This design comes from an exercise in tuning for small area and a short achievable clock period on the open sky130 flow, not from production work. In this exercise RTL edits were held to simulation tests only and were not proved equivalent to the original. Some runs may be left out. An edit can pass the tests and still lose a function that they never use. Power and IR drop assume default switching activity.

==> run_1/registers.png <==
(2 px per um) Other sequential cells in the stronger gray, the rest of the logic in the fainter gray.
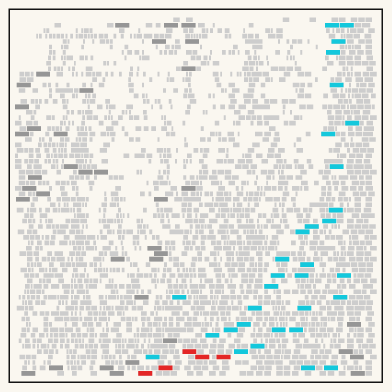
==> run_1/final_routing.png <==
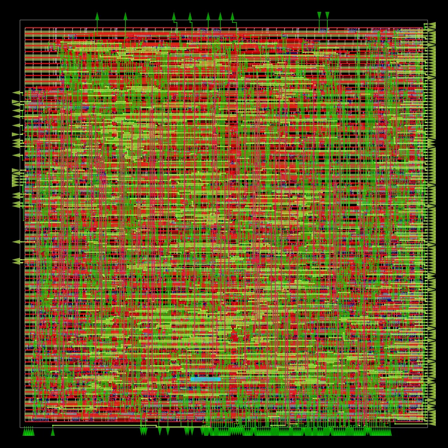
==> run_1/cell_classes.png <==
(2 px per um) Fill, decap, tap and diode cells in gray.
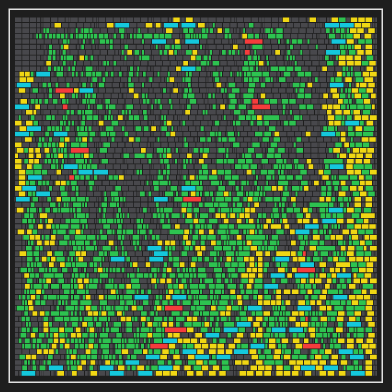
<file path="flow/config.mk">
export PLATFORM = sky130hd
export DESIGN_NAME = EX
export DESIGN_NICKNAME = EX
export VERILOG_FILES = /design/flow/design.v
export SDC_FILE = /design/flow/constraint.sdc
export NUM_CORES = 4
export LEC_CHECK = 0
export CAP_MARGIN = 20
export CORE_MARGIN = 2
export CORE_UTILIZATION = 40
export SLEW_MARGIN = 20
</file>
<file path="flow/constraint.sdc">
create_clock -name core_clock -period 5.2 [get_ports {clk}]
set_input_delay 1.0400 -clock core_clock [delete_from_list [all_inputs] [get_ports {clk}]]
set_output_delay 1.0400 -clock core_clock [all_outputs]
set_load 0.01 [all_outputs]
</file>
<file path="flow/design.v">
module EX (
    input clk,
    input rst_n,
    input en,
    input stage_ID_EX__EX_regwrite,
    input stage_ID_EX__EX_memtoreg,
    input stage_ID_EX__EX_memread,
    input stage_ID_EX__EX_memwrite,
    input stage_ID_EX__EX_alusrc,
    input [1:0] stage_ID_EX__EX_aluop,
    input stage_ID_EX__EX_regdst,
    input stage_ID_EX__EX_sys_en,
    input [31:0]stage_ID_EX__EX_rs_data,
    input [31:0]stage_ID_EX__EX_rt_data,
    input [4:0]stage_ID_EX__EX_rs_id,
    input [4:0]stage_ID_EX__EX_rt_id,
    input [4:0]stage_ID_EX__EX_rd_id,
    input [31:0]stage_ID_EX__EX_sign_ext,
    input [2:0]stage_ID_EX__EX_funct3,
    input sys__EX_done,
    output reg stage_EX_MEM__MEM_regwrite,
    output reg stage_EX_MEM__MEM_memtoreg,
    output reg stage_EX_MEM__MEM_memread,
    output reg stage_EX_MEM__MEM_memwrite,
    output reg [31:0] stage_EX_MEM__MEM_alures,
    output reg [31:0] stage_EX_MEM__MEM_store_data,
    output reg [4:0]  stage_EX_MEM__MEM_rd_id,
    output EX__HDUbr_regwrite,
    output EX__HDU_memread,
    output [4:0] EX__HDU_HDUbr_rd_id,
    output reg  EX_stall_for_sys,
    input  FU__EX_rs_wb,
    input  FU__EX_rs_mem,
    input  FU__EX_rt_wb,
    input  FU__EX_rt_mem,
    input [31:0]  WB__EX_for_help,
    input [31:0]  MEM__EX_for_help
);
localparam S0 = 0;  
localparam S1 = 1;  
wire [31:0] FMP1_out_rs;
wire [31:0] FMP1_out_rt;
wire [31:0] FMP2_out_rs;
wire [31:0] FMP2_out_rt;
wire [31:0] alu_in_rs;
wire [31:0] alu_in_rt;
reg  [31:0] alu_res;
assign FMP1_out_rs = (FU__EX_rs_wb)?WB__EX_for_help:stage_ID_EX__EX_rs_data;
assign FMP1_out_rt = (FU__EX_rt_wb)?WB__EX_for_help:stage_ID_EX__EX_rt_data;
assign FMP2_out_rs = (FU__EX_rs_mem)?MEM__EX_for_help:FMP1_out_rs;
assign FMP2_out_rt = (FU__EX_rt_mem)?MEM__EX_for_help:FMP1_out_rt;
assign alu_in_rs = FMP2_out_rs;
assign alu_in_rt = (stage_ID_EX__EX_alusrc)?stage_ID_EX__EX_sign_ext:FMP2_out_rt;
always@* begin
    case ({stage_ID_EX__EX_aluop,stage_ID_EX__EX_funct3})
        5'b00000: alu_res = alu_in_rs+alu_in_rt;
        5'b01000: alu_res = alu_in_rs+alu_in_rt;
        5'b10000: alu_res = alu_in_rs-alu_in_rt;
        5'b01001: alu_res = alu_in_rs<<alu_in_rt[4:0];
        5'b01101: alu_res = alu_in_rs>>alu_in_rt[4:0];
        5'b10101: alu_res = $signed(alu_in_rs)>>>alu_in_rt[4:0];
        5'b01100: alu_res = alu_in_rs^alu_in_rt;
        5'b01110: alu_res = alu_in_rs|alu_in_rt;
        5'b01111: alu_res = alu_in_rs&alu_in_rt;
        default: alu_res = 32'b0;   
    endcase
end
reg curr_state , next_state;
always@(posedge clk) begin
    if (!rst_n) begin
        curr_state <= 0;
    end
    else begin
        curr_state <= next_state;
    end
end
always@* begin
    next_state = curr_state;
    EX_stall_for_sys = 0;
    case(curr_state) 
        S0: begin
                if (stage_ID_EX__EX_sys_en) begin
                    next_state = S1;
                    EX_stall_for_sys = 1;
                end
        end
        S1: begin
                if(!sys__EX_done)
                    EX_stall_for_sys = 1;
                else begin
                    EX_stall_for_sys = 0;
                    next_state = S0;
                end
        end
    endcase
end
always@(posedge clk) begin
    if(!rst_n) begin
        stage_EX_MEM__MEM_regwrite <= 0;
        stage_EX_MEM__MEM_memtoreg <= 0;
        stage_EX_MEM__MEM_memread <= 0;
        stage_EX_MEM__MEM_memwrite <= 0;
        stage_EX_MEM__MEM_alures <= 0;
        stage_EX_MEM__MEM_store_data <= 0;
        stage_EX_MEM__MEM_rd_id <= 0;
    end
    else begin
        if(en) begin
            stage_EX_MEM__MEM_regwrite <= EX_stall_for_sys?0:stage_ID_EX__EX_regwrite;
            stage_EX_MEM__MEM_memtoreg <= EX_stall_for_sys?0:stage_ID_EX__EX_memtoreg;
            stage_EX_MEM__MEM_memread  <= EX_stall_for_sys?0:stage_ID_EX__EX_memread;
            stage_EX_MEM__MEM_memwrite <= EX_stall_for_sys?0:stage_ID_EX__EX_memwrite;
            stage_EX_MEM__MEM_alures   <= alu_res;
            stage_EX_MEM__MEM_store_data <= FMP2_out_rt;
            stage_EX_MEM__MEM_rd_id      <= stage_ID_EX__EX_regdst?stage_ID_EX__EX_rd_id:stage_ID_EX__EX_rt_id; 
        end
    end
end
assign EX__HDU_HDUbr_rd_id = stage_ID_EX__EX_regdst?stage_ID_EX__EX_rd_id:stage_ID_EX__EX_rt_id;
assign EX__HDU_memread = stage_ID_EX__EX_memread;
assign EX__HDUbr_regwrite = stage_ID_EX__EX_regwrite;
endmodule
</file>
<file path="flow/run.sh">
#!/bin/bash
# synth_recipe.tcl (not shown) runs the flow's synth.tcl, then flattens the netlist and writes it again
# the make line also repeats each setting of config.mk as NAME=value (left out here)
make -C /OpenROAD-flow-scripts/flow DESIGN_CONFIG=/design/flow/config.mk WORK_HOME=/design/flow/orfs CLKGATE_MAP_FILE= SYNTH_SCRIPT=/design/flow/synth_recipe.tcl finish
</file>
==> metrics.yaml, run 1 <==
sw_frac_of_total_pct: 46.63
maxCapViolations: 0
cp_data_required_time_ns: 5.48
outcome: "no timing/DRC/antenna violations"
crit_path_start: "WB__EX_for_help[1]"
rsz0062_at_grt: "yes"
path_cells: "clkdlybuf4s50_1, mux2_4, o221ai_4, ha_4, a41oi_4, nor3_4, o311a_1, o21a_4, nand2_4, a21oi_2, xnor2_1, ha_1, and4_1, nand4_1, nor2_1, nand4_1, o211ai_1, a21oi_1, o31a_1, xnor2_1, buf_4, a21o_1"
num_rows: 66
critical_path.max_fanout: 4
cp-end-kind: "flip-flop"
fill_cells: 3101
cts_made_buffers: 9
multi_input_area_um2: 10800
htreeDepth: 3
wl_um: 74740
dr.pass1.iters: 6
max_stage_delay_ns: 0.42
chipWidth_um: 185.8
synth-seq-area-share_pct: 11.21
synth_edf_count: 0
power_mw: 3.718
p_clk_mw: 0.703
maxPowerGroup: "combinational logic"
crit_cells: 22
crit_family: "compound AO/OA/AOI/OAI gates"
Back to the opening pictures, registers.png:
Key: red = `stage_EX_MEM__MEM_rd_id` [flops 5, where bottom middle]; cyan = `stage_EX_MEM__MEM_store_data` [flops 32]
Another 37 sequential cells are not colored.

Back to the opening pictures, final_routing.png:
WL met3: 8304 um
All-Layer GR Usage: 43.00%
WL met1: 29850 um
Vias: 16750

Back to the opening pictures, cell_classes.png:
Key: red = clock drivers and dummy loads [cells 16, share of their area 1.7%]; yellow = other buffers and delay cells [cells 561, share of their area 27%]; green = all other logic [cells 1612, share of their area 63%]; cyan = flip-flops [cells 74, share of their area 8.3%]

run 1: layout make-up:
cell class                 count  area share [%]
antenna                        9          0.1221
inverter                     104           2.116
tap                          442           2.998
sequential                    74           8.031
clock inverter                 6          0.3595
clock buffer                  10           1.241
multi-input combinational   1508           58.55
timing repair buffer         561           26.58
run 1: metal layers:
layer | vias to the layer above | track usage, %
li1 | 7475 | -
met1 | 7974 | 54.92
met2 | 1081 | 65.47
met3 | 214 | 8.785
met4 | 2 | 28.00
met5 | - | 0
run 1: metrics by stage:
step | std cells | setup TNS, ns | setup WS [ns] | area [um2] | util [%]
global placement | 2689 | -3.949 | -0.3959 | 18040 | 55.44
finish | 2714 | 0 | 0.1802 | 18450 | 56.70
global route | 2710 | -0.09381 | -0.04814 | 18440 | 56.66
detailed placement | 2689 | -4.357 | -0.4148 | 18040 | 55.44
floorplan | 1813 | -0.4234 | -0.1977 | 13290 | -
CTS | 2705 | 0 | 0.02087 | 18330 | 56.35
run 1: Yosys cell counts, types with 22 or more instances:
cell type	count	area (um2)
clkbuf_1	56	210.2
nand2_1	190	713.2
a22oi_1	36	270.3
inv_1	99	371.6
nand2b_1	36	225.2
xnor2_1	47	411.6
o21ai_0	136	680.7
nor2_1	142	533.0
dfxtp_1	74	1481
o21a_1	37	277.8
nand3_1	23	115.1
mux2i_1	204	2042
ha_1	97	1214
mux2_2	41	461.7
buf_2	34	170.2
nor3_1	22	110.1
o22ai_1	32	200.2
nor2b_1	57	356.6
a21oi_1	115	575.6
run 1: sequential cells by signal, indices dropped and copies added (netlist names):
register and count:
stage_EX_MEM__MEM_store_data 32, stage_EX_MEM__MEM_memtoreg 1, stage_EX_MEM__MEM_memread 1, stage_EX_MEM__MEM_regwrite 1
stage_EX_MEM__MEM_rd_id 5, curr_state 1, stage_EX_MEM__MEM_memwrite 1, stage_EX_MEM__MEM_alures 32
run 1: kinds of logic (layout without fill, tap and decap cells):
family | Yosys count | in the layout | share of synthesized area [%]
xor gates and xnor gates | 56 | 56 | 3.768
and+or+nand+nor | 528 | 528 | 18.56
DFF | 74 | 74 | 11.21
adders and majority gates | 98 | 98 | 9.335
AOI/OAI and AO/OA | 569 | 569 | 28.65
other | 0 | 9 | 0
muxes | 257 | 257 | 20.31
buffers and inverters | 231 | 681 | 8.171
==> run_1/clock_map.png <==
(2 px per um)
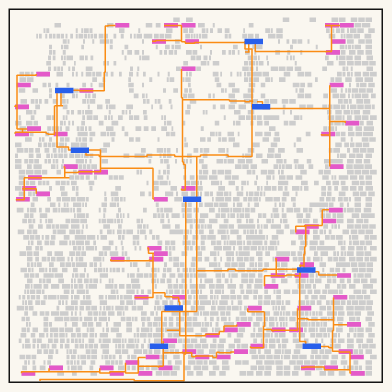

==> inputs of run 2 (changes only) <==
--- a/flow/config.mk
+++ b/flow/config.mk
@@ -10,2 +10,3 @@
 export CORE_UTILIZATION = 40
+export GPL_TIMING_DRIVEN = 0
 export SLEW_MARGIN = 20
==> run_2/clock_map.png <==
(2 px per um)
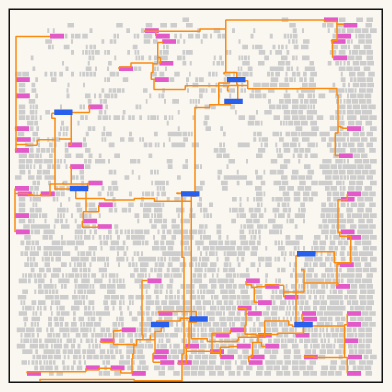
Key: blue = cells driving clock nets [count 9]; magenta = flip-flops [count 74]; orange = clock wires [length 1840 um]
There are 10 routed clock nets.

==> run_2/registers.png <==
(2 px per um) Other sequential cells in the stronger gray, the rest of the logic in the fainter gray.
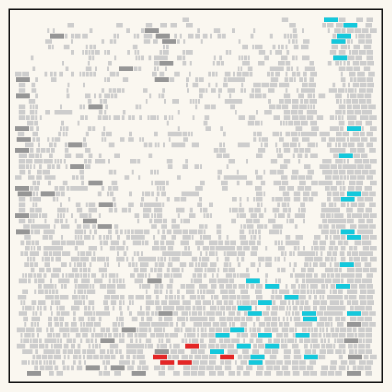
Key: cyan = `stage_EX_MEM__MEM_store_data` [flops 32]; red = `stage_EX_MEM__MEM_rd_id` [flops 5, where bottom middle]
Another 37 sequential cells are not colored.

==> run_2/final_routing.png <==
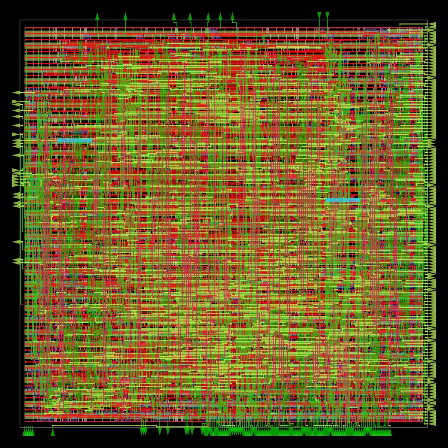
routed wire length per instance: 33.45 um
top layer in use: met5
WL met1: 31790 um
DR WL met2: 34340 um
Vias: 17330

==> run 2 against run 1 <==
Now fails the layout checks on setup timing. Synthesized cell count did not move. Cell count fell by 4.9%. Clock skew fell by 0.0035 ns. Global-route usage rose by 5.8 points. Total power barely moved. Setup slack got worse by 0.68 ns.
==> metrics.yaml, run 2 <==
synthAdderAreaFrac_pct: 9.335
wl_met3_um: 12180
busiest_layer: "met2"
htreeDepth: 3
setup_violations: 16
cp-end-kind: "flip-flop"
power_mw: 3.719
rsz0062_at_grt: "yes"
yosys.area.top_type_share_pct: 15.45
grt_use_met3_pct: 15.67
synthTopCellsByArea: "mux2i_1, dfxtp_1, ha_1, nand2_1, o21ai_0"
synth-seq-area-share_pct: 11.21
synthMuxAreaShare_pct: 20.31
track_usage_pct: 48.84
maxCapViolations: 0
fin_cells: 2582
fill_cells: 3077
synth_xor_area_share_pct: 3.768
cp_data_required_time_ns: 5.49
failed_checks: "setup timing"
critical_path.max_fanout: 10
top_regs: "stage_EX_MEM__MEM_alures (32), stage_EX_MEM__MEM_store_data (32), stage_EX_MEM__MEM_rd_id (5)"
dr.pass1.iters: 6
cts-root-buf: "clkbuf_16"
yosys.area.top_type: "mux2i_1"
sw_frac_of_total_pct: 51.02
pre_cts_slack_ns: -1.733
use_met1_pct: 59.65
synth_commonest_cells: "mux2i_1, nand2_1, nor2_1, o21ai_0, a21oi_1"
synthSimpleGateAreaFrac_pct: 18.56
met2_usage_pct: 71.49
synth-compound-area-share_pct: 28.65
layout_setup_ws_ns: -0.4996
synth_top_family_by_area: "compound AO/OA/AOI/OAI gates"
dp.cells: 2524
cts_made_buffers: 9
outcome: "finished with violations"
run 2: power groups by stage:
stage               Sequential, mW  Combinational [mW]  Clock, mW
finish                       0.605                2.42      0.697
detailed placement           0.618                2.11          0
global placement             0.617                2.10          0
global route                 0.607                2.50      0.694
CTS                          0.605                2.22      0.681
floorplan                    0.627                1.23          0
run 2: worst max-delay path: stages:
cell      delay, ns
buf_12         0.12
buf_8          0.18
buf_8          0.20
mux2i_1        0.75
o21ai_2        0.26
or3_1          0.41
o311ai_0       0.14
o311a_1        0.28
o21a_2         0.20
nand2_4        0.10
a21oi_2        0.15
xnor2_1        0.10
ha_2           0.34
and4_4         0.23
nand4_1        0.13
nor2_2         0.15
nand4_1        0.15
o211ai_1       0.32
a21oi_1        0.11
o31a_1         0.30
xnor2_1        0.15
a21o_1         0.16
run 2: through the flow:
step	setup TNS (ns)	hold slack [ns]	instance area (um2)
2_1_floorplan	-0.4234	0.4786	13290
3_3_place_gp	-35.81	0.4670	16510
3_5_place_dp	-36.14	0.4711	16550
4_1_cts	0	0.4831	17390
5_1_grt	-5.758	0.5131	17820
6_report	-4.356	0.4845	17830
run 2: how the worst max path moves through the flow:
| stage | end | slack (ns) | startpoint |
|---|---|---|---|
| detailed placement | stage_EX_MEM__MEM_alures[28] | -1.73 | stage_ID_EX__EX_rt_data[3] |
| CTS | stage_EX_MEM__MEM_alures[29] | 0.0002 | WB__EX_for_help[1] |
| floorplan | stage_EX_MEM__MEM_alures[31] | -0.20 | stage_ID_EX__EX_alusrc |
| global route | stage_EX_MEM__MEM_alures[31] | -0.55 | FU__EX_rt_wb |
| finish | stage_EX_MEM__MEM_alures[31] | -0.50 | FU__EX_rt_wb |
| global placement | stage_EX_MEM__MEM_alures[10] | -1.80 | stage_ID_EX__EX_rt_data[3] |
run 2: cells by family after synthesis:
logic type | count (synthesis)
AO/OA/AOI/OAI | 569
XOR/XNOR | 56
adder cells (fa/ha/maj) | 98
buffers and inverters | 231
flip-flops | 74
multiplexers | 257
AND/OR/NAND/NOR | 528
run 2: area by class of cell:
class	count	area, um2	area share [%]
Antenna cell	3	7.507	0.04211
Buffer	118	822.0	4.611
Clock buffer	9	225.2	1.263
Clock inverter	7	60.06	0.3369
Inverter	104	397.9	2.232
Multi-Input combinational cell	1508	11150	62.57
Sequential cell	74	1481	8.310
Tap cell	442	553.0	3.102
Timing Repair Buffer	317	3126	17.53
==> run_2/final_worst_path.png <==
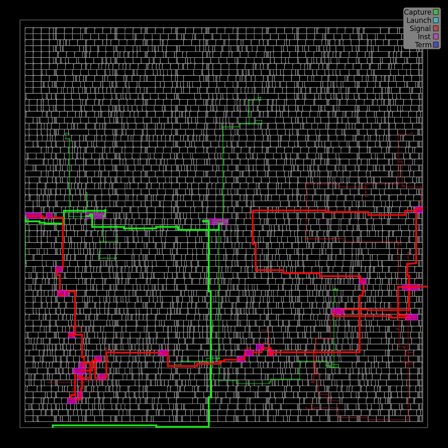

==> inputs of run 3 (changes only) <==
==> flow/flow/run.sh (new file) <==
#!/bin/bash
# Standard layout, but buffer the ports with the smallest buffer cell.
set -o pipefail
bash standard.sh BUFFER_PORTS_ARGS="-buffer_cell sky130_fd_sc_hd__buf_1" finish > flow_standard.log 2>&1
==> flow/standard.sh (new file) <==
#!/bin/bash
# synth_recipe.tcl (not shown) runs the flow's synth.tcl, then flattens the netlist and writes it again
# the make line also repeats each setting of config.mk as NAME=value (left out here)
make -C /OpenROAD-flow-scripts/flow DESIGN_CONFIG=/design/flow/config.mk WORK_HOME=/design/flow/orfs CLKGATE_MAP_FILE= SYNTH_SCRIPT=/design/flow/synth_recipe.tcl "${@:-finish}"
removed: flow/run.sh
==> run_3/final_worst_path.png <==
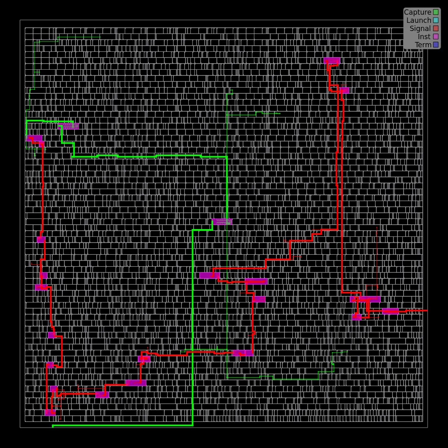
min cycle time layout: 5.209 ns
Layout Utilization: 48.93%
Setup TNS Final: -0.01462 ns
slack of the critical path: -0.008875 ns

==> run_3/final_routing.png <==
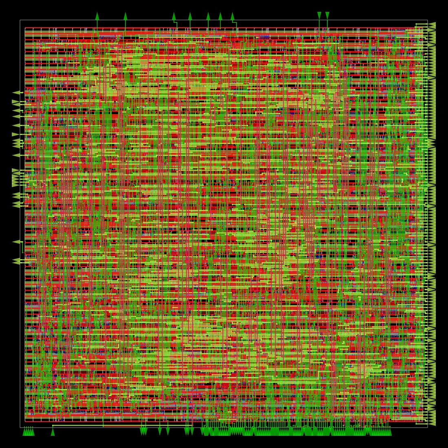
final wirelength: 81620 um
top layer in use: met4
All-Layer GR Usage: 45.93%

==> run_3/registers.png <==
(2 px per um) Other sequential cells in the stronger gray, the rest of the logic in the fainter gray.
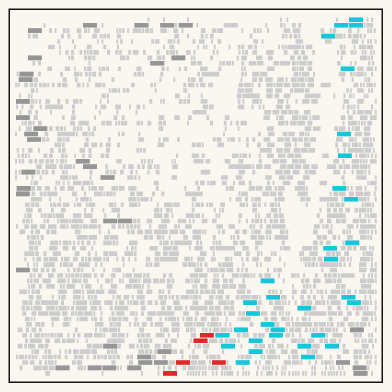
Key: cyan = `stage_EX_MEM__MEM_store_data` [flops 32]; red = `stage_EX_MEM__MEM_rd_id` [flops 5, where bottom middle]

==> run 3 against run 2 <==
The layout still fails its checks (setup timing). Fmax is 9.4% higher. Count of clock-buffer cells in the layout stayed put. Core utilization is 5.9 points lower. Clock skew is 0.00051 ns lower. Cell count is 0.12% higher. First-iteration DRC count is 9.3% lower. Sequential share of layout area is 1.0 points higher. Non-clock buffer count is 1 lower. Flip-flop and latch count stayed put. Critical path depth is 1 higher. Total power is 6.0% lower. Clock power is 6.3% lower. Critical path type unchanged. Critical endpoint is now stage_EX_MEM__MEM_alures[29].
==> metrics.yaml, run 3 <==
pre_cts_slack_ns: -1.406
vias: 16800
hpwl_um: 65800
failed_checks: "setup timing"
layout_setup_ws_ns: -0.008875
cts_made_buffers: 9
top_regs: "stage_EX_MEM__MEM_alures (32), stage_EX_MEM__MEM_store_data (32), stage_EX_MEM__MEM_rd_id (5)"
critical_path.max_fanout: 8
setup_violations: 2
maxCapViolations: 0
fin_cells: 2585
synthTopCellsByArea: "mux2i_1, dfxtp_1, ha_1, nand2_1, o21ai_0"
dp.cells: 2522
max_stage_delay_ns: 0.38
slowest_stage: "or3_1"
dr.pass1.iters: 8
fill_cells: 3462
chipWidth_um: 185.8
crit_end: "stage_EX_MEM__MEM_alures[29]"
synth_edf_count: 0
hold_start: "stage_EX_MEM__MEM_alures[3]"
path_cells: "buf_12, or2_1, buf_6, o221ai_4, buf_6, buf_12, ha_4, a41oi_4, nor3_4, o311a_1, o21a_4, a31oi_1, xnor2_1, ha_4, a21oi_4, o21ai_2, a211oi_2, nand3b_1, o21ai_2, o221ai_2, nor2b_2, mux2i_1, or3_1"
cp_data_required_time_ns: 5.45
yosys.area.top_type: "mux2i_1"
num_rows: 66
cts-root-buf: "clkbuf_16"
htreeDepth: 3
hold_slack_ns: 0.4604
outcome: "finished with violations"
synth_commonest_cells: "mux2i_1, nand2_1, nor2_1, o21ai_0, a21oi_1"
routedWlPerCell_um: 31.57
synth-seq-area-share_pct: 11.21
cp-end-kind: "flip-flop"
rsz0062_at_grt: "yes"
crit_path_start: "stage_ID_EX__EX_alusrc"
place.port_buffers: 266
yosys.area.top_type_share_pct: 15.45
[run 3: cell counts after synthesis]
Identical to the previous run, type by type.
[run 3: routing by layer]
metal  wire (um)  track usage [%]  part of all wire [%]  vias up
met5           0                0                     0        -
met4        6530            30.39                   8.0        0
met3       10210            11.88                    13      292
met2       33270            68.31                    41     1350
met1       31610            58.27                    39     7924
li1            -                -                     -     7236
[run 3: power by group]
part / internal [mW] / switching, mW
logic: 0.751 / 1.49
clock network: 0.328 / 0.325
registers: 0.591 / 0.0142
total: 1.67 / 1.82
[run 3: logic make-up after synthesis]
logic type / after synthesis / synth area share [%]
AOI/OAI and AO/OA: 569 / 28.65
and+or+nand+nor: 528 / 18.56
muxes: 257 / 20.31
buffers and inverters: 231 / 8.171
adders and majority gates: 98 / 9.335
DFF: 74 / 11.21
xor gates and xnor gates: 56 / 3.768
[run 3: worst max-delay path: cells and delay by family]
family	cells	cell delay [ns]
AOI/OAI and AO/OA	10	1.82
and+or+nand+nor	5	1.13
buffers and inverters	4	0.55
adders and majority gates	2	0.44
xor gates and xnor gates	1	0.29
muxes	1	0.15
[run 3: repair_timing]
item,CTS,global route
buffers inserted,12,33
pin swaps,9,35
resized for setup,57,66
setup endpoints to repair,27,18
cloned,1,0
[run 3: cell type report]
| cell class | count | area, um2 | area share, % |
|---|---|---|---|
| plain buffers | 121 | 768.2 | 4.826 |
| inverters | 104 | 399.1 | 2.507 |
| clock buffers | 9 | 225.2 | 1.415 |
| repair buffers | 313 | 1376 | 8.646 |
| multi-input cells | 1508 | 11040 | 69.38 |
| clock inverters | 7 | 53.80 | 0.3380 |
| diodes | 7 | 17.52 | 0.1100 |
| well taps | 442 | 553.0 | 3.474 |
| flip-flops and latches | 74 | 1481 | 9.306 |
[run 3: through the flow]
| step | instance area (um2) | power [mW] |
|---|---|---|
| detailed placement | 14870 | 2.598 |
| CTS | 15420 | 3.301 |
| global route | 15910 | 3.592 |
| floorplan | 13290 | 1.856 |
| finish | 15920 | 3.494 |
| global placement | 14840 | 2.595 |
==> run_3/clock_map.png <==
(2 px per um)
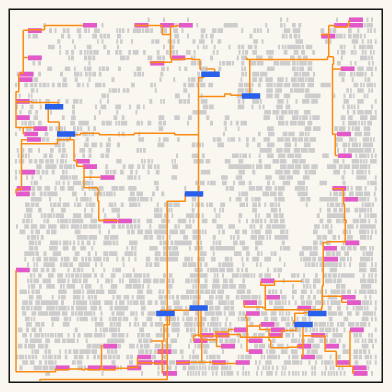

==> run 4: a larger rewrite; changed files in full <==
removed: flow/flow/run.sh
removed: flow/standard.sh
==> flow/design.v <==
module EX (
    input clk,
    input rst_n,
    input en,
    input stage_ID_EX__EX_regwrite,
    input stage_ID_EX__EX_memtoreg,
    input stage_ID_EX__EX_memread,
    input stage_ID_EX__EX_memwrite,
    input stage_ID_EX__EX_alusrc,
    input [1:0] stage_ID_EX__EX_aluop,
    input stage_ID_EX__EX_regdst,
    input stage_ID_EX__EX_sys_en,
    input [31:0]stage_ID_EX__EX_rs_data,
    input [31:0]stage_ID_EX__EX_rt_data,
    input [4:0]stage_ID_EX__EX_rs_id,
    input [4:0]stage_ID_EX__EX_rt_id,
    input [4:0]stage_ID_EX__EX_rd_id,
    input [31:0]stage_ID_EX__EX_sign_ext,
    input [2:0]stage_ID_EX__EX_funct3,
    input sys__EX_done,
    output reg stage_EX_MEM__MEM_regwrite,
    output reg stage_EX_MEM__MEM_memtoreg,
    output reg stage_EX_MEM__MEM_memread,
    output reg stage_EX_MEM__MEM_memwrite,
    output reg [31:0] stage_EX_MEM__MEM_alures,
    output reg [31:0] stage_EX_MEM__MEM_store_data,
    output reg [4:0]  stage_EX_MEM__MEM_rd_id,
    output EX__HDUbr_regwrite,
    output EX__HDU_memread,
    output [4:0] EX__HDU_HDUbr_rd_id,
    output EX_stall_for_sys,
    input  FU__EX_rs_wb,
    input  FU__EX_rs_mem,
    input  FU__EX_rt_wb,
    input  FU__EX_rt_mem,
    input [31:0]  WB__EX_for_help,
    input [31:0]  MEM__EX_for_help
);
wire [31:0] rs = FU__EX_rs_mem ? MEM__EX_for_help :
                 (FU__EX_rs_wb ? WB__EX_for_help : stage_ID_EX__EX_rs_data);
wire [31:0] rt = FU__EX_rt_mem ? MEM__EX_for_help :
                 (FU__EX_rt_wb ? WB__EX_for_help : stage_ID_EX__EX_rt_data);
wire [31:0] b  = stage_ID_EX__EX_alusrc ? stage_ID_EX__EX_sign_ext : rt;
wire [4:0] op = {stage_ID_EX__EX_aluop, stage_ID_EX__EX_funct3};
wire op_add = (op == 5'b00000) | (op == 5'b01000);
wire op_sub = (op == 5'b10000);
wire op_sll = (op == 5'b01001);
wire op_srl = (op == 5'b01101);
wire op_sra = (op == 5'b10101);
wire op_xor = (op == 5'b01100);
wire op_or  = (op == 5'b01110);
wire op_and = (op == 5'b01111);
wire ld   = rst_n & en;           
wire s_p  = ld & (op_add | op_sub | op_xor | op_or);
wire s_g  = ld & (op_or | op_and);
wire s_c  = ld & (op_add | op_sub);
wire s_sr = ld & (op_srl | op_sra);
wire s_sl = ld & op_sll;
wire s_h  = rst_n & ~en;          
wire        sub = stage_ID_EX__EX_aluop[1];
wire [31:0] bx  = b ^ {32{sub}};
wire [31:0] p   = rs ^ bx;
wire [31:0] g   = rs & bx;
wire [31:0] G0 = {g[31:1], g[0] | (p[0] & sub)};
wire [31:0] P0 = p;
wire [31:0] G1, P1, G2, P2, G3, P3, G4, P4, G5, P5;
genvar i;
generate
  for (i = 0; i < 32; i = i + 1) begin : up
    if (i % 2 == 1) begin : l1
      assign G1[i] = G0[i] | (P0[i] & G0[i-1]);
      assign P1[i] = P0[i] & P0[i-1];
    end else begin : l1n
      assign G1[i] = G0[i];
      assign P1[i] = P0[i];
    end
    if (i % 4 == 3) begin : l2
      assign G2[i] = G1[i] | (P1[i] & G1[i-2]);
      assign P2[i] = P1[i] & P1[i-2];
    end else begin : l2n
      assign G2[i] = G1[i];
      assign P2[i] = P1[i];
    end
    if (i % 8 == 7) begin : l3
      assign G3[i] = G2[i] | (P2[i] & G2[i-4]);
      assign P3[i] = P2[i] & P2[i-4];
    end else begin : l3n
      assign G3[i] = G2[i];
      assign P3[i] = P2[i];
    end
    if (i % 16 == 15) begin : l4
      assign G4[i] = G3[i] | (P3[i] & G3[i-8]);
      assign P4[i] = P3[i] & P3[i-8];
    end else begin : l4n
      assign G4[i] = G3[i];
      assign P4[i] = P3[i];
    end
    if (i == 31) begin : l5
      assign G5[i] = G4[i] | (P4[i] & G4[i-16]);
      assign P5[i] = P4[i] & P4[i-16];
    end else begin : l5n
      assign G5[i] = G4[i];
      assign P5[i] = P4[i];
    end
  end
endgenerate
wire [31:0] D4, D3, D2, D1;
generate
  for (i = 0; i < 32; i = i + 1) begin : dn
    if (i == 23) begin : d4
      assign D4[i] = G5[i] | (P5[i] & G5[15]);
    end else begin : d4n
      assign D4[i] = G5[i];
    end
    if (i % 8 == 3 && i > 8) begin : d3
      assign D3[i] = D4[i] | (P5[i] & D4[i-4]);
    end else begin : d3n
      assign D3[i] = D4[i];
    end
    if (i % 4 == 1 && i > 4) begin : d2
      assign D2[i] = D3[i] | (P5[i] & D3[i-2]);
    end else begin : d2n
      assign D2[i] = D3[i];
    end
    if (i % 2 == 0 && i > 1) begin : d1
      assign D1[i] = D2[i] | (P0[i] & D2[i-1]);
    end else begin : d1n
      assign D1[i] = D2[i];
    end
  end
endgenerate
wire [31:0] c = {D1[30:0], sub};
wire [31:0] al = (p & {32{s_p}}) ^ ((g & {32{s_g}}) | (c & {32{s_c}}));
wire [31:0] rs_rev;
generate
  for (i = 0; i < 32; i = i + 1) begin : rv
    assign rs_rev[i] = rs[31-i];
  end
endgenerate
wire [31:0] x    = op_sll ? rs_rev : rs;
wire        fill = op_sra & rs[31];
wire [4:0]  sh   = b[4:0];
wire [31:0] x1 = sh[0] ? {fill, x[31:1]}            : x;
wire [31:0] x2 = sh[1] ? {{2{fill}}, x1[31:2]}      : x1;
wire [31:0] x3 = sh[2] ? {{4{fill}}, x2[31:4]}      : x2;
wire [31:0] x4 = sh[3] ? {{8{fill}}, x3[31:8]}      : x3;
wire [31:0] y  = sh[4] ? {{16{fill}}, x4[31:16]}    : x4;
wire [31:0] y_rev;
generate
  for (i = 0; i < 32; i = i + 1) begin : yr
    assign y_rev[i] = y[31-i];
  end
endgenerate
wire [31:0] alu_d = al | (y & {32{s_sr}}) | (y_rev & {32{s_sl}}) |
                    (stage_EX_MEM__MEM_alures & {32{s_h}});
reg curr_state;
assign EX_stall_for_sys = curr_state ? ~sys__EX_done : stage_ID_EX__EX_sys_en;
always @(posedge clk) begin
    curr_state <= rst_n & EX_stall_for_sys;
end
wire [4:0] rd_sel = stage_ID_EX__EX_regdst ? stage_ID_EX__EX_rd_id : stage_ID_EX__EX_rt_id;
always @(posedge clk) begin
    stage_EX_MEM__MEM_alures <= alu_d;
end
always @(posedge clk) begin
    if (!rst_n) begin
        stage_EX_MEM__MEM_regwrite <= 0;
        stage_EX_MEM__MEM_memtoreg <= 0;
        stage_EX_MEM__MEM_memread <= 0;
        stage_EX_MEM__MEM_memwrite <= 0;
        stage_EX_MEM__MEM_store_data <= 0;
        stage_EX_MEM__MEM_rd_id <= 0;
    end else if (en) begin
        stage_EX_MEM__MEM_regwrite <= ~EX_stall_for_sys & stage_ID_EX__EX_regwrite;
        stage_EX_MEM__MEM_memtoreg <= ~EX_stall_for_sys & stage_ID_EX__EX_memtoreg;
        stage_EX_MEM__MEM_memread  <= ~EX_stall_for_sys & stage_ID_EX__EX_memread;
        stage_EX_MEM__MEM_memwrite <= ~EX_stall_for_sys & stage_ID_EX__EX_memwrite;
        stage_EX_MEM__MEM_store_data <= rt;
        stage_EX_MEM__MEM_rd_id      <= rd_sel;
    end
end
assign EX__HDU_HDUbr_rd_id = rd_sel;
assign EX__HDU_memread = stage_ID_EX__EX_memread;
assign EX__HDUbr_regwrite = stage_ID_EX__EX_regwrite;
endmodule
==> flow/run.sh <==
#!/bin/bash
# synth_recipe.tcl (not shown) runs the flow's synth.tcl, then flattens the netlist and writes it again
# the make line also repeats each setting of config.mk as NAME=value (left out here)
make -C /OpenROAD-flow-scripts/flow DESIGN_CONFIG=/design/flow/config.mk WORK_HOME=/design/flow/orfs CLKGATE_MAP_FILE= SYNTH_SCRIPT=/design/flow/synth_recipe.tcl finish
==> flow/config.mk <==
export PLATFORM = sky130hd
export DESIGN_NAME = EX
export DESIGN_NICKNAME = EX
export VERILOG_FILES = /design/flow/design.v
export SDC_FILE = /design/flow/constraint.sdc
export NUM_CORES = 4
export LEC_CHECK = 0
export CAP_MARGIN = 20
export CORE_MARGIN = 2
export CORE_UTILIZATION = 40
export SLEW_MARGIN = 20
==> run_4/clock_map.png <==
(2 px per um)
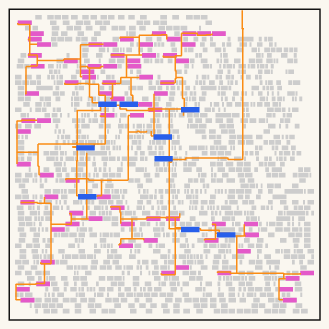
Key: blue = cells driving clock nets [count 9]; orange = clock wires [length 1330 um]; magenta = flip-flops [count 74]
There are 10 routed clock nets.

==> run_4/final_worst_path.png <==
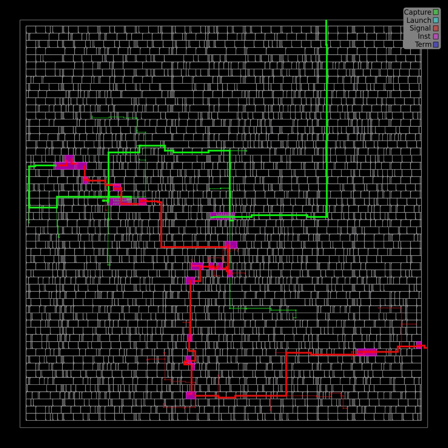
Finished Layout Cells: 1764
Layout Utilization: 56.10%
Setup TNS Final: 0 ns
min cycle time layout: 4.709 ns

==> run 4 against run 3 <==
Now clean on timing, DRC and antenna. Setup slack improved by 0.50 ns. Clock power increased by 12%. Largest cell class unchanged. Wire length decreased by 53%. Die area decreased by 31%. Sequential share of layout area increased by 2.5 points.
==> metrics.yaml, run 4 <==
outcome: "no timing/DRC/antenna violations"
top_regs: "stage_EX_MEM__MEM_alures (32), stage_EX_MEM__MEM_store_data (32), stage_EX_MEM__MEM_rd_id (5)"
setup_violations: 0
worst_pin_slew_ns: 1.168
diodes: 0
crit_family: "compound AO/OA/AOI/OAI gates"
synth-seq-area-share_pct: 16.33
num_rows: 55
slowest_stage: "a211oi_1"
synthTopCellsByArea: "dfxtp_1, mux2i_1, nand2_1, mux2_2, a21oi_1"
cts-root-buf: "clkbuf_16"
hold_path_class: "flip-flop to flip-flop"
routedWlPerCell_um: 21.70
wl_um: 38290
pre_cts_slack_ns: 0.2267
grt_pass1_vias: 10030
crit_type: "input pin to flip-flop"
htreeDepth: 3
post-cts-setup-buffer-count: 0
vias: 10310
busiest_layer: "met2"
skew_ns: 0.001523
synth.most_common_cell: "nand2_1"
placed_cell_area_um2: 12250
chipWidth_um: 154.6
synth_commonest_cells: "nand2_1, mux2i_1, a21oi_1, o21ai_0, dfxtp_1"
grt_pass1_wl_um: 58370
yosys_warnings: 1
grt_use_met3_pct: 5.296
rsz0062_at_grt: "no"
place.port_buffers: 270
max_stage_delay_ns: 0.40
fin_area_um2: 12590
cp-end-kind: "flip-flop"
path_cells: "buf_2, buf_12, mux2i_1, nor2_1, a21oi_1, o21ai_0, xor2_1, ha_1, a21oi_1, o21ai_0, o21ai_0, a211oi_2, o211ai_1, a211oi_1, o21ai_0, mux2_2, a211o_1"
yosys.area.top_type: "dfxtp_1"
hpwl_um: 31050
layout_setup_ws_ns: 0.4914
cts_resized: 0
met2_usage_pct: 55.72
final_net_count: 1701
grt-ovfl-total: 0
cp_num_buf_inv: 2
yosys.area.top_type_share_pct: 16.33
dr.pass1.iters: 5
path_common_cell: "o21ai_0"
synth_edf_count: 0
maxCapViolations: 0
cts_made_buffers: 9
use_met1_pct: 39.77
cp_data_required_time_ns: 5.44
critical_path.max_fanout: 18
==> run_4/final_routing.png <==
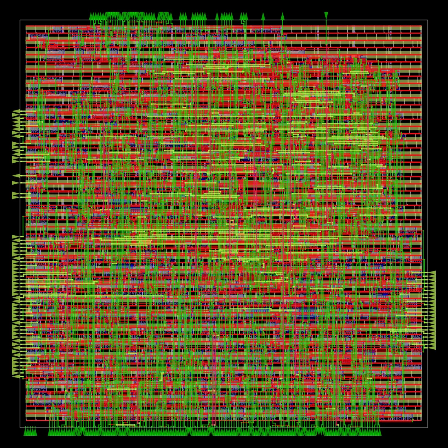
WL met3: 2624 um
All-Layer GR Usage: 31.57%
DR WL met2: 18650 um
WL met1: 16170 um

[run 4: cell types whose count changed after synthesis, sizes merged, moves of 31 or more]
cell,before,now
xor2,8,40
mux2i,208,125
nand2b,36,5
o21ai,147,111
nor2,144,73
buf,70,36
ha,97,32
inv,103,53
[run 4: cell families after synthesis]
logic type               after synthesis  synth area share (%)
adder cells (fa/ha/maj)               32                 4.413
buffers and inverters                142                 6.439
AO/OA/AOI/OAI                        367                 26.52
multiplexers                         197                 23.30
XOR/XNOR                              62                 5.985
AND/OR/NAND/NOR                      347                 17.02
flip-flops                            74                 16.33
[run 4: path summary, 6_finish.rpt]
path,start,end,cells past startpoint
max reg2reg,curr_state,stage_EX_MEM__MEM_regwrite,4
max,FU__EX_rt_wb,stage_EX_MEM__MEM_alures[30],17
min,stage_EX_MEM__MEM_memwrite,stage_EX_MEM__MEM_memwrite,1
min reg2reg,stage_EX_MEM__MEM_memwrite,stage_EX_MEM__MEM_memwrite,1
[run 4: per-stage QoR]
step                total power, mW  instances  hold slack (ns)
floorplan                     1.386       1221           0.5047
global placement              1.926       1748           0.4575
detailed placement            1.928       1748           0.4601
CTS                           2.668       1764           0.4810
global route                  2.814       1764           0.5038
finish                        2.680       1764           0.4838
[run 4: power breakdown]
group	internal, mW	leakage (nW)	switching [mW]	total [mW]
Sequential	0.607	0.606	0.0230	0.630
Clock	0.441	0.165	0.291	0.732
Combinational	0.590	4.37	0.727	1.32
[run 4: worst register-to-register path, stage by stage (launching register included)]
cell and delay (ns):
dfxtp_1 0.33, nor2_1 0.04, a21oi_1 0.20, nor2_1 0.13
a22o_1 0.19
[run 4: per-layer routing]
metal | up-vias | share of wire (%)
li1 | 4946 | -
met3 | 43 | 6.9
met4 | 0 | 2.2
met1 | 4922 | 42
met2 | 394 | 49
met5 | - | 0
[run 4: final cells by class]
| type | instances | area, um2 |
|---|---|---|
| clock inverters | 6 | 97.59 |
| repair buffers | 331 | 3168 |
| multi-input cells | 1005 | 7044 |
| fillers | 2191 | 9848 |
| clock buffers | 10 | 239.0 |
| inverters | 53 | 198.9 |
| flip-flops and latches | 74 | 1481 |
| well taps | 285 | 356.6 |
==> run_4/cell_classes.png <==
(3 px per um) Fill, decap, tap and diode cells in gray.
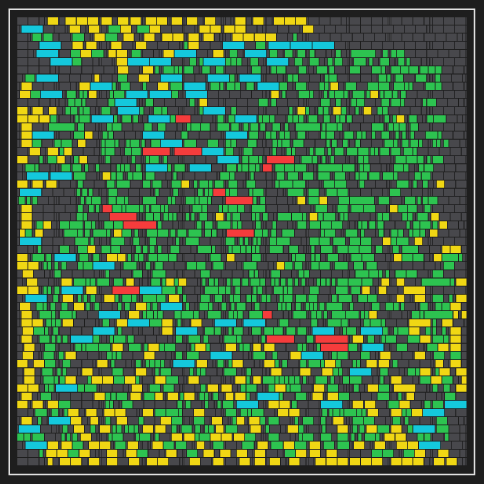

==> inputs of run 5 (changes only) <==
==> flow/flow/run.sh (new file) <==
#!/bin/bash
# Standard layout, but buffer the ports with the smallest buffer cell.
set -o pipefail
bash standard.sh BUFFER_PORTS_ARGS="-buffer_cell sky130_fd_sc_hd__buf_1" finish > flow_standard.log 2>&1
==> flow/standard.sh (new file) <==
#!/bin/bash
# synth_recipe.tcl (not shown) runs the flow's synth.tcl, then flattens the netlist and writes it again
# the make line also repeats each setting of config.mk as NAME=value (left out here)
make -C /OpenROAD-flow-scripts/flow DESIGN_CONFIG=/design/flow/config.mk WORK_HOME=/design/flow/orfs CLKGATE_MAP_FILE= SYNTH_SCRIPT=/design/flow/synth_recipe.tcl "${@:-finish}"
removed: flow/run.sh
==> run_5/cell_classes.png <==
(3 px per um) Fill, decap, tap and diode cells in gray.
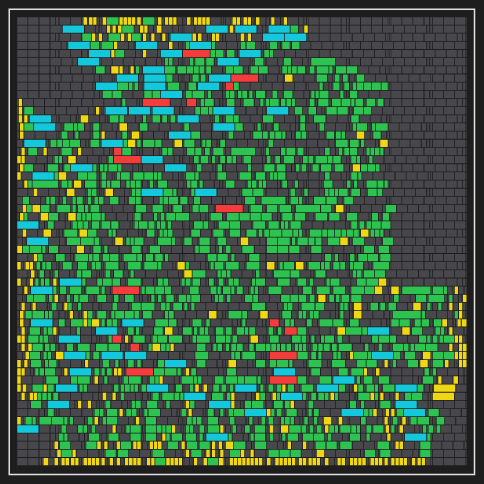
Key: cyan = flip-flops [cells 74, share of their area 14%]; red = clock drivers and dummy loads [cells 16, share of their area 2.7%]; green = all other logic [cells 1058, share of their area 69%]; yellow = other buffers and delay cells [cells 325, share of their area 14%]

==> run_5/final_routing.png <==
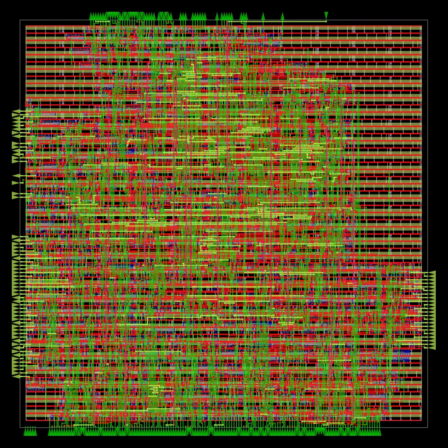
final wirelength: 36430 um
WL met1: 15400 um

==> run_5/met1.png <==
(2 px per um) Supply wires on this layer in gray.
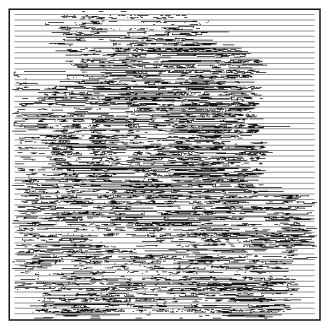
The longest straight run is 77.3 um. The wires run mostly horizontal. 1544 nets have wire on it. The layer holds 42% of the routed length.

==> run 5 against run 4 <==
Non-clock buffer count is 6 lower. First-iteration DRC count is 4.1% lower. Clock skew is 0.00095 ns lower. Cell area is 14% lower. Critical path depth is 2 higher. Still clean. Largest power group unchanged.
==> metrics.yaml, run 5 <==
num_rows: 55
largest_class: "multi-input combinational cells"
place.port_buffers: 270
multi_input_area_um2: 7041
cts_resized: 0
fin_cells: 1758
synth.most_common_cell: "nand2_1"
outcome: "no timing/DRC/antenna violations"
synth_top_family_by_area: "compound AO/OA/AOI/OAI gates"
cp_data_required_time_ns: 5.43
clk_share_pct: 2.647
buffers: 325
nClkBuffers: 9
sh_seq_area_pct: 13.69
vias: 10260
chipWidth_um: 154.6
setup_violations: 0
rsz0062_at_grt: "no"
crit_type: "input pin to flip-flop"
htreeDepth: 3
buffer_area_share_pct: 13.49
taps: 285
nFlopsAndLatches: 74
hpwl_um: 29650
fin_area_um2: 10820
yosys.area.top_type: "dfxtp_1"
inv_count: 53
==> run 5: cell types whose count changed in the layout (fill, tap and decap cells not counted) <==
cell             previous run  this run
buf_4                      58        53
clkbuf_2                    0         7
clkdlybuf4s50_1           264         0
clkinv_4                    2         1
inv_6                       1         3
o21ai_1                    26        27
buf_1                       0       263
clkinvlp_4                  0         2
buf_2                       6         0
bufinv_16                   2         0
buf_12                      3         2
o21ai_2                     1         0
clkbuf_8                    1         0
==> run 5: metrics by stage <==
stage          hold slack [ns]  total power, mW
2_1_floorplan           0.5047            1.386
3_3_place_gp            0.4581            1.764
3_5_place_dp            0.4589            1.766
4_1_cts                 0.4770            2.406
5_1_grt                 0.5011            2.546
6_report                0.4720            2.418
==> run 5: path summary, 6_finish.rpt <==
check	cells after the start	slack, ns	startpoint	endpoint
setup / recovery	19	0.56	FU__EX_rt_wb	stage_EX_MEM__MEM_alures[29]
hold / removal	1	0.47	stage_EX_MEM__MEM_rd_id[0]	stage_EX_MEM__MEM_rd_id[0]
setup reg to reg	4	4.25	curr_state	stage_EX_MEM__MEM_memwrite
hold reg to reg	1	0.47	stage_EX_MEM__MEM_rd_id[0]	stage_EX_MEM__MEM_rd_id[0]
==> run 5: metal layers <==
layer	part of all wire (%)	GRT usage [%]
met5	0	0
met4	3.4	11.11
met3	6.7	4.819
met2	48	51.49
met1	42	37.85
==> run 5: where the power goes <==
group	internal (mW)	switching [mW]
registers	0.607	0.0229
logic	0.442	0.711
clock network	0.333	0.303
==> run 5: critical path, cell delays in order <==
cell and delay, ns:
clkbuf_2 0.21, buf_12 0.25, mux2i_1 0.21, nor2_1 0.05
a21oi_1 0.16, o21ai_0 0.17, xor2_1 0.18, ha_1 0.37
nand2_1 0.09, o21ai_0 0.26, buf_4 0.19, a21oi_1 0.09
o21ai_0 0.33, o211ai_1 0.20, a2111oi_0 0.43, a211oi_1 0.11
xnor2_1 0.27, buf_4 0.18, o211ai_1 0.09
==> run 5: kinds of logic after synthesis <==
family / after synthesis
XOR/XNOR: 62
adder cells (fa/ha/maj): 32
flip-flops: 74
AND/OR/NAND/NOR: 347
buffers and inverters: 142
multiplexers: 197
AO/OA/AOI/OAI: 367
==> run_5/clock_map.png <==
(2 px per um)
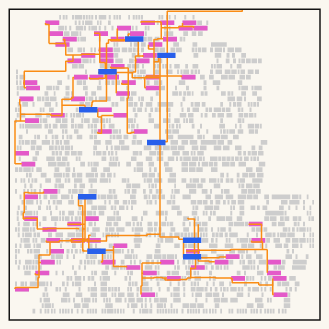

==> inputs of run 6 (changes only) <==
--- a/flow/config.mk
+++ b/flow/config.mk
@@ -7,2 +7,3 @@
 export LEC_CHECK = 0
+export ABC_AREA = 1
 export CAP_MARGIN = 20
==> run_6/clock_map.png <==
(2 px per um)
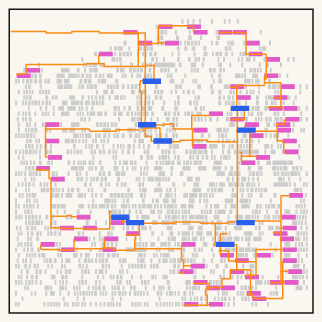
Key: orange = clock wires [length 1350 um]; magenta = flip-flops [count 74]; blue = cells driving clock nets [count 9]
There are 10 routed clock nets.

==> run_6/final_routing.png <==
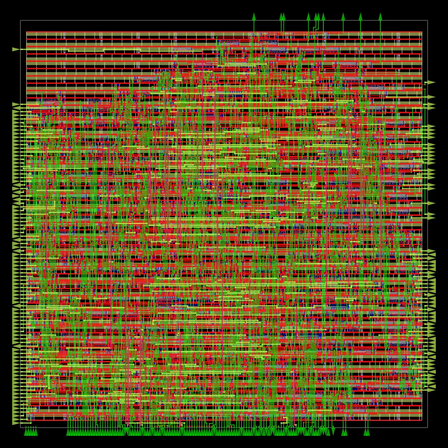
WL met1: 15960 um
final wirelength: 37490 um
All-Layer GR Usage: 32.64%

==> run_6/cell_classes.png <==
(3 px per um) Fill, decap, tap and diode cells in gray.
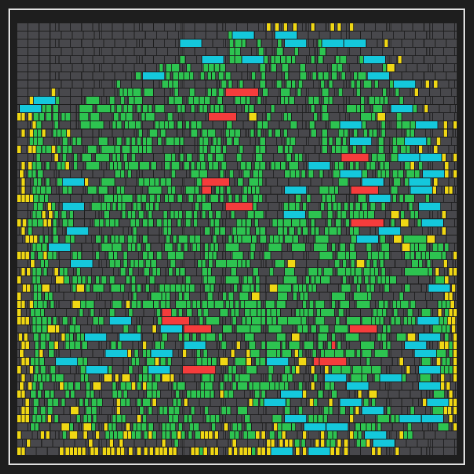
Key: yellow = other buffers and delay cells [cells 300, share of their area 13%]; red = clock drivers and dummy loads [cells 16, share of their area 3.5%]; green = all other logic [cells 1342, share of their area 69%]; cyan = flip-flops [cells 74, share of their area 15%]

==> run 6 against run 5 <==
Global-route usage grew 2.7 points. Cell count grew 14%. Still clean on timing, DRC and antenna. Cell area shrank 6.6%. Non-clock buffer count shrank 25.
==> metrics.yaml, run 6 <==
cp_data_required_time_ns: 5.41
synth_edf_count: 0
tns_ns: 0
seq_power_share_pct: 26.3
outcome: "no timing/DRC/antenna violations"
final_net_count: 1954
num_rows: 53
layout_setup_ws_ns: 0.7499
place.port_buffers: 270
vias: 11190
ant_nets: 0
routedWlPerCell_um: 18.68
critical_path.max_fanout: 16
path_common_cell: "nand2_1"
max_stage_delay_ns: 0.61
grt_pass1_vias: 10110
pin_count: 276
rsz0062_at_grt: "no"
crit_family: "simple AND/OR/NAND/NOR gates"
cts_made_buffers: 9
sw_frac_of_total_pct: 41.94
power_mw: 2.402
cts-root-buf: "clkbuf_16"
dr.pass1.iters: 5
die_area_um2: 22860
fin_util_pct: 47.78
cp_num_buf_inv: 2
p_comb_share_pct: 42.3
post-cts-setup-buffer-count: 0
worst_pin_slew_ns: 0.9294
setup_violations: 0
pre_cts_slack_ns: 0.5501
cell_internal_pwr_mw: 1.395
yosys.area.top_type: "nand2_1"
maxSlewHeadroom_pct: 37.97
diodes: 0
yosys.area.top_type_share_pct: 22.66
synth_commonest_cells: "nand2_1, nand3_1, o21ai_0, inv_1, nor2_1"
finalCriticalPeriod_ns: 4.450
chipWidth_um: 151.2
slowest_stage: "o21ai_0"
hold_path_class: "flip-flop to flip-flop"
grt-ovfl-total: 0
top_regs: "stage_EX_MEM__MEM_alures (32), stage_EX_MEM__MEM_store_data (32), stage_EX_MEM__MEM_rd_id (5)"
maxCapViolations: 0
path_clk_slew_ns: 0.06
crit_type: "input pin to flip-flop"
path_cells: "buf_1, clkinv_1, o21ai_0, o21ai_0, xor2_1, ha_1, a21oi_1, nor2_1, a211oi_1, nand2_1, nand2_1, nand2_1, nand2_1, nand2_1, nand2_1, nand2_1, nand2_1, nand2_1, nand2_1, nand2_1, nand2_1, nand3_1"
postCtsHoldBufs: 0
yosys_warnings: 1
cp-end-kind: "flip-flop"
cts_resized: 0
grt_pass1_wl_um: 56520
htreeDepth: 3
switchingPower_mw: 1.007
clkPwrFrac_pct: 31.5
hpwl_um: 30280
[run 6: cell count changes after synthesis, sizes merged, moves of 10 or more]
cell    delta
inv       +47
o21ai     +96
nand3    +162
mux2i    -117
nor2b     -35
buf       +19
a21o      -11
o211ai    +10
mux2      -68
xnor2     -18
nand2    +348
a221oi    -11
a22oi     -18
a21oi     -37
[run 6: per-stage QoR]
step                cell area (um2)  std cells
finish                        10110       2007
global route                  10110       2007
CTS                           10110       2007
detailed placement             9766       1991
global placement               9766       1991
floorplan                      8665       1515
[run 6: cells by family (layout without fill, tap and decap cells)]
kind of cell / count (synthesis) / in the layout / share of synthesized area [%]
DFF: 74 / 74 / 17.10
AOI/OAI and AO/OA: 336 / 336 / 22.46
buffers and inverters: 201 / 418 / 10.40
adders and majority gates: 32 / 32 / 4.621
muxes: 8 / 8 / 0.9242
xor gates and xnor gates: 45 / 45 / 4.549
and+or+nand+nor: 819 / 819 / 39.96
[run 6: layout make-up]
cell class / count / area, um2
fillers: 2389 / 11050
multi-input cells: 1240 / 6306
flip-flops and latches: 74 / 1481
repair buffers: 300 / 1241
inverters: 102 / 392.9
well taps: 275 / 344.1
clock buffers: 10 / 229.0
clock inverters: 6 / 112.6
[run 6: power by group through the flow]
stage	registers [mW]	clock network (mW)	logic, mW
after global routing	0.634	0.782	1.12
after CTS	0.630	0.762	0.995
after detailed placement	0.642	0	0.990
final	0.631	0.756	1.02
after floorplan	0.657	0	0.648
after global placement	0.642	0	0.988
[run 6: layer usage]
layer	global-route usage (%)	vias up	share of wire, %
met2	52.90	555	45
li1	-	5488	-
met3	5.090	75	8.9
met1	44.30	5068	43
met5	0	-	0
met4	10.56	0	3.2
[run 6: worst paths after layout]
kind / startpoint / slack (ns) / depth (start not counted) / end
max reg2reg: curr_state / 4.14 / 4 / stage_EX_MEM__MEM_regwrite
max: FU__EX_rt_mem / 0.75 / 22 / stage_EX_MEM__MEM_alures[30]
min: stage_EX_MEM__MEM_store_data[19] / 0.46 / 2 / stage_EX_MEM__MEM_store_data[19]
min reg2reg: stage_EX_MEM__MEM_store_data[19] / 0.46 / 2 / stage_EX_MEM__MEM_store_data[19]
==> run_6/met1.png <==
(2 px per um) Supply wires on this layer in gray.
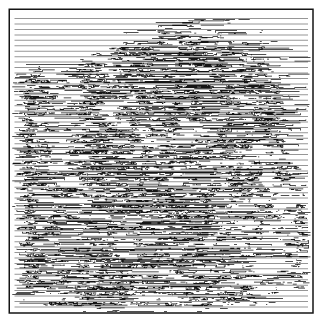

==> inputs of run 7 (changes only) <==
--- a/flow/config.mk
+++ b/flow/config.mk
@@ -11,2 +11,3 @@
 export CORE_UTILIZATION = 40
+export SETUP_SLACK_MARGIN = 0.6
 export SLEW_MARGIN = 20
==> run_7/met1.png <==
(2 px per um) Supply wires on this layer in gray.
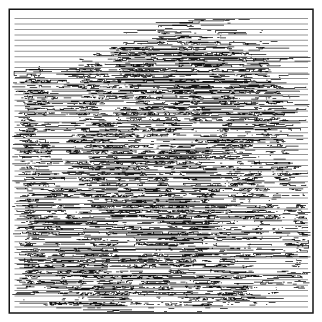
The layer carries 16200 um of wire. The wires run mostly horizontal.

==> run_7/final_routing.png <==
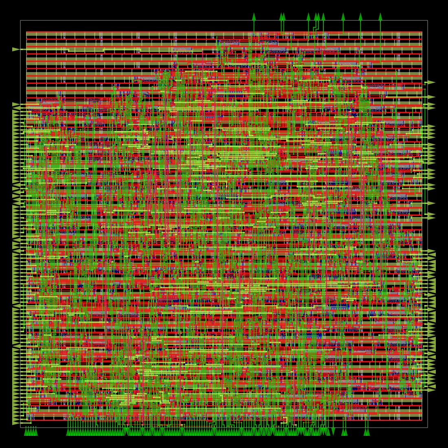
final wirelength: 37690 um
Vias: 11240
WL met1: 16160 um
WL met3: 3385 um
routed wire length per instance: 18.73 um

==> run 7 against run 6 <==
Still clean on timing, DRC and antenna. Via count rose by 0.50%. Non-clock buffer count increased by 4. First-iteration DRC count rose by 6.9%. Synthesized area stayed put. Register-to-register slack is essentially flat. Clock power is essentially flat. Clock skew barely moved. Count of clock-buffer cells in the layout unchanged. Die area did not move. Cell count rose by 0.25%. Setup slack better by 0.11 ns. Critical path type unchanged. Highest routed layer unchanged.
==> metrics.yaml, run 7 <==
outcome: "no timing/DRC/antenna violations"
chipWidth_um: 151.2
top_regs: "stage_EX_MEM__MEM_alures (32), stage_EX_MEM__MEM_store_data (32), stage_EX_MEM__MEM_rd_id (5)"
power_mw: 2.408
dp.cells: 1991
rsz0062_at_grt: "no"
yosys.area.top_type: "nand2_1"
slowest_stage: "o21ai_0"
layout.area.seq_um2: 1481
fill_cells: 2386
cp_data_required_time_ns: 5.41
pin_count: 276
synth_edf_count: 0
grt-ovfl-total: 0
crit_type: "input pin to flip-flop"
max_stage_delay_ns: 0.43
ant_nets: 0
path_common_cell: "nand2_1"
worst_pin_slew_ns: 0.9305
grt_pass1_wl_um: 56520
cts-root-buf: "clkbuf_16"
postCtsHoldBufs: 0
track_usage_pct: 32.64
final_net_count: 1958
cp-end-kind: "flip-flop"
==> run_7/registers.png <==
(2 px per um) Other sequential cells in the stronger gray, the rest of the logic in the fainter gray.
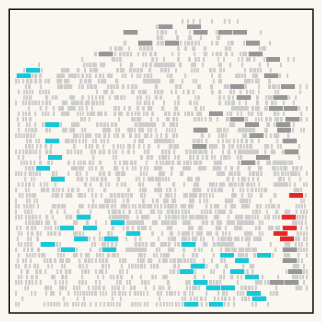
Key: cyan = `stage_EX_MEM__MEM_store_data` [flops 32]; red = `stage_EX_MEM__MEM_rd_id` [flops 5, where bottom right]

==> run 7: area by class of cell <==
cell class / instances / area share [%]
Antenna cell: 1 / 0.02467
Clock buffer: 10 / 2.257
Clock inverter: 6 / 1.110
Inverter: 102 / 3.910
Multi-Input combinational cell: 1240 / 62.17
Sequential cell: 74 / 14.60
Tap cell: 275 / 3.392
Timing Repair Buffer: 304 / 12.53
==> run 7: path summary, 6_finish.rpt <==
path	from	end	slack (ns)	depth (start not counted)
worst max-delay path	FU__EX_rt_mem	stage_EX_MEM__MEM_alures[31]	0.86	23
worst min-delay path	stage_EX_MEM__MEM_store_data[19]	stage_EX_MEM__MEM_store_data[19]	0.46	2
worst max register to register	curr_state	stage_EX_MEM__MEM_regwrite	4.14	4
worst min register to register	stage_EX_MEM__MEM_store_data[19]	stage_EX_MEM__MEM_store_data[19]	0.46	2
==> run 7: metrics by stage <==
step                      cell area, um2  hold slack [ns]  worst slack [ns]
after CTS                          10110           0.4625            0.9038
final                              10140           0.4595            0.8626
after global routing               10140           0.4805            0.5865
after floorplan                     8665           0.4934             1.348
after global placement              9766           0.4387            0.5212
after detailed placement            9766           0.4460            0.5501
==> run 7: logic make-up after synthesis <==
| group | synth area share, % |
|---|---|
| AND/OR/NAND/NOR | 39.96 |
| adder cells (fa/ha/maj) | 4.621 |
| buffers and inverters | 10.40 |
| multiplexers | 0.9242 |
| flip-flops | 17.10 |
| XOR/XNOR | 4.549 |
| AO/OA/AOI/OAI | 22.46 |
==> run 7: layer usage <==
| metal | routed length [um] | GRT usage (%) |
|---|---|---|
| met1 | 16160 | 44.30 |
| met2 | 16980 | 52.90 |
| met3 | 3385 | 5.090 |
| met4 | 1163 | 10.56 |
| met5 | 0 | 0 |
==> run 7: timing repair <==
action | in CTS | in global routing
setup endpoints to repair | 0 | 14
setup buffers | 0 | 4
resized for setup | 0 | 1
==> run 7: worst reg2reg max path: stages, from the launching register on <==
cell and delay, ns:
dfxtp_1 0.31, inv_1 0.04, o21ai_0 0.21, inv_1 0.15, a32o_1 0.24
==> run 7: where the power goes <==
group / internal (mW) / switching (mW)
registers: 0.607 / 0.0237
clock network: 0.472 / 0.284
logic: 0.318 / 0.703
total: 1.40 / 1.01
==> run_7/final_worst_path.png <==
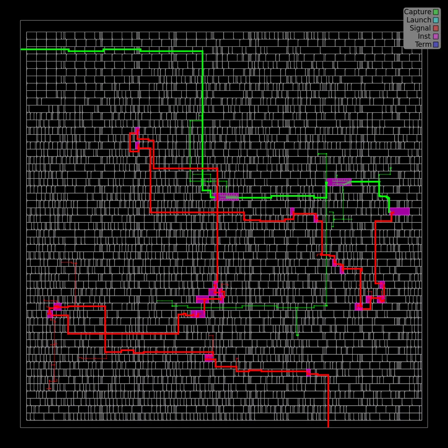

==> inputs of run 8 (changes only) <==
==> flow/flow/run.sh (replaced) <==
#!/bin/bash
# Standard layout with three changes: ports buffered with the smallest buffer,
# CTS without dummy loads, and power recovery (downsizing off-critical gates).
set -o pipefail
bash standard.sh \
  BUFFER_PORTS_ARGS="-buffer_cell sky130_fd_sc_hd__buf_1" \
  CTS_ARGS="-sink_clustering_enable -repair_clock_nets -dont_use_dummy_load" \
  RECOVER_POWER=100 \
  finish > flow_standard.log 2>&1
--- a/flow/config.mk
+++ b/flow/config.mk
@@ -8,6 +8,5 @@
 export ABC_AREA = 1
-export CAP_MARGIN = 20
+export CAP_MARGIN = 0
 export CORE_MARGIN = 2
 export CORE_UTILIZATION = 40
-export SETUP_SLACK_MARGIN = 0.6
-export SLEW_MARGIN = 20
+export SLEW_MARGIN = 0
==> run_8/final_worst_path.png <==
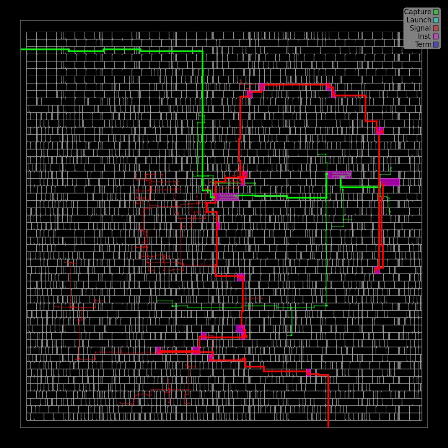
min cycle time layout: 4.527 ns
slack of the critical path: 0.6725 ns
Finished Layout Cells: 2000
Layout Utilization: 47.12%

==> run_8/cell_classes.png <==
(3 px per um) Fill, decap, tap and diode cells in gray.
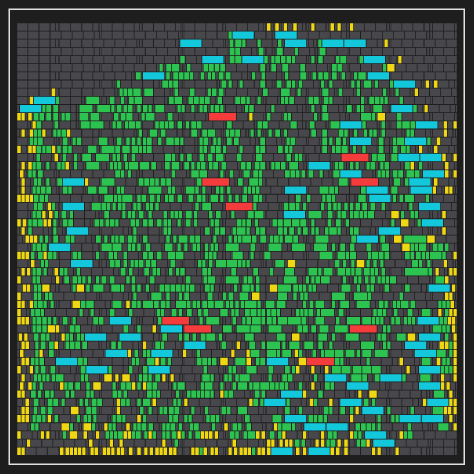
Key: green = all other logic [cells 1342, share of their area 69%]; red = cells driving clock nets [cells 9, share of their area 2.3%]; cyan = flip-flops [cells 74, share of their area 15%]; yellow = other buffers and delay cells [cells 300, share of their area 13%]

==> run 8 against run 7 <==
Now fails the layout checks on capacitance limit, slew limit. Flip-flop and latch count is the same. Synthesized cell count is the same. Hold slack got worse by 0.00082 ns. First-iteration DRC count down 14%. Cell count decreased by 0.60%. Global-route usage shrank 0.070 points. Via count down 0.34%.
==> metrics.yaml, run 8 <==
cts_made_buffers: 9
yosys.area.top_type_share_pct: 22.66
yosys.area.top_type: "nand2_1"
critical_path.max_fanout: 37
cp-end-kind: "flip-flop"
cp_data_required_time_ns: 5.40
crit_type: "input pin to flip-flop"
wl_met3_um: 3369
max_stage_delay_ns: 0.61
busiest_layer: "met2"
path_clk_slew_ns: 0.06
worst_pin_slew_ns: 1.692
maxCapViolations: 2
postCtsHoldBufs: 0
slowest_stage: "inv_1"
met2_usage_pct: 53.12
slew_violations: 56
tns_ns: 0
routedWlPerCell_um: 18.74
post-cts-setup-buffer-count: 0
grt-ovfl-total: 0
path_common_cell: "nand2_1"
outcome: "finished with violations"
chipWidth_um: 151.2
num_rows: 53
failed_checks: "capacitance limit, slew limit"
hold_path_class: "flip-flop to flip-flop"
synthTopCellsByArea: "nand2_1, dfxtp_1, nand3_1, o21ai_0, ha_1"
path_cells: "buf_1, clkinv_1, clkbuf_1, o211ai_1, o21ai_1, nand2_1, o21ai_2, buf_4, inv_1, nand2_1, nand2_1, a21oi_1, o21ai_0, nand2_1, nand2_1, nor2_1, nor2_1, nand3_1"
dr.pass1.iters: 5
vias: 11200
final_net_count: 1954
synth.most_common_cell: "nand2_1"
cts-root-buf: "clkbuf_16"
htreeDepth: 3
use_met1_pct: 43.86
hpwl_um: 30280
skew_ns: 0.001084
yosys_warnings: 1
track_usage_pct: 32.57
wl_um: 37470
fill_cells: 2403
die_area_um2: 22860
top_regs: "stage_EX_MEM__MEM_alures (32), stage_EX_MEM__MEM_store_data (32), stage_EX_MEM__MEM_rd_id (5)"
met1_length_um: 16140
grt_use_met3_pct: 5.633
==> run_8/clock_map.png <==
(2 px per um)
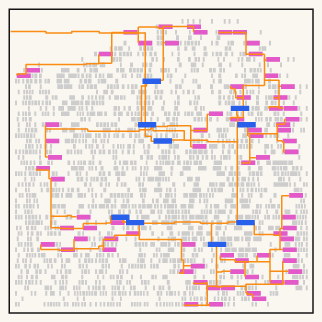
Key: magenta = flip-flops [count 74]; blue = cells driving clock nets [count 9]; orange = clock wires [length 1300 um]
Position of the flops: all over the die. There are 10 routed clock nets.

## run 8: cell counts after synthesis
No cell type changed its count.
## run 8: cell type report
type | count | area (um2) | area share (%)
Clock buffer | 9 | 225.2 | 2.259
Multi-Input combinational cell | 1240 | 6295 | 63.15
Sequential cell | 74 | 1481 | 14.86
Inverter | 102 | 392.9 | 3.941
Timing Repair Buffer | 300 | 1230 | 12.34
Tap cell | 275 | 344.1 | 3.452
## run 8: metrics by stage
| stage | hold slack, ns | worst slack (ns) | instances | util, % | area, um2 |
|---|---|---|---|---|---|
| final | 0.4586 | 0.6725 | 2000 | 47.12 | 9968 |
| after floorplan | 0.4934 | 1.348 | 1515 | - | 8665 |
| after CTS | 0.4608 | 0.8971 | 2000 | 47.23 | 9991 |
| after global routing | 0.4793 | 0.2376 | 2000 | 47.12 | 9968 |
| after detailed placement | 0.4460 | 0.5501 | 1991 | 46.16 | 9766 |
| after global placement | 0.4387 | 0.5212 | 1991 | 46.16 | 9766 |
## run 8: worst paths after layout
check	end	from	cells past startpoint
max	stage_EX_MEM__MEM_alures[30]	FU__EX_rt_mem	18
min	stage_EX_MEM__MEM_store_data[19]	stage_EX_MEM__MEM_store_data[19]	2
max reg2reg	stage_EX_MEM__MEM_regwrite	curr_state	4
min reg2reg	stage_EX_MEM__MEM_store_data[19]	stage_EX_MEM__MEM_store_data[19]	2
## run 8: kinds of logic (layout without fill, tap and decap cells)
family | count (synthesis) | after routing | share of synthesized area (%)
simple gates | 819 | 819 | 39.96
flops | 74 | 74 | 17.10
xor+xnor | 45 | 45 | 4.549
mux | 8 | 8 | 0.9242
compound gates | 336 | 336 | 22.46
buf+inv | 201 | 411 | 10.40
fa+ha+maj | 32 | 32 | 4.621
## run 8: where the power goes
group / internal, mW / leakage (nW) / total [mW] / switching (mW)
Clock: 0.304 / 0.111 / 0.546 / 0.242
Combinational: 0.314 / 3.67 / 1.01 / 0.698
Sequential: 0.607 / 0.607 / 0.631 / 0.0239
Total: 1.23 / 4.38 / 2.19 / 0.964
## run 8: critical path, delay by kind of cell
| family | cells | cell delay (ns) |
|---|---|---|
| AO/OA/AOI/OAI | 5 | 0.85 |
| AND/OR/NAND/NOR | 8 | 1.01 |
| buffers and inverters | 5 | 1.80 |
==> run_8/final_routing.png <==
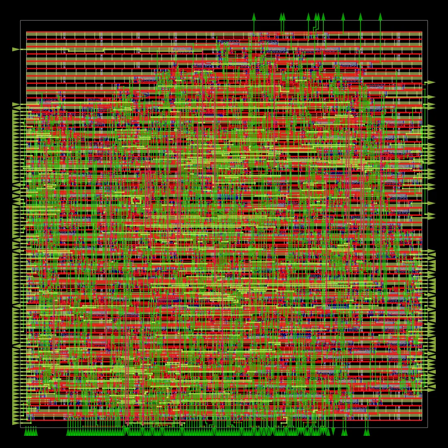

==> inputs of run 9 (changes only) <==
--- a/flow/design.v
+++ b/flow/design.v
@@ -38,6 +38,12 @@
 );
-wire [31:0] rs = FU__EX_rs_mem ? MEM__EX_for_help :
-                 (FU__EX_rs_wb ? WB__EX_for_help : stage_ID_EX__EX_rs_data);
-wire [31:0] rt = FU__EX_rt_mem ? MEM__EX_for_help :
-                 (FU__EX_rt_wb ? WB__EX_for_help : stage_ID_EX__EX_rt_data);
+wire rs_m = FU__EX_rs_mem;
+wire rs_w = ~FU__EX_rs_mem & FU__EX_rs_wb;
+wire rs_d = ~FU__EX_rs_mem & ~FU__EX_rs_wb;
+wire rt_m = FU__EX_rt_mem;
+wire rt_w = ~FU__EX_rt_mem & FU__EX_rt_wb;
+wire rt_d = ~FU__EX_rt_mem & ~FU__EX_rt_wb;
+wire [31:0] rs = (MEM__EX_for_help & {32{rs_m}}) | (WB__EX_for_help & {32{rs_w}}) |
+                 (stage_ID_EX__EX_rs_data & {32{rs_d}});
+wire [31:0] rt = (MEM__EX_for_help & {32{rt_m}}) | (WB__EX_for_help & {32{rt_w}}) |
+                 (stage_ID_EX__EX_rt_data & {32{rt_d}});
 wire [31:0] b  = stage_ID_EX__EX_alusrc ? stage_ID_EX__EX_sign_ext : rt;
==> flow/flow/run.sh (replaced) <==
#!/bin/bash
# Standard layout, but buffer the ports with the smallest buffer cell.
set -o pipefail
bash standard.sh BUFFER_PORTS_ARGS="-buffer_cell sky130_fd_sc_hd__buf_1" finish > flow_standard.log 2>&1
--- a/flow/config.mk
+++ b/flow/config.mk
@@ -8,5 +8,6 @@
 export ABC_AREA = 1
-export CAP_MARGIN = 0
+export CAP_MARGIN = 20
 export CORE_MARGIN = 2
 export CORE_UTILIZATION = 40
-export SLEW_MARGIN = 0
+export SETUP_SLACK_MARGIN = 2.5
+export SLEW_MARGIN = 20
==> run_9/final_routing.png <==
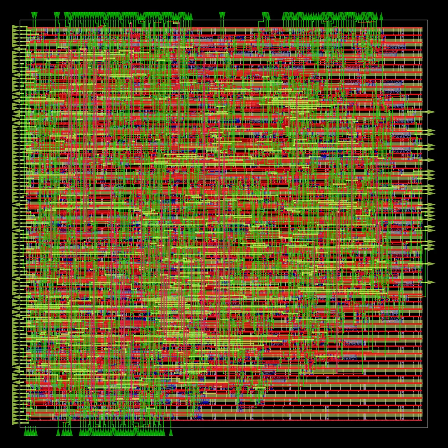
DR WL met2: 18020 um
WL met1: 16800 um
WL met3: 3816 um

==> run_9/final_worst_path.png <==
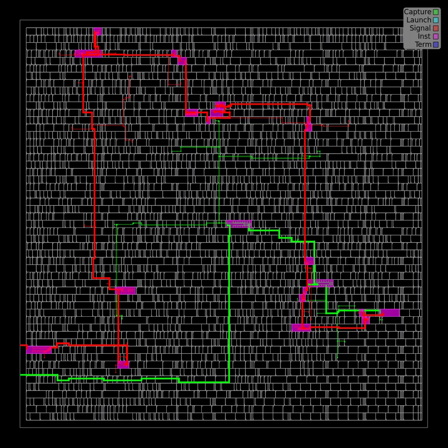
min cycle time layout: 3.549 ns
Finished Layout Cells: 2064

==> run 9 against run 8 <==
Now clean on timing, DRC and antenna. Cell area up 18%. Setup slack better by 0.98 ns. Synthesized area down 2.0%. Sequential power down 0.8%. Hold slack better by 0.0037 ns. First-iteration DRC count down 7.0%. Cell count up 3.2%. Clock skew about the same. Fmax up 28%. Register-to-register slack about the same. Critical path depth up 3. Critical endpoint is now stage_EX_MEM__MEM_alures[27]. Largest cell class unchanged.
==> metrics.yaml, run 9 <==
top_regs: "stage_EX_MEM__MEM_alures (32), stage_EX_MEM__MEM_store_data (32), stage_EX_MEM__MEM_rd_id (5)"
yosys.area.top_type: "nand2_1"
num_rows: 53
chipWidth_um: 149.7
grt-ovfl-total: 0
critical_path.max_fanout: 13
pin_count: 276
fin_util_pct: 56.08
postCtsHoldBufs: 0
htreeDepth: 3
maxCapViolations: 0
tns_ns: 0
pre_cts_slack_ns: 0.8414
rsz0062_at_grt: "yes"
cts_resized: 189
wl_um: 40480
grt_pass1_wl_um: 60530
dr.pass1.iters: 6
track_usage_pct: 35.29
power_mw: 2.637
diodes: 0
maxSlewHeadroom_pct: 33.63
hold_path_class: "flip-flop to flip-flop"
synth_edf_count: 0
placed_cell_area_um2: 9673
die_area_um2: 22420
setup_violations: 0
post-cts-setup-buffer-count: 64
ant_nets: 0
layout_setup_ws_ns: 1.651
cp_data_required_time_ns: 5.43
final_net_count: 2011
outcome: "no timing/DRC/antenna violations"
grt_pass1_vias: 10690
yosys_warnings: 1
synthTopCellsByArea: "nand2_1, dfxtp_1, nand3_1, o21ai_0, ha_1"
slew_violations: 0
synth-seq-area-share_pct: 17.44
==> run_9/clock_map.png <==
(2 px per um)
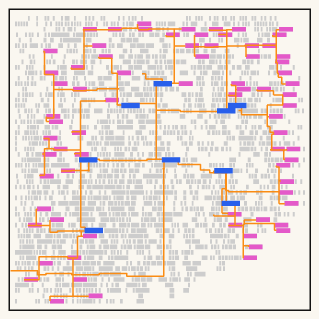
Key: blue = cells driving clock nets [count 9]; magenta = flip-flops [count 74]; orange = clock wires [length 1340 um]
Position of the flops: all over the die.

[run 9: cell families (layout without fill, tap and decap cells)]
family / after synthesis / count (layout) / share of synthesized area, %
adders and majority gates: 32 / 32 / 4.713
and+or+nand+nor: 812 / 815 / 40.68
AOI/OAI and AO/OA: 301 / 301 / 21.11
buffers and inverters: 207 / 513 / 10.33
DFF: 74 / 74 / 17.44
xor gates and xnor gates: 43 / 43 / 4.434
muxes: 11 / 11 / 1.296
[run 9: path summary, 6_finish.rpt]
path                                    from                              end  slack (ns)  depth (start not counted)
max                            FU__EX_rt_mem     stage_EX_MEM__MEM_alures[27]        1.65                         21
max reg2reg                       curr_state       stage_EX_MEM__MEM_memwrite        4.15                          4
min          stage_EX_MEM__MEM_store_data[5]  stage_EX_MEM__MEM_store_data[5]        0.46                          2
min reg2reg  stage_EX_MEM__MEM_store_data[5]  stage_EX_MEM__MEM_store_data[5]        0.46                          2
[run 9: cell type report]
| class | count | area (um2) |
|---|---|---|
| timing repair inverter | 4 | 33.78 |
| inverter | 118 | 503.0 |
| fill | 2181 | 9204 |
| multi-input combinational | 1202 | 6954 |
| tap | 275 | 344.1 |
| clock buffer | 9 | 225.2 |
| clock inverter | 7 | 82.58 |
| timing repair buffer | 375 | 2127 |
| sequential | 74 | 1481 |
[run 9: power by group]
group          internal [mW]  switching, mW  leakage (nW)
Clock                  0.381          0.303         0.145
Combinational          0.485          0.841          4.45
Sequential             0.604         0.0220         0.606
Total                   1.47           1.17          5.20
[run 9: metal layers]
| metal | vias up | GRT usage [%] | share of wire [%] |
|---|---|---|---|
| li1 | 5554 | - | - |
| met4 | 0 | 14.06 | 4.6 |
| met3 | 112 | 6.250 | 9.4 |
| met5 | - | 0 | 0 |
| met2 | 676 | 55.85 | 45 |
| met1 | 5308 | 47.58 | 41 |
[run 9: worst max-delay path, stage by stage]
cell	delay, ns
clkbuf_16	0.13
nor2_4	0.05
buf_12	0.14
buf_4	0.15
a221oi_4	0.29
o21ai_1	0.11
xor2_1	0.17
ha_1	0.33
inv_1	0.12
nor4_2	0.27
nand2_1	0.09
nand2_2	0.10
nand2_1	0.07
nand2_2	0.14
nand3_2	0.08
nand2_1	0.08
nand2_2	0.08
o21bai_4	0.17
inv_1	0.05
nand2_1	0.05
nand3_1	0.06
==> run_9/registers.png <==
(2 px per um) Other sequential cells in the stronger gray, the rest of the logic in the fainter gray.
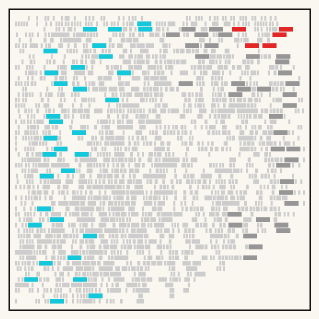

==> inputs of run 10 (changes only) <==
--- a/flow/config.mk
+++ b/flow/config.mk
@@ -11,3 +11,2 @@
 export CORE_UTILIZATION = 40
-export SETUP_SLACK_MARGIN = 2.5
 export SLEW_MARGIN = 20
==> run_10/registers.png <==
(2 px per um) Other sequential cells in the stronger gray, the rest of the logic in the fainter gray.
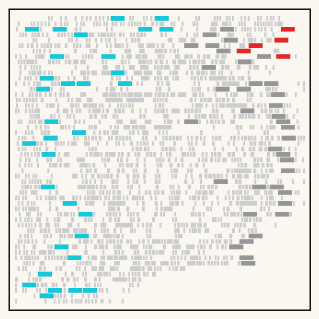
Key: cyan = `stage_EX_MEM__MEM_store_data` [flops 32]; red = `stage_EX_MEM__MEM_rd_id` [flops 5, where top right]

==> run_10/cell_classes.png <==
(3 px per um) Fill, decap, tap and diode cells in gray.
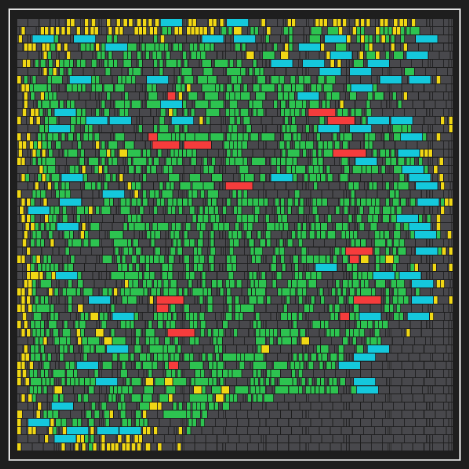
Key: cyan = flip-flops [cells 74, share of their area 16%]; yellow = other buffers and delay cells [cells 289, share of their area 12%]; green = all other logic [cells 1317, share of their area 69%]; red = clock drivers and dummy loads [cells 16, share of their area 3.2%]

==> run 10 against run 9 <==
Clock power increased by 0.6%. Synthesized cell count unchanged. Flip-flop and latch count unchanged. Combinational power decreased by 24%. Clock skew increased by 0.00067 ns. Hold slack got worse by 0.0019 ns. Via count decreased by 6.6%. Cell count decreased by 4.4%. Fmax decreased by 16%. Total power decreased by 12%. Core utilization decreased by 8.9 points. Die area unchanged.
==> metrics.yaml, run 10 <==
postCtsHoldBufs: 0
synthTopCellsByArea: "nand2_1, dfxtp_1, nand3_1, o21ai_0, ha_1"
path_cells: "clkbuf_2, nor2_4, buf_4, nand2_1, o211ai_1, inv_1, o21ai_0, xor2_1, ha_1, inv_1, o21bai_1, a21oi_1, nor2_1, a211oi_1, nand2_2, nand2_1, nand2_1, nand2_1, nand2_1, nand3_1, nand2_1, nand2_1, nand3_1"
cp_num_buf_inv: 4
max_stage_delay_ns: 0.44
maxSlewHeadroom_pct: 38.62
pin_count: 276
vias: 10890
worstReg2RegStart: "curr_state"
yosys.area.top_type: "nand2_1"
critical_path.max_fanout: 18
fin_cells: 1974
crit_type: "input pin to flip-flop"
hpwl_um: 28790
crit_end: "stage_EX_MEM__MEM_alures[31]"
setup_violations: 0
grt_pass1_vias: 9545
routedWlPerCell_um: 18.24
synth_edf_count: 0
slowest_stage: "nor2_4"
synth.most_common_cell: "nand2_1"
crit_family: "simple AND/OR/NAND/NOR gates"
chipWidth_um: 149.7
top_regs: "stage_EX_MEM__MEM_alures (32), stage_EX_MEM__MEM_store_data (32), stage_EX_MEM__MEM_rd_id (5)"
hold_path_depth: 2
yosys_warnings: 1
dp.cells: 1955
slew_violations: 0
cts-root-buf: "clkbuf_16"
rsz0062_at_grt: "no"
cp_data_required_time_ns: 5.44
ant_nets: 0
hold_path_class: "flip-flop to flip-flop"
r2r_cells: 4
cp-end-kind: "flip-flop"
yosys.area.top_type_share_pct: 24.26
power_mw: 2.329
r2r_setup_slack_ns: 4.15
fin_area_um2: 9892
path_common_cell: "nand2_1"
place.port_buffers: 270
htreeDepth: 3
worst_pin_slew_ns: 0.9151
skew_ns: 0.001464
post-cts-setup-buffer-count: 0
final_net_count: 1918
die_area_um2: 22420
synth_commonest_cells: "nand2_1, nand3_1, o21ai_0, inv_1, dfxtp_1"
outcome: "no timing/DRC/antenna violations"
dr.pass1.iters: 7
fin_util_pct: 47.21
cts_made_buffers: 9
placed_cell_area_um2: 9575
ys_seq_elements: 74
==> run_10/final_routing.png <==
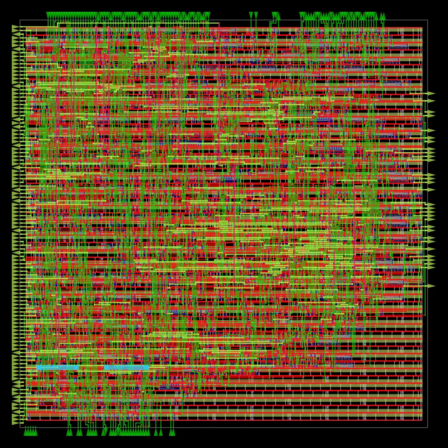
final wirelength: 36020 um
WL met1: 16200 um
top layer in use: met5
WL met3: 3486 um

==> run 10: changes by cell type in the layout (fill, tap and decap cells not counted), sizes merged <==
cell	change
buf	-80
bufbuf	-2
clkbuf	-3
clkdlybuf4s18	-1
clkinv	+1
clkinvlp	-6
diode	+3
inv	+1
nand2	-1
nand4	-1
nor2	-1
==> run 10: worst register-to-register path: cells and delay by family (launching register included) <==
kind | cells | cell delay [ns]
buf+inv | 2 | 0.18
flops | 1 | 0.31
compound gates | 2 | 0.45
==> run 10: routing by layer <==
layer	share of wire, %	GRT usage (%)	vias to the layer above
met3	9.7	6.463	58
li1	-	-	5350
met1	45	45.41	4890
met2	43	46.61	583
met4	2.4	8.066	4
met5	0.078	0	-
==> run 10: worst min-delay path by stage <==
stage,from,endpoint,slack [ns]
global route,stage_EX_MEM__MEM_regwrite,stage_EX_MEM__MEM_regwrite,0.49
detailed placement,stage_EX_MEM__MEM_store_data[9],stage_EX_MEM__MEM_store_data[9],0.45
global placement,stage_EX_MEM__MEM_store_data[7],stage_EX_MEM__MEM_store_data[7],0.44
CTS,stage_EX_MEM__MEM_store_data[9],stage_EX_MEM__MEM_store_data[9],0.46
floorplan,stage_EX_MEM__MEM_store_data[21],stage_EX_MEM__MEM_store_data[21],0.49
finish,stage_EX_MEM__MEM_store_data[9],stage_EX_MEM__MEM_store_data[9],0.46
==> run 10: logic make-up (layout without fill, tap and decap cells) <==
group | after synthesis | after routing | share of synthesized area, %
and+or+nand+nor | 812 | 812 | 40.68
AOI/OAI and AO/OA | 301 | 301 | 21.11
buffers and inverters | 207 | 423 | 10.33
DFF | 74 | 74 | 17.44
xor gates and xnor gates | 43 | 43 | 4.434
adders and majority gates | 32 | 32 | 4.713
muxes | 11 | 11 | 1.296
other | 0 | 3 | 0
==> run 10: cell type report <==
type                    instances  area [um2]
diodes                          3       7.507
multi-input cells            1199        6147
inverters                     118       442.9
fillers                      2446       11060
clock inverters                 7       83.83
well taps                     275       344.1
repair buffers                289        1160
clock buffers                   9       225.2
flip-flops and latches         74        1481
==> run 10: report_power, final <==
part           internal, mW  total [mW]  leakage (nW)  switching [mW]
Clock                 0.382       0.688         0.149           0.306
Sequential            0.604       0.626         0.606          0.0223
Combinational         0.312        1.01          3.72           0.702
==> run_10/clock_map.png <==
(2 px per um)
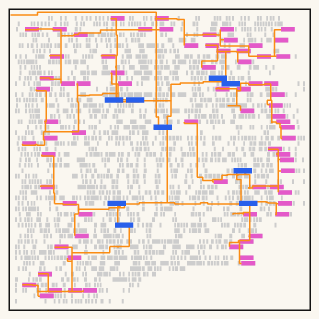

==> inputs of run 11 (changes only) <==
--- a/flow/config.mk
+++ b/flow/config.mk
@@ -11,2 +11,3 @@
 export CORE_UTILIZATION = 40
+export SETUP_SLACK_MARGIN = 1.5
 export SLEW_MARGIN = 20
==> run_11/clock_map.png <==
(2 px per um)
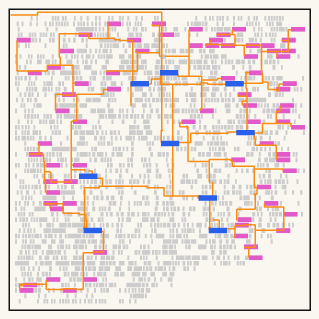
Key: orange = clock wires [length 1460 um]; magenta = flip-flops [count 74]; blue = cells driving clock nets [count 9]
There are 10 routed clock nets. Position of the flops: all over the die.

==> run_11/final_worst_path.png <==
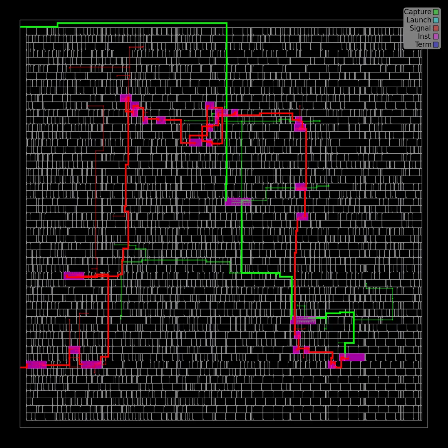
Finished Layout Cells: 2005
min cycle time layout: 3.727 ns
slack of the critical path: 1.473 ns
Layout Utilization: 50.28%

==> run 11 against run 10 <==
Wire length rose by 8.2%. Clock power rose by 1%. Total power rose by 5.5%. Via count rose by 3.3%. Still clean on timing, DRC and antenna. Register-to-register slack improved by 0.03 ns. Cell area rose by 6.5%. Largest cell class unchanged. Fmax rose by 14%. Largest power group unchanged. Critical endpoint unchanged.
==> metrics.yaml, run 11 <==
top_regs: "stage_EX_MEM__MEM_alures (32), stage_EX_MEM__MEM_store_data (32), stage_EX_MEM__MEM_rd_id (5)"
maxSlewHeadroom_pct: 35.32
maxCapViolations: 0
cts_made_buffers: 9
slew_violations: 0
crit_type: "input pin to flip-flop"
path_common_cell: "nand2_2"
vias: 11240
p_comb_mw: 1.14
tns_ns: 0
pin_count: 276
dr.pass1.iters: 5
grt-ovfl-total: 0
slowest_stage: "ha_1"
yosys_warnings: 1
p_seq_mw: 0.626
synth_commonest_cells: "nand2_1, nand3_1, o21ai_0, inv_1, dfxtp_1"
cell_internal_pwr_mw: 1.359
synth-seq-area-share_pct: 17.44
synth.most_common_cell: "nand2_1"
ys_seq_elements: 74
seq_power_share_pct: 25.5
place.port_buffers: 270
skew_ns: 0.0004555
yosys.area.top_type_share_pct: 24.26
max_stage_delay_ns: 0.29
routedWlPerCell_um: 19.43
p_clk_mw: 0.695
outcome: "no timing/DRC/antenna violations"
ant_nets: 0
track_usage_pct: 33.13
cp-end-kind: "flip-flop"
crit_family: "simple AND/OR/NAND/NOR gates"
clkPwrFrac_pct: 28.3
die_area_um2: 22420
cts-root-buf: "clkbuf_16"
wl_um: 38970
htreeDepth: 3
rsz0062_at_grt: "yes"
hold_path_class: "flip-flop to flip-flop"
maxPowerGroup: "combinational logic"
cp_num_buf_inv: 3
p_comb_share_pct: 46.2
critical_path.max_fanout: 6
synthTopCellsByArea: "nand2_1, dfxtp_1, nand3_1, o21ai_0, ha_1"
sw_frac_of_total_pct: 44.71
==> run_11/registers.png <==
(2 px per um) Other sequential cells in the stronger gray, the rest of the logic in the fainter gray.
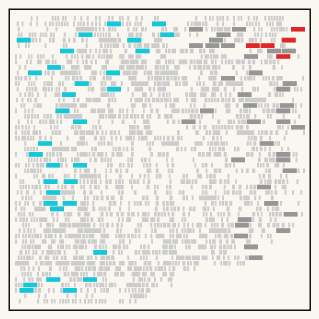
Key: cyan = `stage_EX_MEM__MEM_store_data` [flops 32]; red = `stage_EX_MEM__MEM_rd_id` [flops 5, where top right]
Another 37 sequential cells are not colored.

-- run 11: cell type report --
class / count / area (um2)
diodes: 3 / 7.507
clock buffers: 9 / 225.2
clock inverters: 7 / 83.83
fillers: 2363 / 10420
inverters: 118 / 462.9
multi-input cells: 1201 / 6395
flip-flops and latches: 74 / 1481
well taps: 275 / 344.1
repair buffers: 317 / 1529
repair inverters: 1 / 7.507
-- run 11: final timing paths --
kind / from / to / cells past startpoint
worst min-delay path: stage_EX_MEM__MEM_store_data[8] / stage_EX_MEM__MEM_store_data[8] / 2
worst max register to register: curr_state / stage_EX_MEM__MEM_regwrite / 4
worst min register to register: stage_EX_MEM__MEM_store_data[8] / stage_EX_MEM__MEM_store_data[8] / 2
worst max-delay path: FU__EX_rt_mem / stage_EX_MEM__MEM_alures[31] / 26
-- run 11: metrics by stage --
step / utilization, % / area [um2] / total power [mW] / hold slack, ns / setup slack [ns]
final: 50.28 / 10540 / 2.457 / 0.4673 / 1.473
after global routing: 50.28 / 10540 / 2.587 / 0.4843 / 1.290
after CTS: 47.82 / 10020 / 2.343 / 0.4665 / 1.523
after global placement: 45.87 / 9613 / 1.641 / 0.4445 / 0.9087
after floorplan: - / 8531 / 1.300 / 0.4922 / 1.502
after detailed placement: 45.87 / 9613 / 1.638 / 0.4485 / 0.9149
-- run 11: cells by family (layout without fill, tap and decap cells) --
| logic type | count (synthesis) | after routing | share of synthesized area [%] |
|---|---|---|---|
| AND/OR/NAND/NOR | 812 | 814 | 40.68 |
| AO/OA/AOI/OAI | 301 | 301 | 21.11 |
| buffers and inverters | 207 | 452 | 10.33 |
| flip-flops | 74 | 74 | 17.44 |
| XOR/XNOR | 43 | 43 | 4.434 |
| adder cells (fa/ha/maj) | 32 | 32 | 4.713 |
| multiplexers | 11 | 11 | 1.296 |
| other | 0 | 3 | 0 |
-- run 11: what timing repair did --
item | CTS | global route
resized for setup | 22 | 77
setup buffers | 3 | 20
pin swaps | 4 | 30
gates cloned | 1 | 5
setup endpoints to repair | 20 | 32
-- run 11: per-layer routing --
| metal | vias up | track usage [%] | wire length (um) |
|---|---|---|---|
| met5 | - | 0 | 13 |
| met4 | 2 | 11.46 | 1356 |
| met1 | 5138 | 47.75 | 16970 |
| met2 | 609 | 49.75 | 17220 |
| met3 | 69 | 5.457 | 3405 |
| li1 | 5424 | - | - |
==> run_11/cell_classes.png <==
(3 px per um) Fill, decap, tap and diode cells in gray.
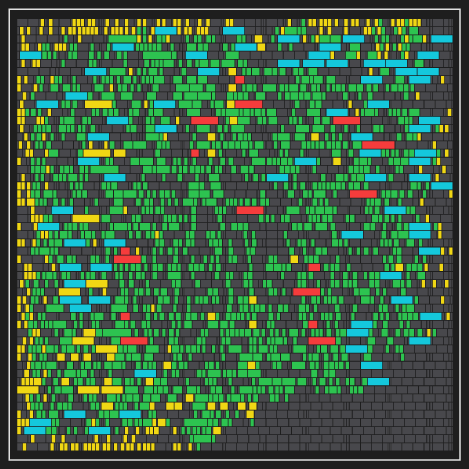

==> inputs of run 12 (changes only) <==
==> flow/flow/run.sh (replaced) <==
#!/bin/bash
# Standard layout with three changes: synthesis maps the logic with its own ABC
# script (flow/synth.tcl, flow/map.abc), ports are buffered with the smallest
# buffer, and CTS adds no dummy loads.
set -o pipefail
export EX_ABC_SCRIPT=$PWD/flow/map.abc
bash standard.sh \
  SYNTH_SCRIPT=$PWD/flow/synth.tcl \
  BUFFER_PORTS_ARGS="-buffer_cell sky130_fd_sc_hd__buf_1" \
  CTS_ARGS="-sink_clustering_enable -repair_clock_nets -dont_use_dummy_load" \
  finish > flow_standard.log 2>&1
==> flow/flow/map.abc (new file) <==
strash
dch
map -D 2500
topo
stime -c
buffer -c
upsize -c
dnsize -c
==> flow/flow/synth.tcl (new file) <==
proc synth {args} { yosys synth -nofsm -noshare {*}$args }
proc abc {args} {
  set i [lsearch -exact $args -script]
  if {$i >= 0} { lset args [expr {$i + 1}] $::env(EX_ABC_SCRIPT) }
  yosys abc {*}$args
}
source $::env(SCRIPTS_DIR)/synth.tcl
# left out here: clear keep_hierarchy, flatten, clean up, hide names made inside functions, write 1_2_yosys.v
==> run_12/cell_classes.png <==
(3 px per um) Fill, decap, tap and diode cells in gray.
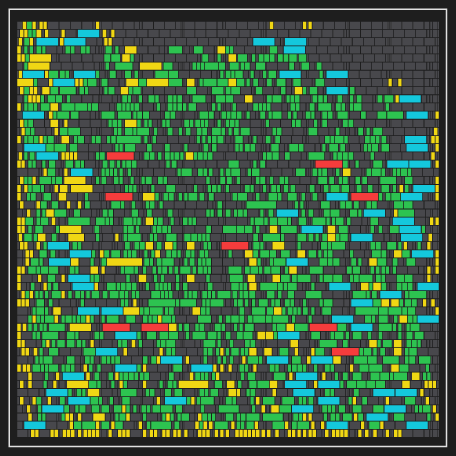
Key: yellow = other buffers and delay cells [cells 354, share of their area 18%]; red = cells driving clock nets [cells 9, share of their area 2.2%]; green = all other logic [cells 1166, share of their area 65%]; cyan = flip-flops [cells 74, share of their area 14%]

==> run_12/registers.png <==
(2 px per um) Other sequential cells in the stronger gray, the rest of the logic in the fainter gray.
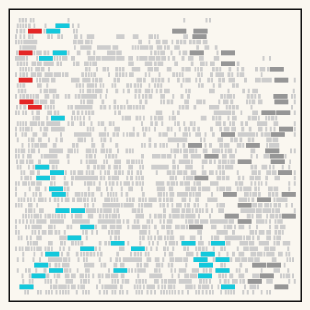
Key: cyan = `stage_EX_MEM__MEM_store_data` [flops 32, where all over the die]; red = `stage_EX_MEM__MEM_rd_id` [flops 5, where top left]
Another 37 sequential cells are not colored.

==> run_12/met1.png <==
(2 px per um) Supply wires on this layer in gray.
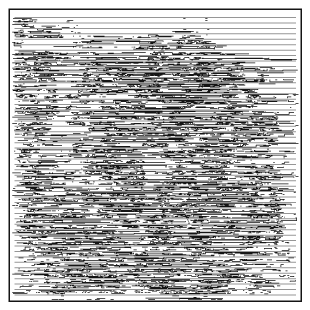
The longest straight run is 61.2 um. The wires run mostly horizontal. 1660 nets have wire on it.

==> run 12 against run 11 <==
Critical path depth is 5 lower. Critical endpoint is now stage_EX_MEM__MEM_alures[19]. Core utilization is 4.0 points higher. Flip-flop and latch count stayed put. Register-to-register slack better by 0.10 ns. Highest routed layer is now met4. Combinational power is 8% higher. First-iteration DRC count is 12% lower. Non-clock buffer count is 37 higher.
==> metrics.yaml, run 12 <==
maxCapViolations: 0
fin_util_pct: 54.26
synthSimpleGateAreaFrac_pct: 24.36
grt-ovfl-total: 0
placed_cell_area_um2: 9298
synthTopCellsByArea: "dfxtp_1, nand2_1, o21ai_0, a22oi_1, inv_1"
routedWlPerCell_um: 20.00
die_area_um2: 21090
wl_um: 37450
outcome: "no timing/DRC/antenna violations"
hold_path_depth: 2
r2r_cells: 2
synth_xor_area_share_pct: 3.953
slew_violations: 0
hpwl_um: 28850
path_clk_slew_ns: 0.06
hold_slack_ns: 0.4599
grt_pass1_wl_um: 56150
synthMuxAreaShare_pct: 0.8784
synth_top_family_by_area: "compound AO/OA/AOI/OAI gates"
synth.most_common_cell: "nand2_1"
rsz0062_at_grt: "yes"
yosys.area.top_type_share_pct: 18.57
dp.cells: 1804
skew_ns: 0.0002976
worstReg2RegStart: "stage_EX_MEM__MEM_alures[18]"
r2r-end: "stage_EX_MEM__MEM_alures[18]"
critical_path.max_fanout: 13
chipWidth_um: 145.2
finalCriticalPeriod_ns: 4.122
layout_setup_ws_ns: 1.078
synth-seq-area-share_pct: 18.57
cp-end-kind: "flip-flop"
synth_commonest_cells: "nand2_1, o21ai_0, inv_1, o21ai_1, a21oi_1"
ant_nets: 0
cts_made_buffers: 9
fin_area_um2: 10600
hold_start: "stage_EX_MEM__MEM_store_data[26]"
htreeDepth: 3
cts-root-buf: "clkbuf_16"
track_usage_pct: 33.98
yosys.area.top_type: "dfxtp_1"
pre_cts_slack_ns: 0.3564
pin_count: 276
crit_type: "input pin to flip-flop"
holdPathEnd: "stage_EX_MEM__MEM_store_data[26]"
dr.pass1.iters: 5
maxSlewHeadroom_pct: 35.19
worst_pin_slew_ns: 0.9699
hold_path_class: "flip-flop to flip-flop"
yosys_warnings: 1
crit_path_start: "FU__EX_rt_mem"
setup_violations: 0
synthAdderAreaFrac_pct: 5.020
vias: 10730
synth-compound-area-share_pct: 36.56
## run 12: metal layers
layer / share of wire [%] / up-vias / track usage, %
li1: - / 5122 / -
met1: 42 / 4895 / 44.61
met2: 45 / 616 / 53.74
met3: 9.3 / 95 / 7.201
met4: 4.1 / 0 / 14.71
met5: 0 / - / 0
## run 12: area by class of cell
| type | instances | area [um2] | area share [%] |
|---|---|---|---|
| antenna | 4 | 10.01 | 0.09447 |
| clock buffer | 9 | 225.2 | 2.126 |
| inverter | 132 | 538.0 | 5.078 |
| multi-input combinational | 1033 | 6147 | 58.02 |
| sequential | 74 | 1481 | 13.98 |
| tap | 265 | 331.6 | 3.129 |
| timing repair buffer | 354 | 1857 | 17.52 |
| timing repair inverter | 1 | 5.005 | 0.04724 |
## run 12: report_power, final
part	internal [mW]	total, mW	switching, mW
combinational	0.443	1.23	0.782
clock	0.305	0.560	0.255
sequential	0.605	0.628	0.0230
total	1.35	2.41	1.06
## run 12: how the worst max path moves through the flow
stage,to,slack [ns]
4_1_cts,stage_EX_MEM__MEM_alures[29],1.09
2_1_floorplan,stage_EX_MEM__MEM_alures[29],1.15
6_report,stage_EX_MEM__MEM_alures[19],1.08
5_1_grt,stage_EX_MEM__MEM_alures[19],0.88
3_5_place_dp,stage_EX_MEM__MEM_alures[19],0.36
3_3_place_gp,stage_EX_MEM__MEM_alures[19],0.37
## run 12: cell families (layout without fill, tap and decap cells)
group,Yosys count,count (layout)
buf+inv,219,496
fa+ha+maj,32,32
compound gates,478,478
xor+xnor,36,36
other cells,0,4
mux,7,7
flops,74,74
simple gates,479,480
## run 12: repair_timing
item,CTS,global route
cloned,4,2
resized for setup,71,99
pin swaps,26,24
hold buffers,0,0
setup endpoints to repair,32,32
setup buffers,25,24
## run 12: worst max-delay path, cell delays in order
cell	delay, ns
buf_8	0.10
buf_12	0.12
bufbuf_16	0.28
a22oi_1	0.18
a21boi_2	0.21
nand2_1	0.06
o21ai_1	0.12
xor2_1	0.21
ha_1	0.29
a21oi_1	0.16
inv_1	0.08
nand2_1	0.06
o211ai_1	0.12
a31oi_4	0.23
nor2_2	0.08
a31oi_2	0.20
nor2_1	0.07
a221oi_2	0.27
a21oi_1	0.11
a221oi_2	0.21
o211ai_1	0.12
==> run_12/final_routing.png <==
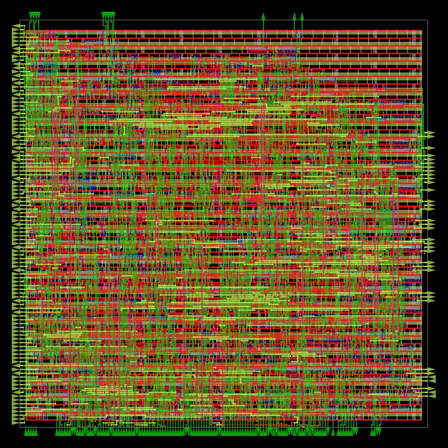

==> inputs of run 13 (changes only) <==
--- a/flow/design.v
+++ b/flow/design.v
@@ -69,42 +69,18 @@
 wire [31:0] g   = rs & bx;
-wire [31:0] G0 = {g[31:1], g[0] | (p[0] & sub)};
-wire [31:0] P0 = p;
-wire [31:0] G1, P1, G2, P2, G3, P3, G4, P4, G5, P5;
-genvar i;
+wire [31:0] Gs [0:5];
+wire [31:0] Ps [0:5];
+assign Gs[0] = {g[31:1], g[0] | (p[0] & sub)};
+assign Ps[0] = p;
+genvar i, k;
 generate
-  for (i = 0; i < 32; i = i + 1) begin : up
-    if (i % 2 == 1) begin : l1
-      assign G1[i] = G0[i] | (P0[i] & G0[i-1]);
-      assign P1[i] = P0[i] & P0[i-1];
-    end else begin : l1n
-      assign G1[i] = G0[i];
-      assign P1[i] = P0[i];
-    end
-    if (i % 4 == 3) begin : l2
-      assign G2[i] = G1[i] | (P1[i] & G1[i-2]);
-      assign P2[i] = P1[i] & P1[i-2];
-    end else begin : l2n
-      assign G2[i] = G1[i];
-      assign P2[i] = P1[i];
-    end
-    if (i % 8 == 7) begin : l3
-      assign G3[i] = G2[i] | (P2[i] & G2[i-4]);
-      assign P3[i] = P2[i] & P2[i-4];
-    end else begin : l3n
-      assign G3[i] = G2[i];
-      assign P3[i] = P2[i];
-    end
-    if (i % 16 == 15) begin : l4
-      assign G4[i] = G3[i] | (P3[i] & G3[i-8]);
-      assign P4[i] = P3[i] & P3[i-8];
-    end else begin : l4n
-      assign G4[i] = G3[i];
-      assign P4[i] = P3[i];
-    end
-    if (i == 31) begin : l5
-      assign G5[i] = G4[i] | (P4[i] & G4[i-16]);
-      assign P5[i] = P4[i] & P4[i-16];
-    end else begin : l5n
-      assign G5[i] = G4[i];
-      assign P5[i] = P4[i];
+  for (k = 0; k < 5; k = k + 1) begin : lv
+    for (i = 0; i < 32; i = i + 1) begin : bt
+      if ((i >> k) % 2 == 1) begin : nd
+        localparam integer J = ((i >> k) << k) - 1;
+        assign Gs[k+1][i] = Gs[k][i] | (Ps[k][i] & Gs[k][J]);
+        assign Ps[k+1][i] = Ps[k][i] & Ps[k][J];
+      end else begin : pass
+        assign Gs[k+1][i] = Gs[k][i];
+        assign Ps[k+1][i] = Ps[k][i];
+      end
     end
@@ -112,28 +88,3 @@
 endgenerate
-wire [31:0] D4, D3, D2, D1;
-generate
-  for (i = 0; i < 32; i = i + 1) begin : dn
-    if (i == 23) begin : d4
-      assign D4[i] = G5[i] | (P5[i] & G5[15]);
-    end else begin : d4n
-      assign D4[i] = G5[i];
-    end
-    if (i % 8 == 3 && i > 8) begin : d3
-      assign D3[i] = D4[i] | (P5[i] & D4[i-4]);
-    end else begin : d3n
-      assign D3[i] = D4[i];
-    end
-    if (i % 4 == 1 && i > 4) begin : d2
-      assign D2[i] = D3[i] | (P5[i] & D3[i-2]);
-    end else begin : d2n
-      assign D2[i] = D3[i];
-    end
-    if (i % 2 == 0 && i > 1) begin : d1
-      assign D1[i] = D2[i] | (P0[i] & D2[i-1]);
-    end else begin : d1n
-      assign D1[i] = D2[i];
-    end
-  end
-endgenerate
-wire [31:0] c = {D1[30:0], sub};
+wire [31:0] c = {Gs[5][30:0], sub};
 wire [31:0] al = (p & {32{s_p}}) ^ ((g & {32{s_g}}) | (c & {32{s_c}}));
==> flow/flow/run.sh (replaced) <==
#!/bin/bash
# Standard layout, but buffer the ports with the smallest buffer cell.
set -o pipefail
bash standard.sh BUFFER_PORTS_ARGS="-buffer_cell sky130_fd_sc_hd__buf_1" finish > flow_standard.log 2>&1
--- a/flow/config.mk
+++ b/flow/config.mk
@@ -11,3 +11,3 @@
 export CORE_UTILIZATION = 40
-export SETUP_SLACK_MARGIN = 1.5
+export SETUP_SLACK_MARGIN = 2.2
 export SLEW_MARGIN = 20
removed: flow/flow/map.abc
removed: flow/flow/synth.tcl
==> run_13/final_routing.png <==
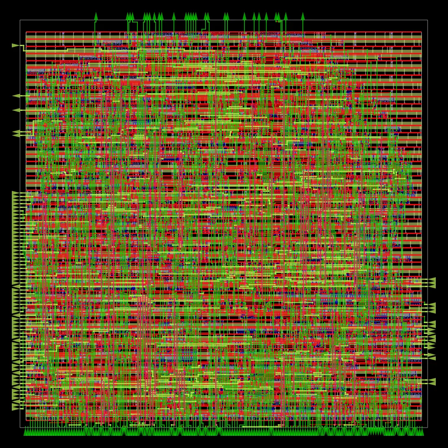
Vias: 12700
WL met3: 3416 um
routed wire length per instance: 19.83 um

==> run_13/cell_classes.png <==
(3 px per um) Fill, decap, tap and diode cells in gray.
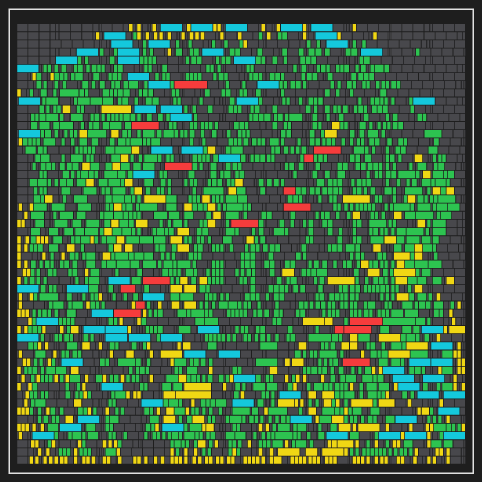
Key: cyan = flip-flops [cells 74, share of their area 12%]; red = clock drivers and dummy loads [cells 16, share of their area 2.8%]; yellow = other buffers and delay cells [cells 377, share of their area 18%]; green = all other logic [cells 1502, share of their area 66%]

==> run 13 against run 12 <==
Still clean. Die area increased by 13%. Total power increased by 14%. Clock power increased by 35%. Sequential power decreased by 0.6%. Cell count increased by 20%. Critical path depth decreased by 1. Flip-flop and latch count unchanged. Sequential share of layout area decreased by 1.9 points. Register-to-register slack got worse by 0.17 ns. Hold slack improved by 0.0021 ns. Synthesized area increased by 13%. Core utilization increased by 1.6 points.
==> metrics.yaml, run 13 <==
cts_resized: 144
skew_ns: 0.01110
yosys.area.top_type: "nand2_1"
synth_commonest_cells: "nand2_1, nand3_1, nor2_1, o21ai_0, inv_1"
outcome: "no timing/DRC/antenna violations"
synth_edf_count: 0
cp_data_required_time_ns: 5.44
maxSlewHeadroom_pct: 54.30
maxCapViolations: 0
grt-ovfl-total: 0
worst_pin_slew_ns: 0.6833
place.port_buffers: 270
htreeDepth: 3
crit_family: "compound AO/OA/AOI/OAI gates"
slew_violations: 0
finalCriticalPeriod_ns: 3.480
slowest_stage: "o31ai_2"
cp_num_buf_inv: 3
crit_type: "input pin to flip-flop"
cts_made_buffers: 9
synth-seq-area-share_pct: 16.43
yosys_warnings: 1
chipWidth_um: 154.1
die_area_um2: 23750
post-cts-setup-buffer-count: 42
cp-end-kind: "flip-flop"
postCtsHoldBufs: 0
synthTopCellsByArea: "nand2_1, dfxtp_1, nand3_1, ha_1, o21ai_0"
path_cells: "buf_8, nor2_4, buf_6, nand2_4, nand2_4, a21oi_4, o21ai_2, xor2_1, ha_1, a21oi_2, o21bai_4, a21oi_2, nor3_2, o31ai_2, nand2_4, buf_12, nand2_2, nand2_1, o21ai_0, nand3_1"
setup_violations: 0
final_net_count: 2191
top_regs: "stage_EX_MEM__MEM_alures (32), stage_EX_MEM__MEM_store_data (32), stage_EX_MEM__MEM_rd_id (5)"
fin_util_pct: 55.90
path_clk_slew_ns: 0.07
hold_path_class: "flip-flop to flip-flop"
track_usage_pct: 36.06
path_common_cell: "nand2_4"
rsz0062_at_grt: "yes"
==> run_13/final_worst_path.png <==
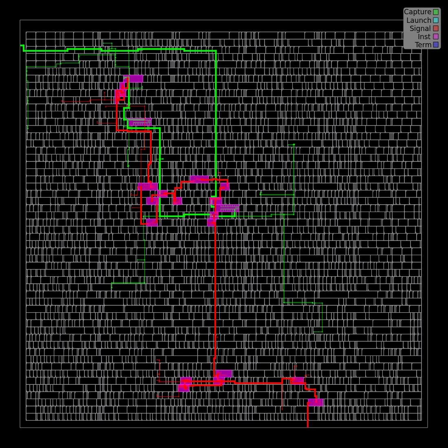
slack of the critical path: 1.720 ns
Finished Layout Cells: 2250

-- run 13: metal layers --
metal	vias up	part of all wire [%]	global-route usage, %
li1	6049	-	-
met1	5850	40	43.32
met2	622	46	60.67
met3	181	7.7	6.539
met4	0	6.3	20.43
met5	-	0	0
-- run 13: power breakdown --
group	total [mW]	switching, mW	internal [mW]	leakage [nW]
clock	0.757	0.315	0.442	0.165
sequential	0.624	0.0201	0.604	0.606
combinational	1.37	0.876	0.494	5.23
-- run 13: worst register-to-register path, cell delays in order (launching register included) --
cell,delay (ns)
dfxtp_1,0.31
inv_1,0.04
o21ai_0,0.22
inv_1,0.15
a32o_1,0.25
-- run 13: per-stage QoR --
stage / total power, mW / instances / hold slack [ns] / setup slack, ns
CTS: 2.595 / 2219 / 0.4625 / 1.825
detailed placement: 1.705 / 2155 / 0.4473 / 0.7953
finish: 2.751 / 2250 / 0.4620 / 1.720
global placement: 1.700 / 2155 / 0.4374 / 0.7823
floorplan: 1.357 / 1663 / 0.4922 / 1.595
global route: 2.891 / 2249 / 0.4735 / 1.626
-- run 13: path summary, 6_finish.rpt --
path | start | to | slack, ns | cells past startpoint
worst max-delay path | FU__EX_rt_wb | stage_EX_MEM__MEM_alures[20] | 1.72 | 20
worst min-delay path | stage_EX_MEM__MEM_store_data[16] | stage_EX_MEM__MEM_store_data[16] | 0.46 | 2
worst max register to register | curr_state | stage_EX_MEM__MEM_memtoreg | 4.11 | 4
worst min register to register | stage_EX_MEM__MEM_store_data[16] | stage_EX_MEM__MEM_store_data[16] | 0.46 | 2
-- run 13: cell type report --
type | instances | area (um2)
Timing Repair Buffer | 377 | 2186
Multi-Input combinational cell | 1409 | 7516
Inverter | 91 | 386.6
Fill cell | 2318 | 9684
Sequential cell | 74 | 1481
Antenna cell | 1 | 2.502
Clock inverter | 6 | 97.59
Timing Repair inverter | 2 | 15.01
Clock buffer | 10 | 239.0
Tap cell | 280 | 350.3
-- run 13: cell families (layout without fill, tap and decap cells) --
group | after synthesis | in the layout | share of synthesized area (%)
AOI/OAI and AO/OA | 183 | 183 | 11.41
DFF | 74 | 74 | 16.43
other | 0 | 1 | 0
and+or+nand+nor | 1153 | 1155 | 55.42
buffers and inverters | 182 | 486 | 8.508
adders and majority gates | 32 | 32 | 4.441
xor gates and xnor gates | 39 | 39 | 3.789
==> run_13/registers.png <==
(2 px per um) Other sequential cells in the stronger gray, the rest of the logic in the fainter gray.
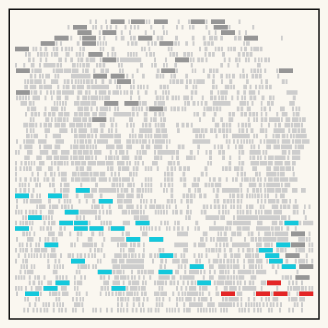

==> inputs of run 14 (changes only) <==
--- a/flow/config.mk
+++ b/flow/config.mk
@@ -11,3 +11,3 @@
 export CORE_UTILIZATION = 40
-export SETUP_SLACK_MARGIN = 2.2
+export SETUP_SLACK_MARGIN = 1.5
 export SLEW_MARGIN = 20
==> run_14/registers.png <==
(2 px per um) Other sequential cells in the stronger gray, the rest of the logic in the fainter gray.
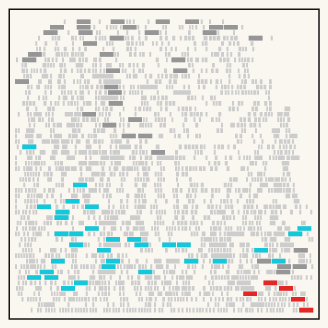
Key: cyan = `stage_EX_MEM__MEM_store_data` [flops 32, where a horizontal strip, bottom]; red = `stage_EX_MEM__MEM_rd_id` [flops 5, where bottom right]

==> run_14/cell_classes.png <==
(3 px per um) Fill, decap, tap and diode cells in gray.
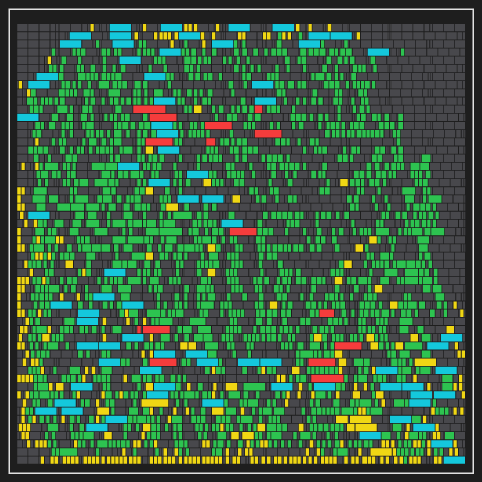
Key: green = all other logic [cells 1501, share of their area 69%]; yellow = other buffers and delay cells [cells 316, share of their area 14%]; cyan = flip-flops [cells 74, share of their area 14%]; red = clock drivers and dummy loads [cells 15, share of their area 3.0%]

==> run_14/clock_map.png <==
(2 px per um)
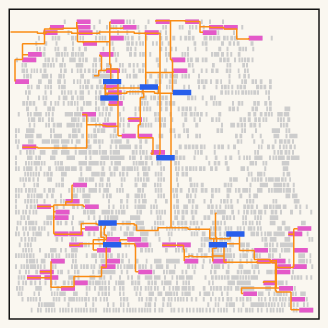
Key: magenta = flip-flops [count 74]; blue = cells driving clock nets [count 9]; orange = clock wires [length 1370 um]
Position of the flops: all over the die.

==> run 14 against run 13 <==
Setup slack worse by 0.071 ns. Die area stayed put. Core utilization is 6.2 points lower. Largest power group unchanged.
==> metrics.yaml, run 14 <==
synthMuxAreaShare_pct: 0
synth_xor_area_share_pct: 3.789
maxCapViolations: 0
path_cells: "buf_12, nor2_4, buf_6, nand2_2, nand2_2, a21oi_2, o21ai_1, xor2_1, ha_1, a21oi_2, o21bai_1, a21oi_2, nor3_2, o31ai_4, buf_6, nand2_4, nand2_1, nand2_1, o21ai_0, nand3_1"
maxSlewHeadroom_pct: 32.23
path_common_cell: "a21oi_2"
outcome: "no timing/DRC/antenna violations"
setup_violations: 0
synth.most_common_cell: "nand2_1"
final_net_count: 2129
synth-compound-area-share_pct: 11.41
postCtsHoldBufs: 0
synth_edf_count: 0
max_stage_delay_ns: 0.30
ant_nets: 0
layout.area.seq_um2: 1481
worst_pin_slew_ns: 1.015
grt_pass1_wl_um: 63480
ys_seq_elements: 74
num_rows: 54
routedWlPerCell_um: 19.29
synth-seq-area-share_pct: 16.43
cp_data_required_time_ns: 5.43
skew_ns: 0.004536
synthTopCellsByArea: "nand2_1, dfxtp_1, nand3_1, ha_1, o21ai_0"
run 14: path summary, 6_finish.rpt:
path                              startpoint  cells after the start                         endpoint  slack, ns
min          stage_EX_MEM__MEM_store_data[7]                      2  stage_EX_MEM__MEM_store_data[7]       0.46
min reg2reg  stage_EX_MEM__MEM_store_data[7]                      2  stage_EX_MEM__MEM_store_data[7]       0.46
max                            FU__EX_rt_mem                     20     stage_EX_MEM__MEM_alures[20]       1.65
max reg2reg                       curr_state                      4       stage_EX_MEM__MEM_regwrite       4.15
run 14: cell families (layout without fill, tap and decap cells):
kind of cell    count (synthesis)  in the layout
simple gates                 1153           1156
compound gates                183            183
buf+inv                       182            422
flops                          74             74
xor+xnor                       39             39
fa+ha+maj                      32             32
run 14: what timing repair did:
item,4_1_cts,5_1_grt
setup endpoints to repair,25,25
pin swaps,2,23
buffers inserted,4,13
gates resized for setup,11,72
gates cloned,1,4
run 14: final cells by class:
class / count / area share (%)
clock buffer: 11 / 2.224
clock inverter: 4 / 0.6994
inverter: 91 / 3.153
multi-input combinational: 1410 / 63.72
sequential: 74 / 13.57
tap: 280 / 3.210
timing repair buffer: 316 / 13.41
run 14: worst min-delay path, delay by kind of cell, from the launching register on:
family / cells / cell delay (ns)
AO/OA/AOI/OAI: 1 / 0.06
flip-flops: 1 / 0.32
AND/OR/NAND/NOR: 1 / 0.05
run 14: power by group:
group | switching [mW] | internal (mW) | leakage [nW] | total [mW]
Clock | 0.277 | 0.433 | 0.152 | 0.710
Combinational | 0.786 | 0.364 | 4.51 | 1.15
Sequential | 0.0219 | 0.604 | 0.606 | 0.626
Total | 1.09 | 1.40 | 5.27 | 2.49
run 14: per-stage QoR:
stage               util [%]  cells  cell area (um2)
floorplan                  -   1663             9046
global placement       46.35   2149            10180
detailed placement     46.35   2149            10180
CTS                    48.15   2169            10570
global route           49.70   2186            10910
finish                 49.70   2186            10910
run 14: metal layers:
layer | GRT usage [%] | vias to the layer above | wire length, um
li1 | - | 5925 | -
met1 | 41.62 | 5609 | 16900
met2 | 59.13 | 585 | 19850
met3 | 6.680 | 128 | 3539
met4 | 14.02 | 2 | 1858
met5 | 0 | - | 17
==> run_14/final_worst_path.png <==
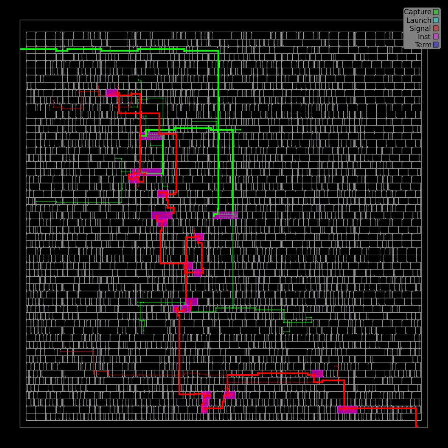

==> inputs of run 15 (changes only) <==
--- a/flow/config.mk
+++ b/flow/config.mk
@@ -7,3 +7,2 @@
 export LEC_CHECK = 0
-export ABC_AREA = 1
 export CAP_MARGIN = 20
==> run_15/final_worst_path.png <==
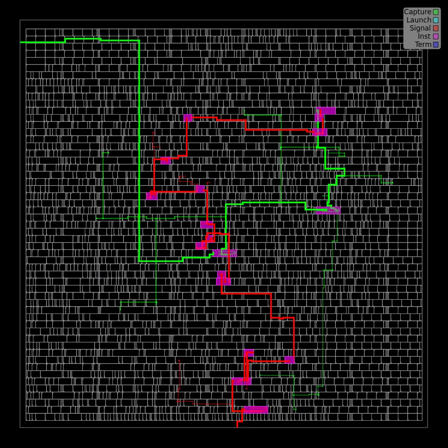
Finished Layout Cells: 1769
min cycle time layout: 4.185 ns
slack of the critical path: 1.015 ns
Layout Utilization: 53.74%

==> run_15/clock_map.png <==
(2 px per um)
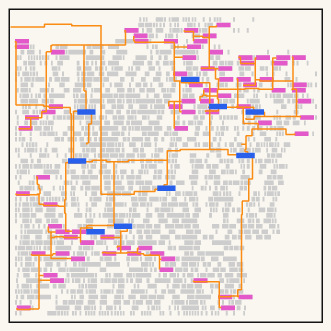
Key: orange = clock wires [length 1540 um]; blue = cells driving clock nets [count 9]; magenta = flip-flops [count 74]
Position of the flops: all over the die. There are 10 routed clock nets.

==> run_15/met1.png <==
(2 px per um) Supply wires on this layer in gray.
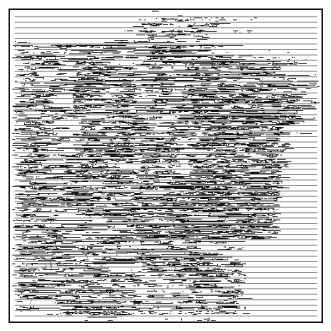
1560 nets have wire on it. The layer carries 15900 um of wire. The layer holds 39% of the routed length. The longest straight run is 68.5 um. The wires run mostly horizontal.

==> run 15 against run 14 <==
Count of clock-buffer cells in the layout decreased by 2. Still clean. Synthesized cell count decreased by 27%. Cell count decreased by 19%.
==> metrics.yaml, run 15 <==
num_rows: 55
slowest_stage: "a222oi_1"
wl_met2_um: 19250
cell_internal_pwr_mw: 1.519
track_usage_pct: 31.89
wl_um: 40520
highest_layer: "met4"
yosys_warnings: 1
outcome: "no timing/DRC/antenna violations"
ant_nets: 0
wl_met3_um: 3432
pre_cts_slack_ns: 0.4018
sw_frac_of_total_pct: 43.86
grt_pass1_vias: 10050
diodes: 0
yosys.area.top_type_share_pct: 16.09
htreeDepth: 3
synth.most_common_cell: "mux2i_1"
switchingPower_mw: 1.187
setup_violations: 0
path_cells: "clkbuf_16, buf_6, mux2i_1, buf_4, a221o_1, xnor2_1, ha_2, a2111o_1, a31oi_1, a211oi_2, a31o_2, a32o_2, a222oi_1, xor2_1, a221oi_2, o21ai_2"
tns_ns: 0
seq_power_share_pct: 23.2
die_area_um2: 24250
grt_pass1_wl_um: 58990
cts-root-buf: "clkbuf_16"
rsz0062_at_grt: "yes"
synth_edf_count: 0
synth_commonest_cells: "mux2i_1, nand2_1, nor2_1, dfxtp_1, a21oi_1"
pin_count: 276
yosys.area.top_type: "dfxtp_1"
cp_num_buf_inv: 3
hpwl_um: 30380
crit_type: "input pin to flip-flop"
hold_slack_ns: 0.4348
dr.pass1.iters: 6
skew_ns: 0.008404
ys_seq_elements: 74
synthTopCellsByArea: "dfxtp_1, mux2i_1, nand2_1, mux2_2, ha_1"
clkPwrFrac_pct: 26.1
routedWlPerCell_um: 22.91
worst_pin_slew_ns: 1.087
final_net_count: 1706
met1_length_um: 15910
vias: 10830
maxCapViolations: 0
chipWidth_um: 155.7
path_clk_slew_ns: 0.08
maxSlewHeadroom_pct: 27.29
placed_cell_area_um2: 10580
p_comb_share_pct: 50.7
fin_area_um2: 12170
## run 15: cell count changes in the layout (fill, tap and decap cells not counted), sizes merged, moves of 20 or more
cell,previous run,this run
nand2,731,144
nand3,301,19
mux2i,0,149
mux2,0,72
nor2b,0,35
a221oi,1,25
inv,87,66
o22ai,3,23
## run 15: worst reg2reg max path, stage by stage, from the launching register on
cell and delay [ns]:
dfxtp_1 0.35, nor2_1 0.05, a21oi_1 0.45, nor2_1 0.20, a22o_1 0.22
## run 15: area by class of cell
type                            instances  area (um2)
Clock buffer                            9       225.2
Timing Repair Buffer                  340        1829
Clock inverter                          7       82.58
Multi-Input combinational cell        992        7960
Inverter                               62       232.7
Fill cell                            2160       10470
Tap cell                              285       356.6
Sequential cell                        74        1481
## run 15: final timing paths
check	start	to	slack, ns	cells after the start
min reg2reg	stage_EX_MEM__MEM_alures[10]	stage_EX_MEM__MEM_alures[10]	0.43	2
max reg2reg	curr_state	stage_EX_MEM__MEM_memread	3.83	4
min	stage_EX_MEM__MEM_alures[10]	stage_EX_MEM__MEM_alures[10]	0.43	2
max	FU__EX_rt_wb	stage_EX_MEM__MEM_alures[15]	1.02	16
## run 15: cells by family after synthesis
| kind of cell | after synthesis | synth area share, % |
|---|---|---|
| adder cells (fa/ha/maj) | 32 | 4.348 |
| XOR/XNOR | 64 | 6.087 |
| multiplexers | 221 | 25.30 |
| AND/OR/NAND/NOR | 349 | 16.77 |
| AO/OA/AOI/OAI | 326 | 24.42 |
| flip-flops | 74 | 16.09 |
| buffers and inverters | 152 | 6.997 |
## run 15: power groups by stage
| stage | Sequential [mW] | Clock (mW) | Combinational [mW] |
|---|---|---|---|
| after global routing | 0.631 | 0.730 | 1.45 |
| after detailed placement | 0.640 | 0 | 1.15 |
| final | 0.628 | 0.706 | 1.37 |
| after floorplan | 0.653 | 0 | 0.769 |
| after CTS | 0.627 | 0.708 | 1.25 |
| after global placement | 0.640 | 0 | 1.15 |
## run 15: metal layers
metal / vias to the layer above / global-route usage (%)
li1: 4973 / -
met2: 610 / 54.02
met3: 107 / 5.917
met5: - / 0
met4: 0 / 13.81
met1: 5137 / 39.58
## run 15: what timing repair did
| action | in CTS | in global routing |
|---|---|---|
| setup endpoints to repair | 32 | 32 |
| resized for setup | 92 | 78 |
| endpoints found under the hold margin | 0 | 0 |
| setup buffers | 13 | 17 |
| pin swaps | 35 | 54 |
| gates cloned | 3 | 2 |
==> run_15/cell_classes.png <==
(3 px per um) Fill, decap, tap and diode cells in gray.
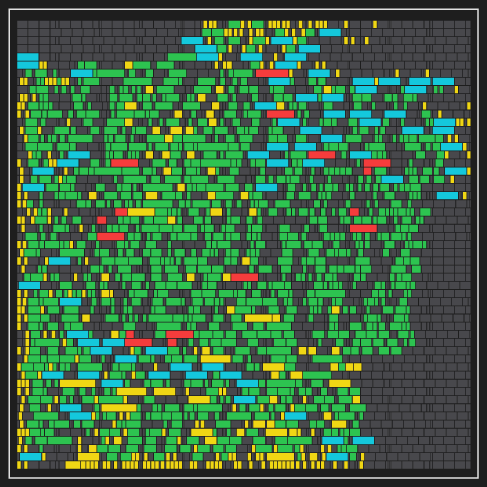

==> inputs of run 16 (changes only) <==
--- a/flow/config.mk
+++ b/flow/config.mk
@@ -7,5 +7,6 @@
 export LEC_CHECK = 0
+export ABC_AREA = 1
 export CAP_MARGIN = 20
 export CORE_MARGIN = 2
-export CORE_UTILIZATION = 40
+export CORE_UTILIZATION = 55
 export SETUP_SLACK_MARGIN = 1.5
==> run_16/cell_classes.png <==
(4 px per um) Fill, decap, tap and diode cells in gray.
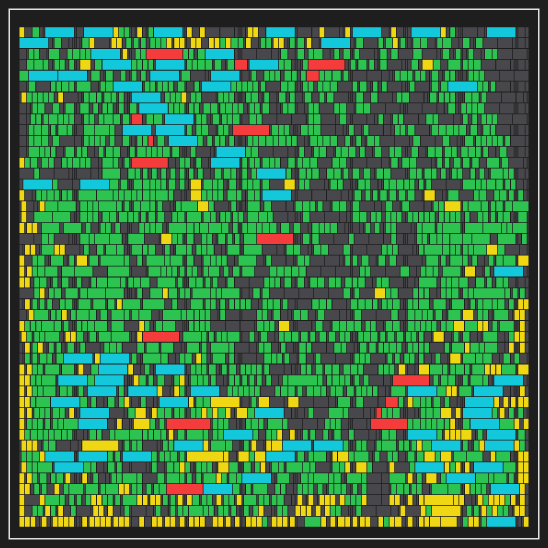
Key: cyan = flip-flops [cells 74, share of their area 14%]; green = all other logic [cells 1501, share of their area 70%]; yellow = other buffers and delay cells [cells 311, share of their area 14%]; red = clock drivers and dummy loads [cells 16, share of their area 2.8%]

==> run_16/final_worst_path.png <==
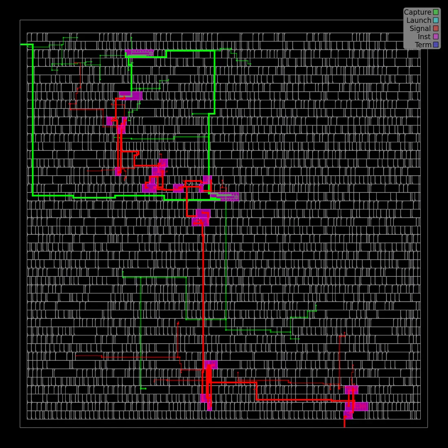
slack of the critical path: 1.565 ns
min cycle time layout: 3.635 ns
Layout Utilization: 67.52%

==> run_16/met1.png <==
(3 px per um) Supply wires on this layer in gray.
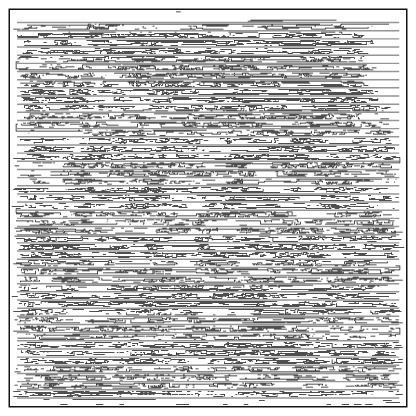
1946 nets have wire on it. The layer carries 14600 um of wire. The longest straight run is 73.6 um. The wires run mostly horizontal.

==> run 16 against run 15 <==
Still clean on timing, DRC and antenna. Die area shrank 28%. Sequential power about the same. Critical path depth increased by 5. Clock power is 6.8% lower. Register-to-register slack better by 0.27 ns. Fmax grew 15%. Count of clock-buffer cells in the layout increased by 2. Cell area fell by 12%. Flip-flop and latch count stayed put. Via count grew 16%.
==> metrics.yaml, run 16 <==
outcome: "no timing/DRC/antenna violations"
final_net_count: 2124
yosys_warnings: 1
setup_violations: 0
chipWidth_um: 132.0
slowest_stage: "ha_1"
path_common_cell: "nand2_1"
hold_slack_ns: 0.4563
maxCapViolations: 0
power_mw: 2.415
fin_cells: 2121
ant_nets: 0
cp-end-kind: "flip-flop"
cp_data_required_time_ns: 5.44
slew_violations: 0
maxSlewHeadroom_pct: 28.21
hpwl_um: 30080
synth_edf_count: 0
critical_path.max_fanout: 8
ys_seq_elements: 74
grt_pass1_wl_um: 59540
synth-seq-area-share_pct: 16.43
yosys.area.top_type: "nand2_1"
cp_num_buf_inv: 5
tns_ns: 0
avgSynthCellArea_um2: 5.421
num_rows: 46
grt-ovfl-total: 0
path_cells: "clkbuf_4, nor2_4, buf_12, buf_4, nand2_1, nand2_1, a21oi_2, o21ai_1, xor2_1, ha_1, inv_1, o21bai_1, a21oi_2, nor3_1, o31ai_2, nand2_4, buf_4, nand2_2, nand2_1, o21ai_0, nand3_1"
dr.pass1.iters: 6
crit_type: "input pin to flip-flop"
placed_cell_area_um2: 10060
syn_nets: 1890
fin_area_um2: 10760
grt_pass1_vias: 11370
worst_pin_slew_ns: 1.073
crit_family: "compound AO/OA/AOI/OAI gates"
path_clk_slew_ns: 0.06
yosys.area.top_type_share_pct: 30.10
vias: 12580
cts_made_buffers: 9
track_usage_pct: 43.24
pin_count: 276
place.port_buffers: 270
die_area_um2: 17430
synthTopCellsByArea: "nand2_1, dfxtp_1, nand3_1, ha_1, o21ai_0"
synth_commonest_cells: "nand2_1, nand3_1, nor2_1, o21ai_0, inv_1"
-- run 16: cell count changes after synthesis, moves of 17 or more --
cell | previous run | this run
o21ai_0 | 60 | 79
nor2_1 | 103 | 80
nand3_2 | 0 | 26
mux2_2 | 47 | 0
xnor2_1 | 20 | 3
mux2_1 | 24 | 0
mux2i_1 | 145 | 0
nand2_1 | 144 | 723
a221oi_1 | 24 | 1
nand3_1 | 19 | 275
o22ai_1 | 22 | 3
nor2b_1 | 35 | 0
-- run 16: per-layer routing --
layer	track usage, %	wire length, um	up-vias
li1	-	-	5910
met1	52.00	14570	5586
met2	69.76	17640	871
met3	11.34	4785	211
met4	24.94	2587	0
met5	0	0	-
-- run 16: power by group --
group          switching [mW]  total, mW  internal [mW]
logic                   0.775       1.13          0.356
registers              0.0216      0.626          0.604
clock network           0.283      0.658          0.376
-- run 16: area by class of cell --
class	count	area, um2
multi-input combinational	1410	6943
fill	1568	5179
sequential	74	1481
timing repair buffer	311	1420
inverter	91	345.3
tap	216	270.3
clock buffer	11	232.7
clock inverter	5	63.81
antenna	3	7.507
-- run 16: worst register-to-register path, cell delays in order (launching register included) --
cell and delay (ns):
dfxtp_1 0.31, inv_1 0.05, o21ai_0 0.21, inv_1 0.16, a32o_1 0.25
-- run 16: what timing repair did --
item	CTS	global route
gates resized for setup	10	59
pin swaps	3	14
setup endpoints to repair	29	25
setup buffers	7	10
cloned	2	3
-- run 16: logic make-up (layout without fill, tap and decap cells) --
| logic type | count (synthesis) | after routing | synth area share [%] |
|---|---|---|---|
| fa+ha+maj | 32 | 32 | 4.441 |
| buf+inv | 182 | 418 | 8.508 |
| other cells | 0 | 3 | 0 |
| flops | 74 | 74 | 16.43 |
| simple gates | 1153 | 1156 | 55.42 |
| compound gates | 183 | 183 | 11.41 |
| xor+xnor | 39 | 39 | 3.789 |
-- run 16: worst paths after layout --
kind                                                 startpoint                         endpoint  slack (ns)  cells after the start
worst max-delay path                               FU__EX_rt_wb     stage_EX_MEM__MEM_alures[18]        1.56                     21
worst min-delay path            stage_EX_MEM__MEM_store_data[5]  stage_EX_MEM__MEM_store_data[5]        0.46                      2
worst min register to register  stage_EX_MEM__MEM_store_data[5]  stage_EX_MEM__MEM_store_data[5]        0.46                      2
worst max register to register                       curr_state        stage_EX_MEM__MEM_memread        4.10                      4

-- what the ideal ports hide --
No port has a modelled driver above. Below, the same layouts with a new extraction and two added sets of constraints. Step 1 assumes that a clkbuf_16 drives the clock port and a buf_2 every other input. Step 2 moves the port delays by t, midway between the first and last clock arrival at a register: inputs arrive t later, outputs are due t later. That takes back most of the time a late clock gives input paths. Three values: ideal, step 1, step 2; two values: the first two.
run	t (ns)	setup WS [ns]	worst register clock-pin slew, ns
run 1	0.435	0.180 / 0.208 / -0.227	0.08 / 0.08
run 2	0.443	-0.500 / -0.517 / -0.960	0.09 / 0.09
run 3	0.423	-0.009 / -0.017 / -0.440	0.08 / 0.08
run 4	0.390	0.491 / 0.511 / 0.121	0.07 / 0.07
run 5	0.402	0.560 / 0.578 / 0.175	0.07 / 0.07
run 6	0.389	0.750 / 0.752 / 0.363	0.07 / 0.07
run 7	0.390	0.863 / 0.863 / 0.473	0.07 / 0.07
run 8	0.386	0.673 / 0.674 / 0.288	0.07 / 0.07
run 9	0.402	1.651 / 1.649 / 1.247	0.07 / 0.07
run 10	0.400	0.951 / 0.975 / 0.574	0.08 / 0.08
run 11	0.407	1.473 / 1.475 / 1.068	0.08 / 0.08
run 12	0.393	1.078 / 1.079 / 0.687	0.07 / 0.07
run 13	0.405	1.720 / 1.726 / 1.320	0.08 / 0.08
run 14	0.397	1.648 / 1.635 / 1.238	0.07 / 0.07
run 15	0.415	1.015 / 1.024 / 0.609	0.08 / 0.08
run 16	0.408	1.565 / 1.589 / 1.180	0.07 / 0.07
Met with ideal ports but missed after step 2: setup timing in run 1. For run 2, which loses most, drivers alone change the setup slack by -0.017 ns; drivers and shift together by -0.460 ns.
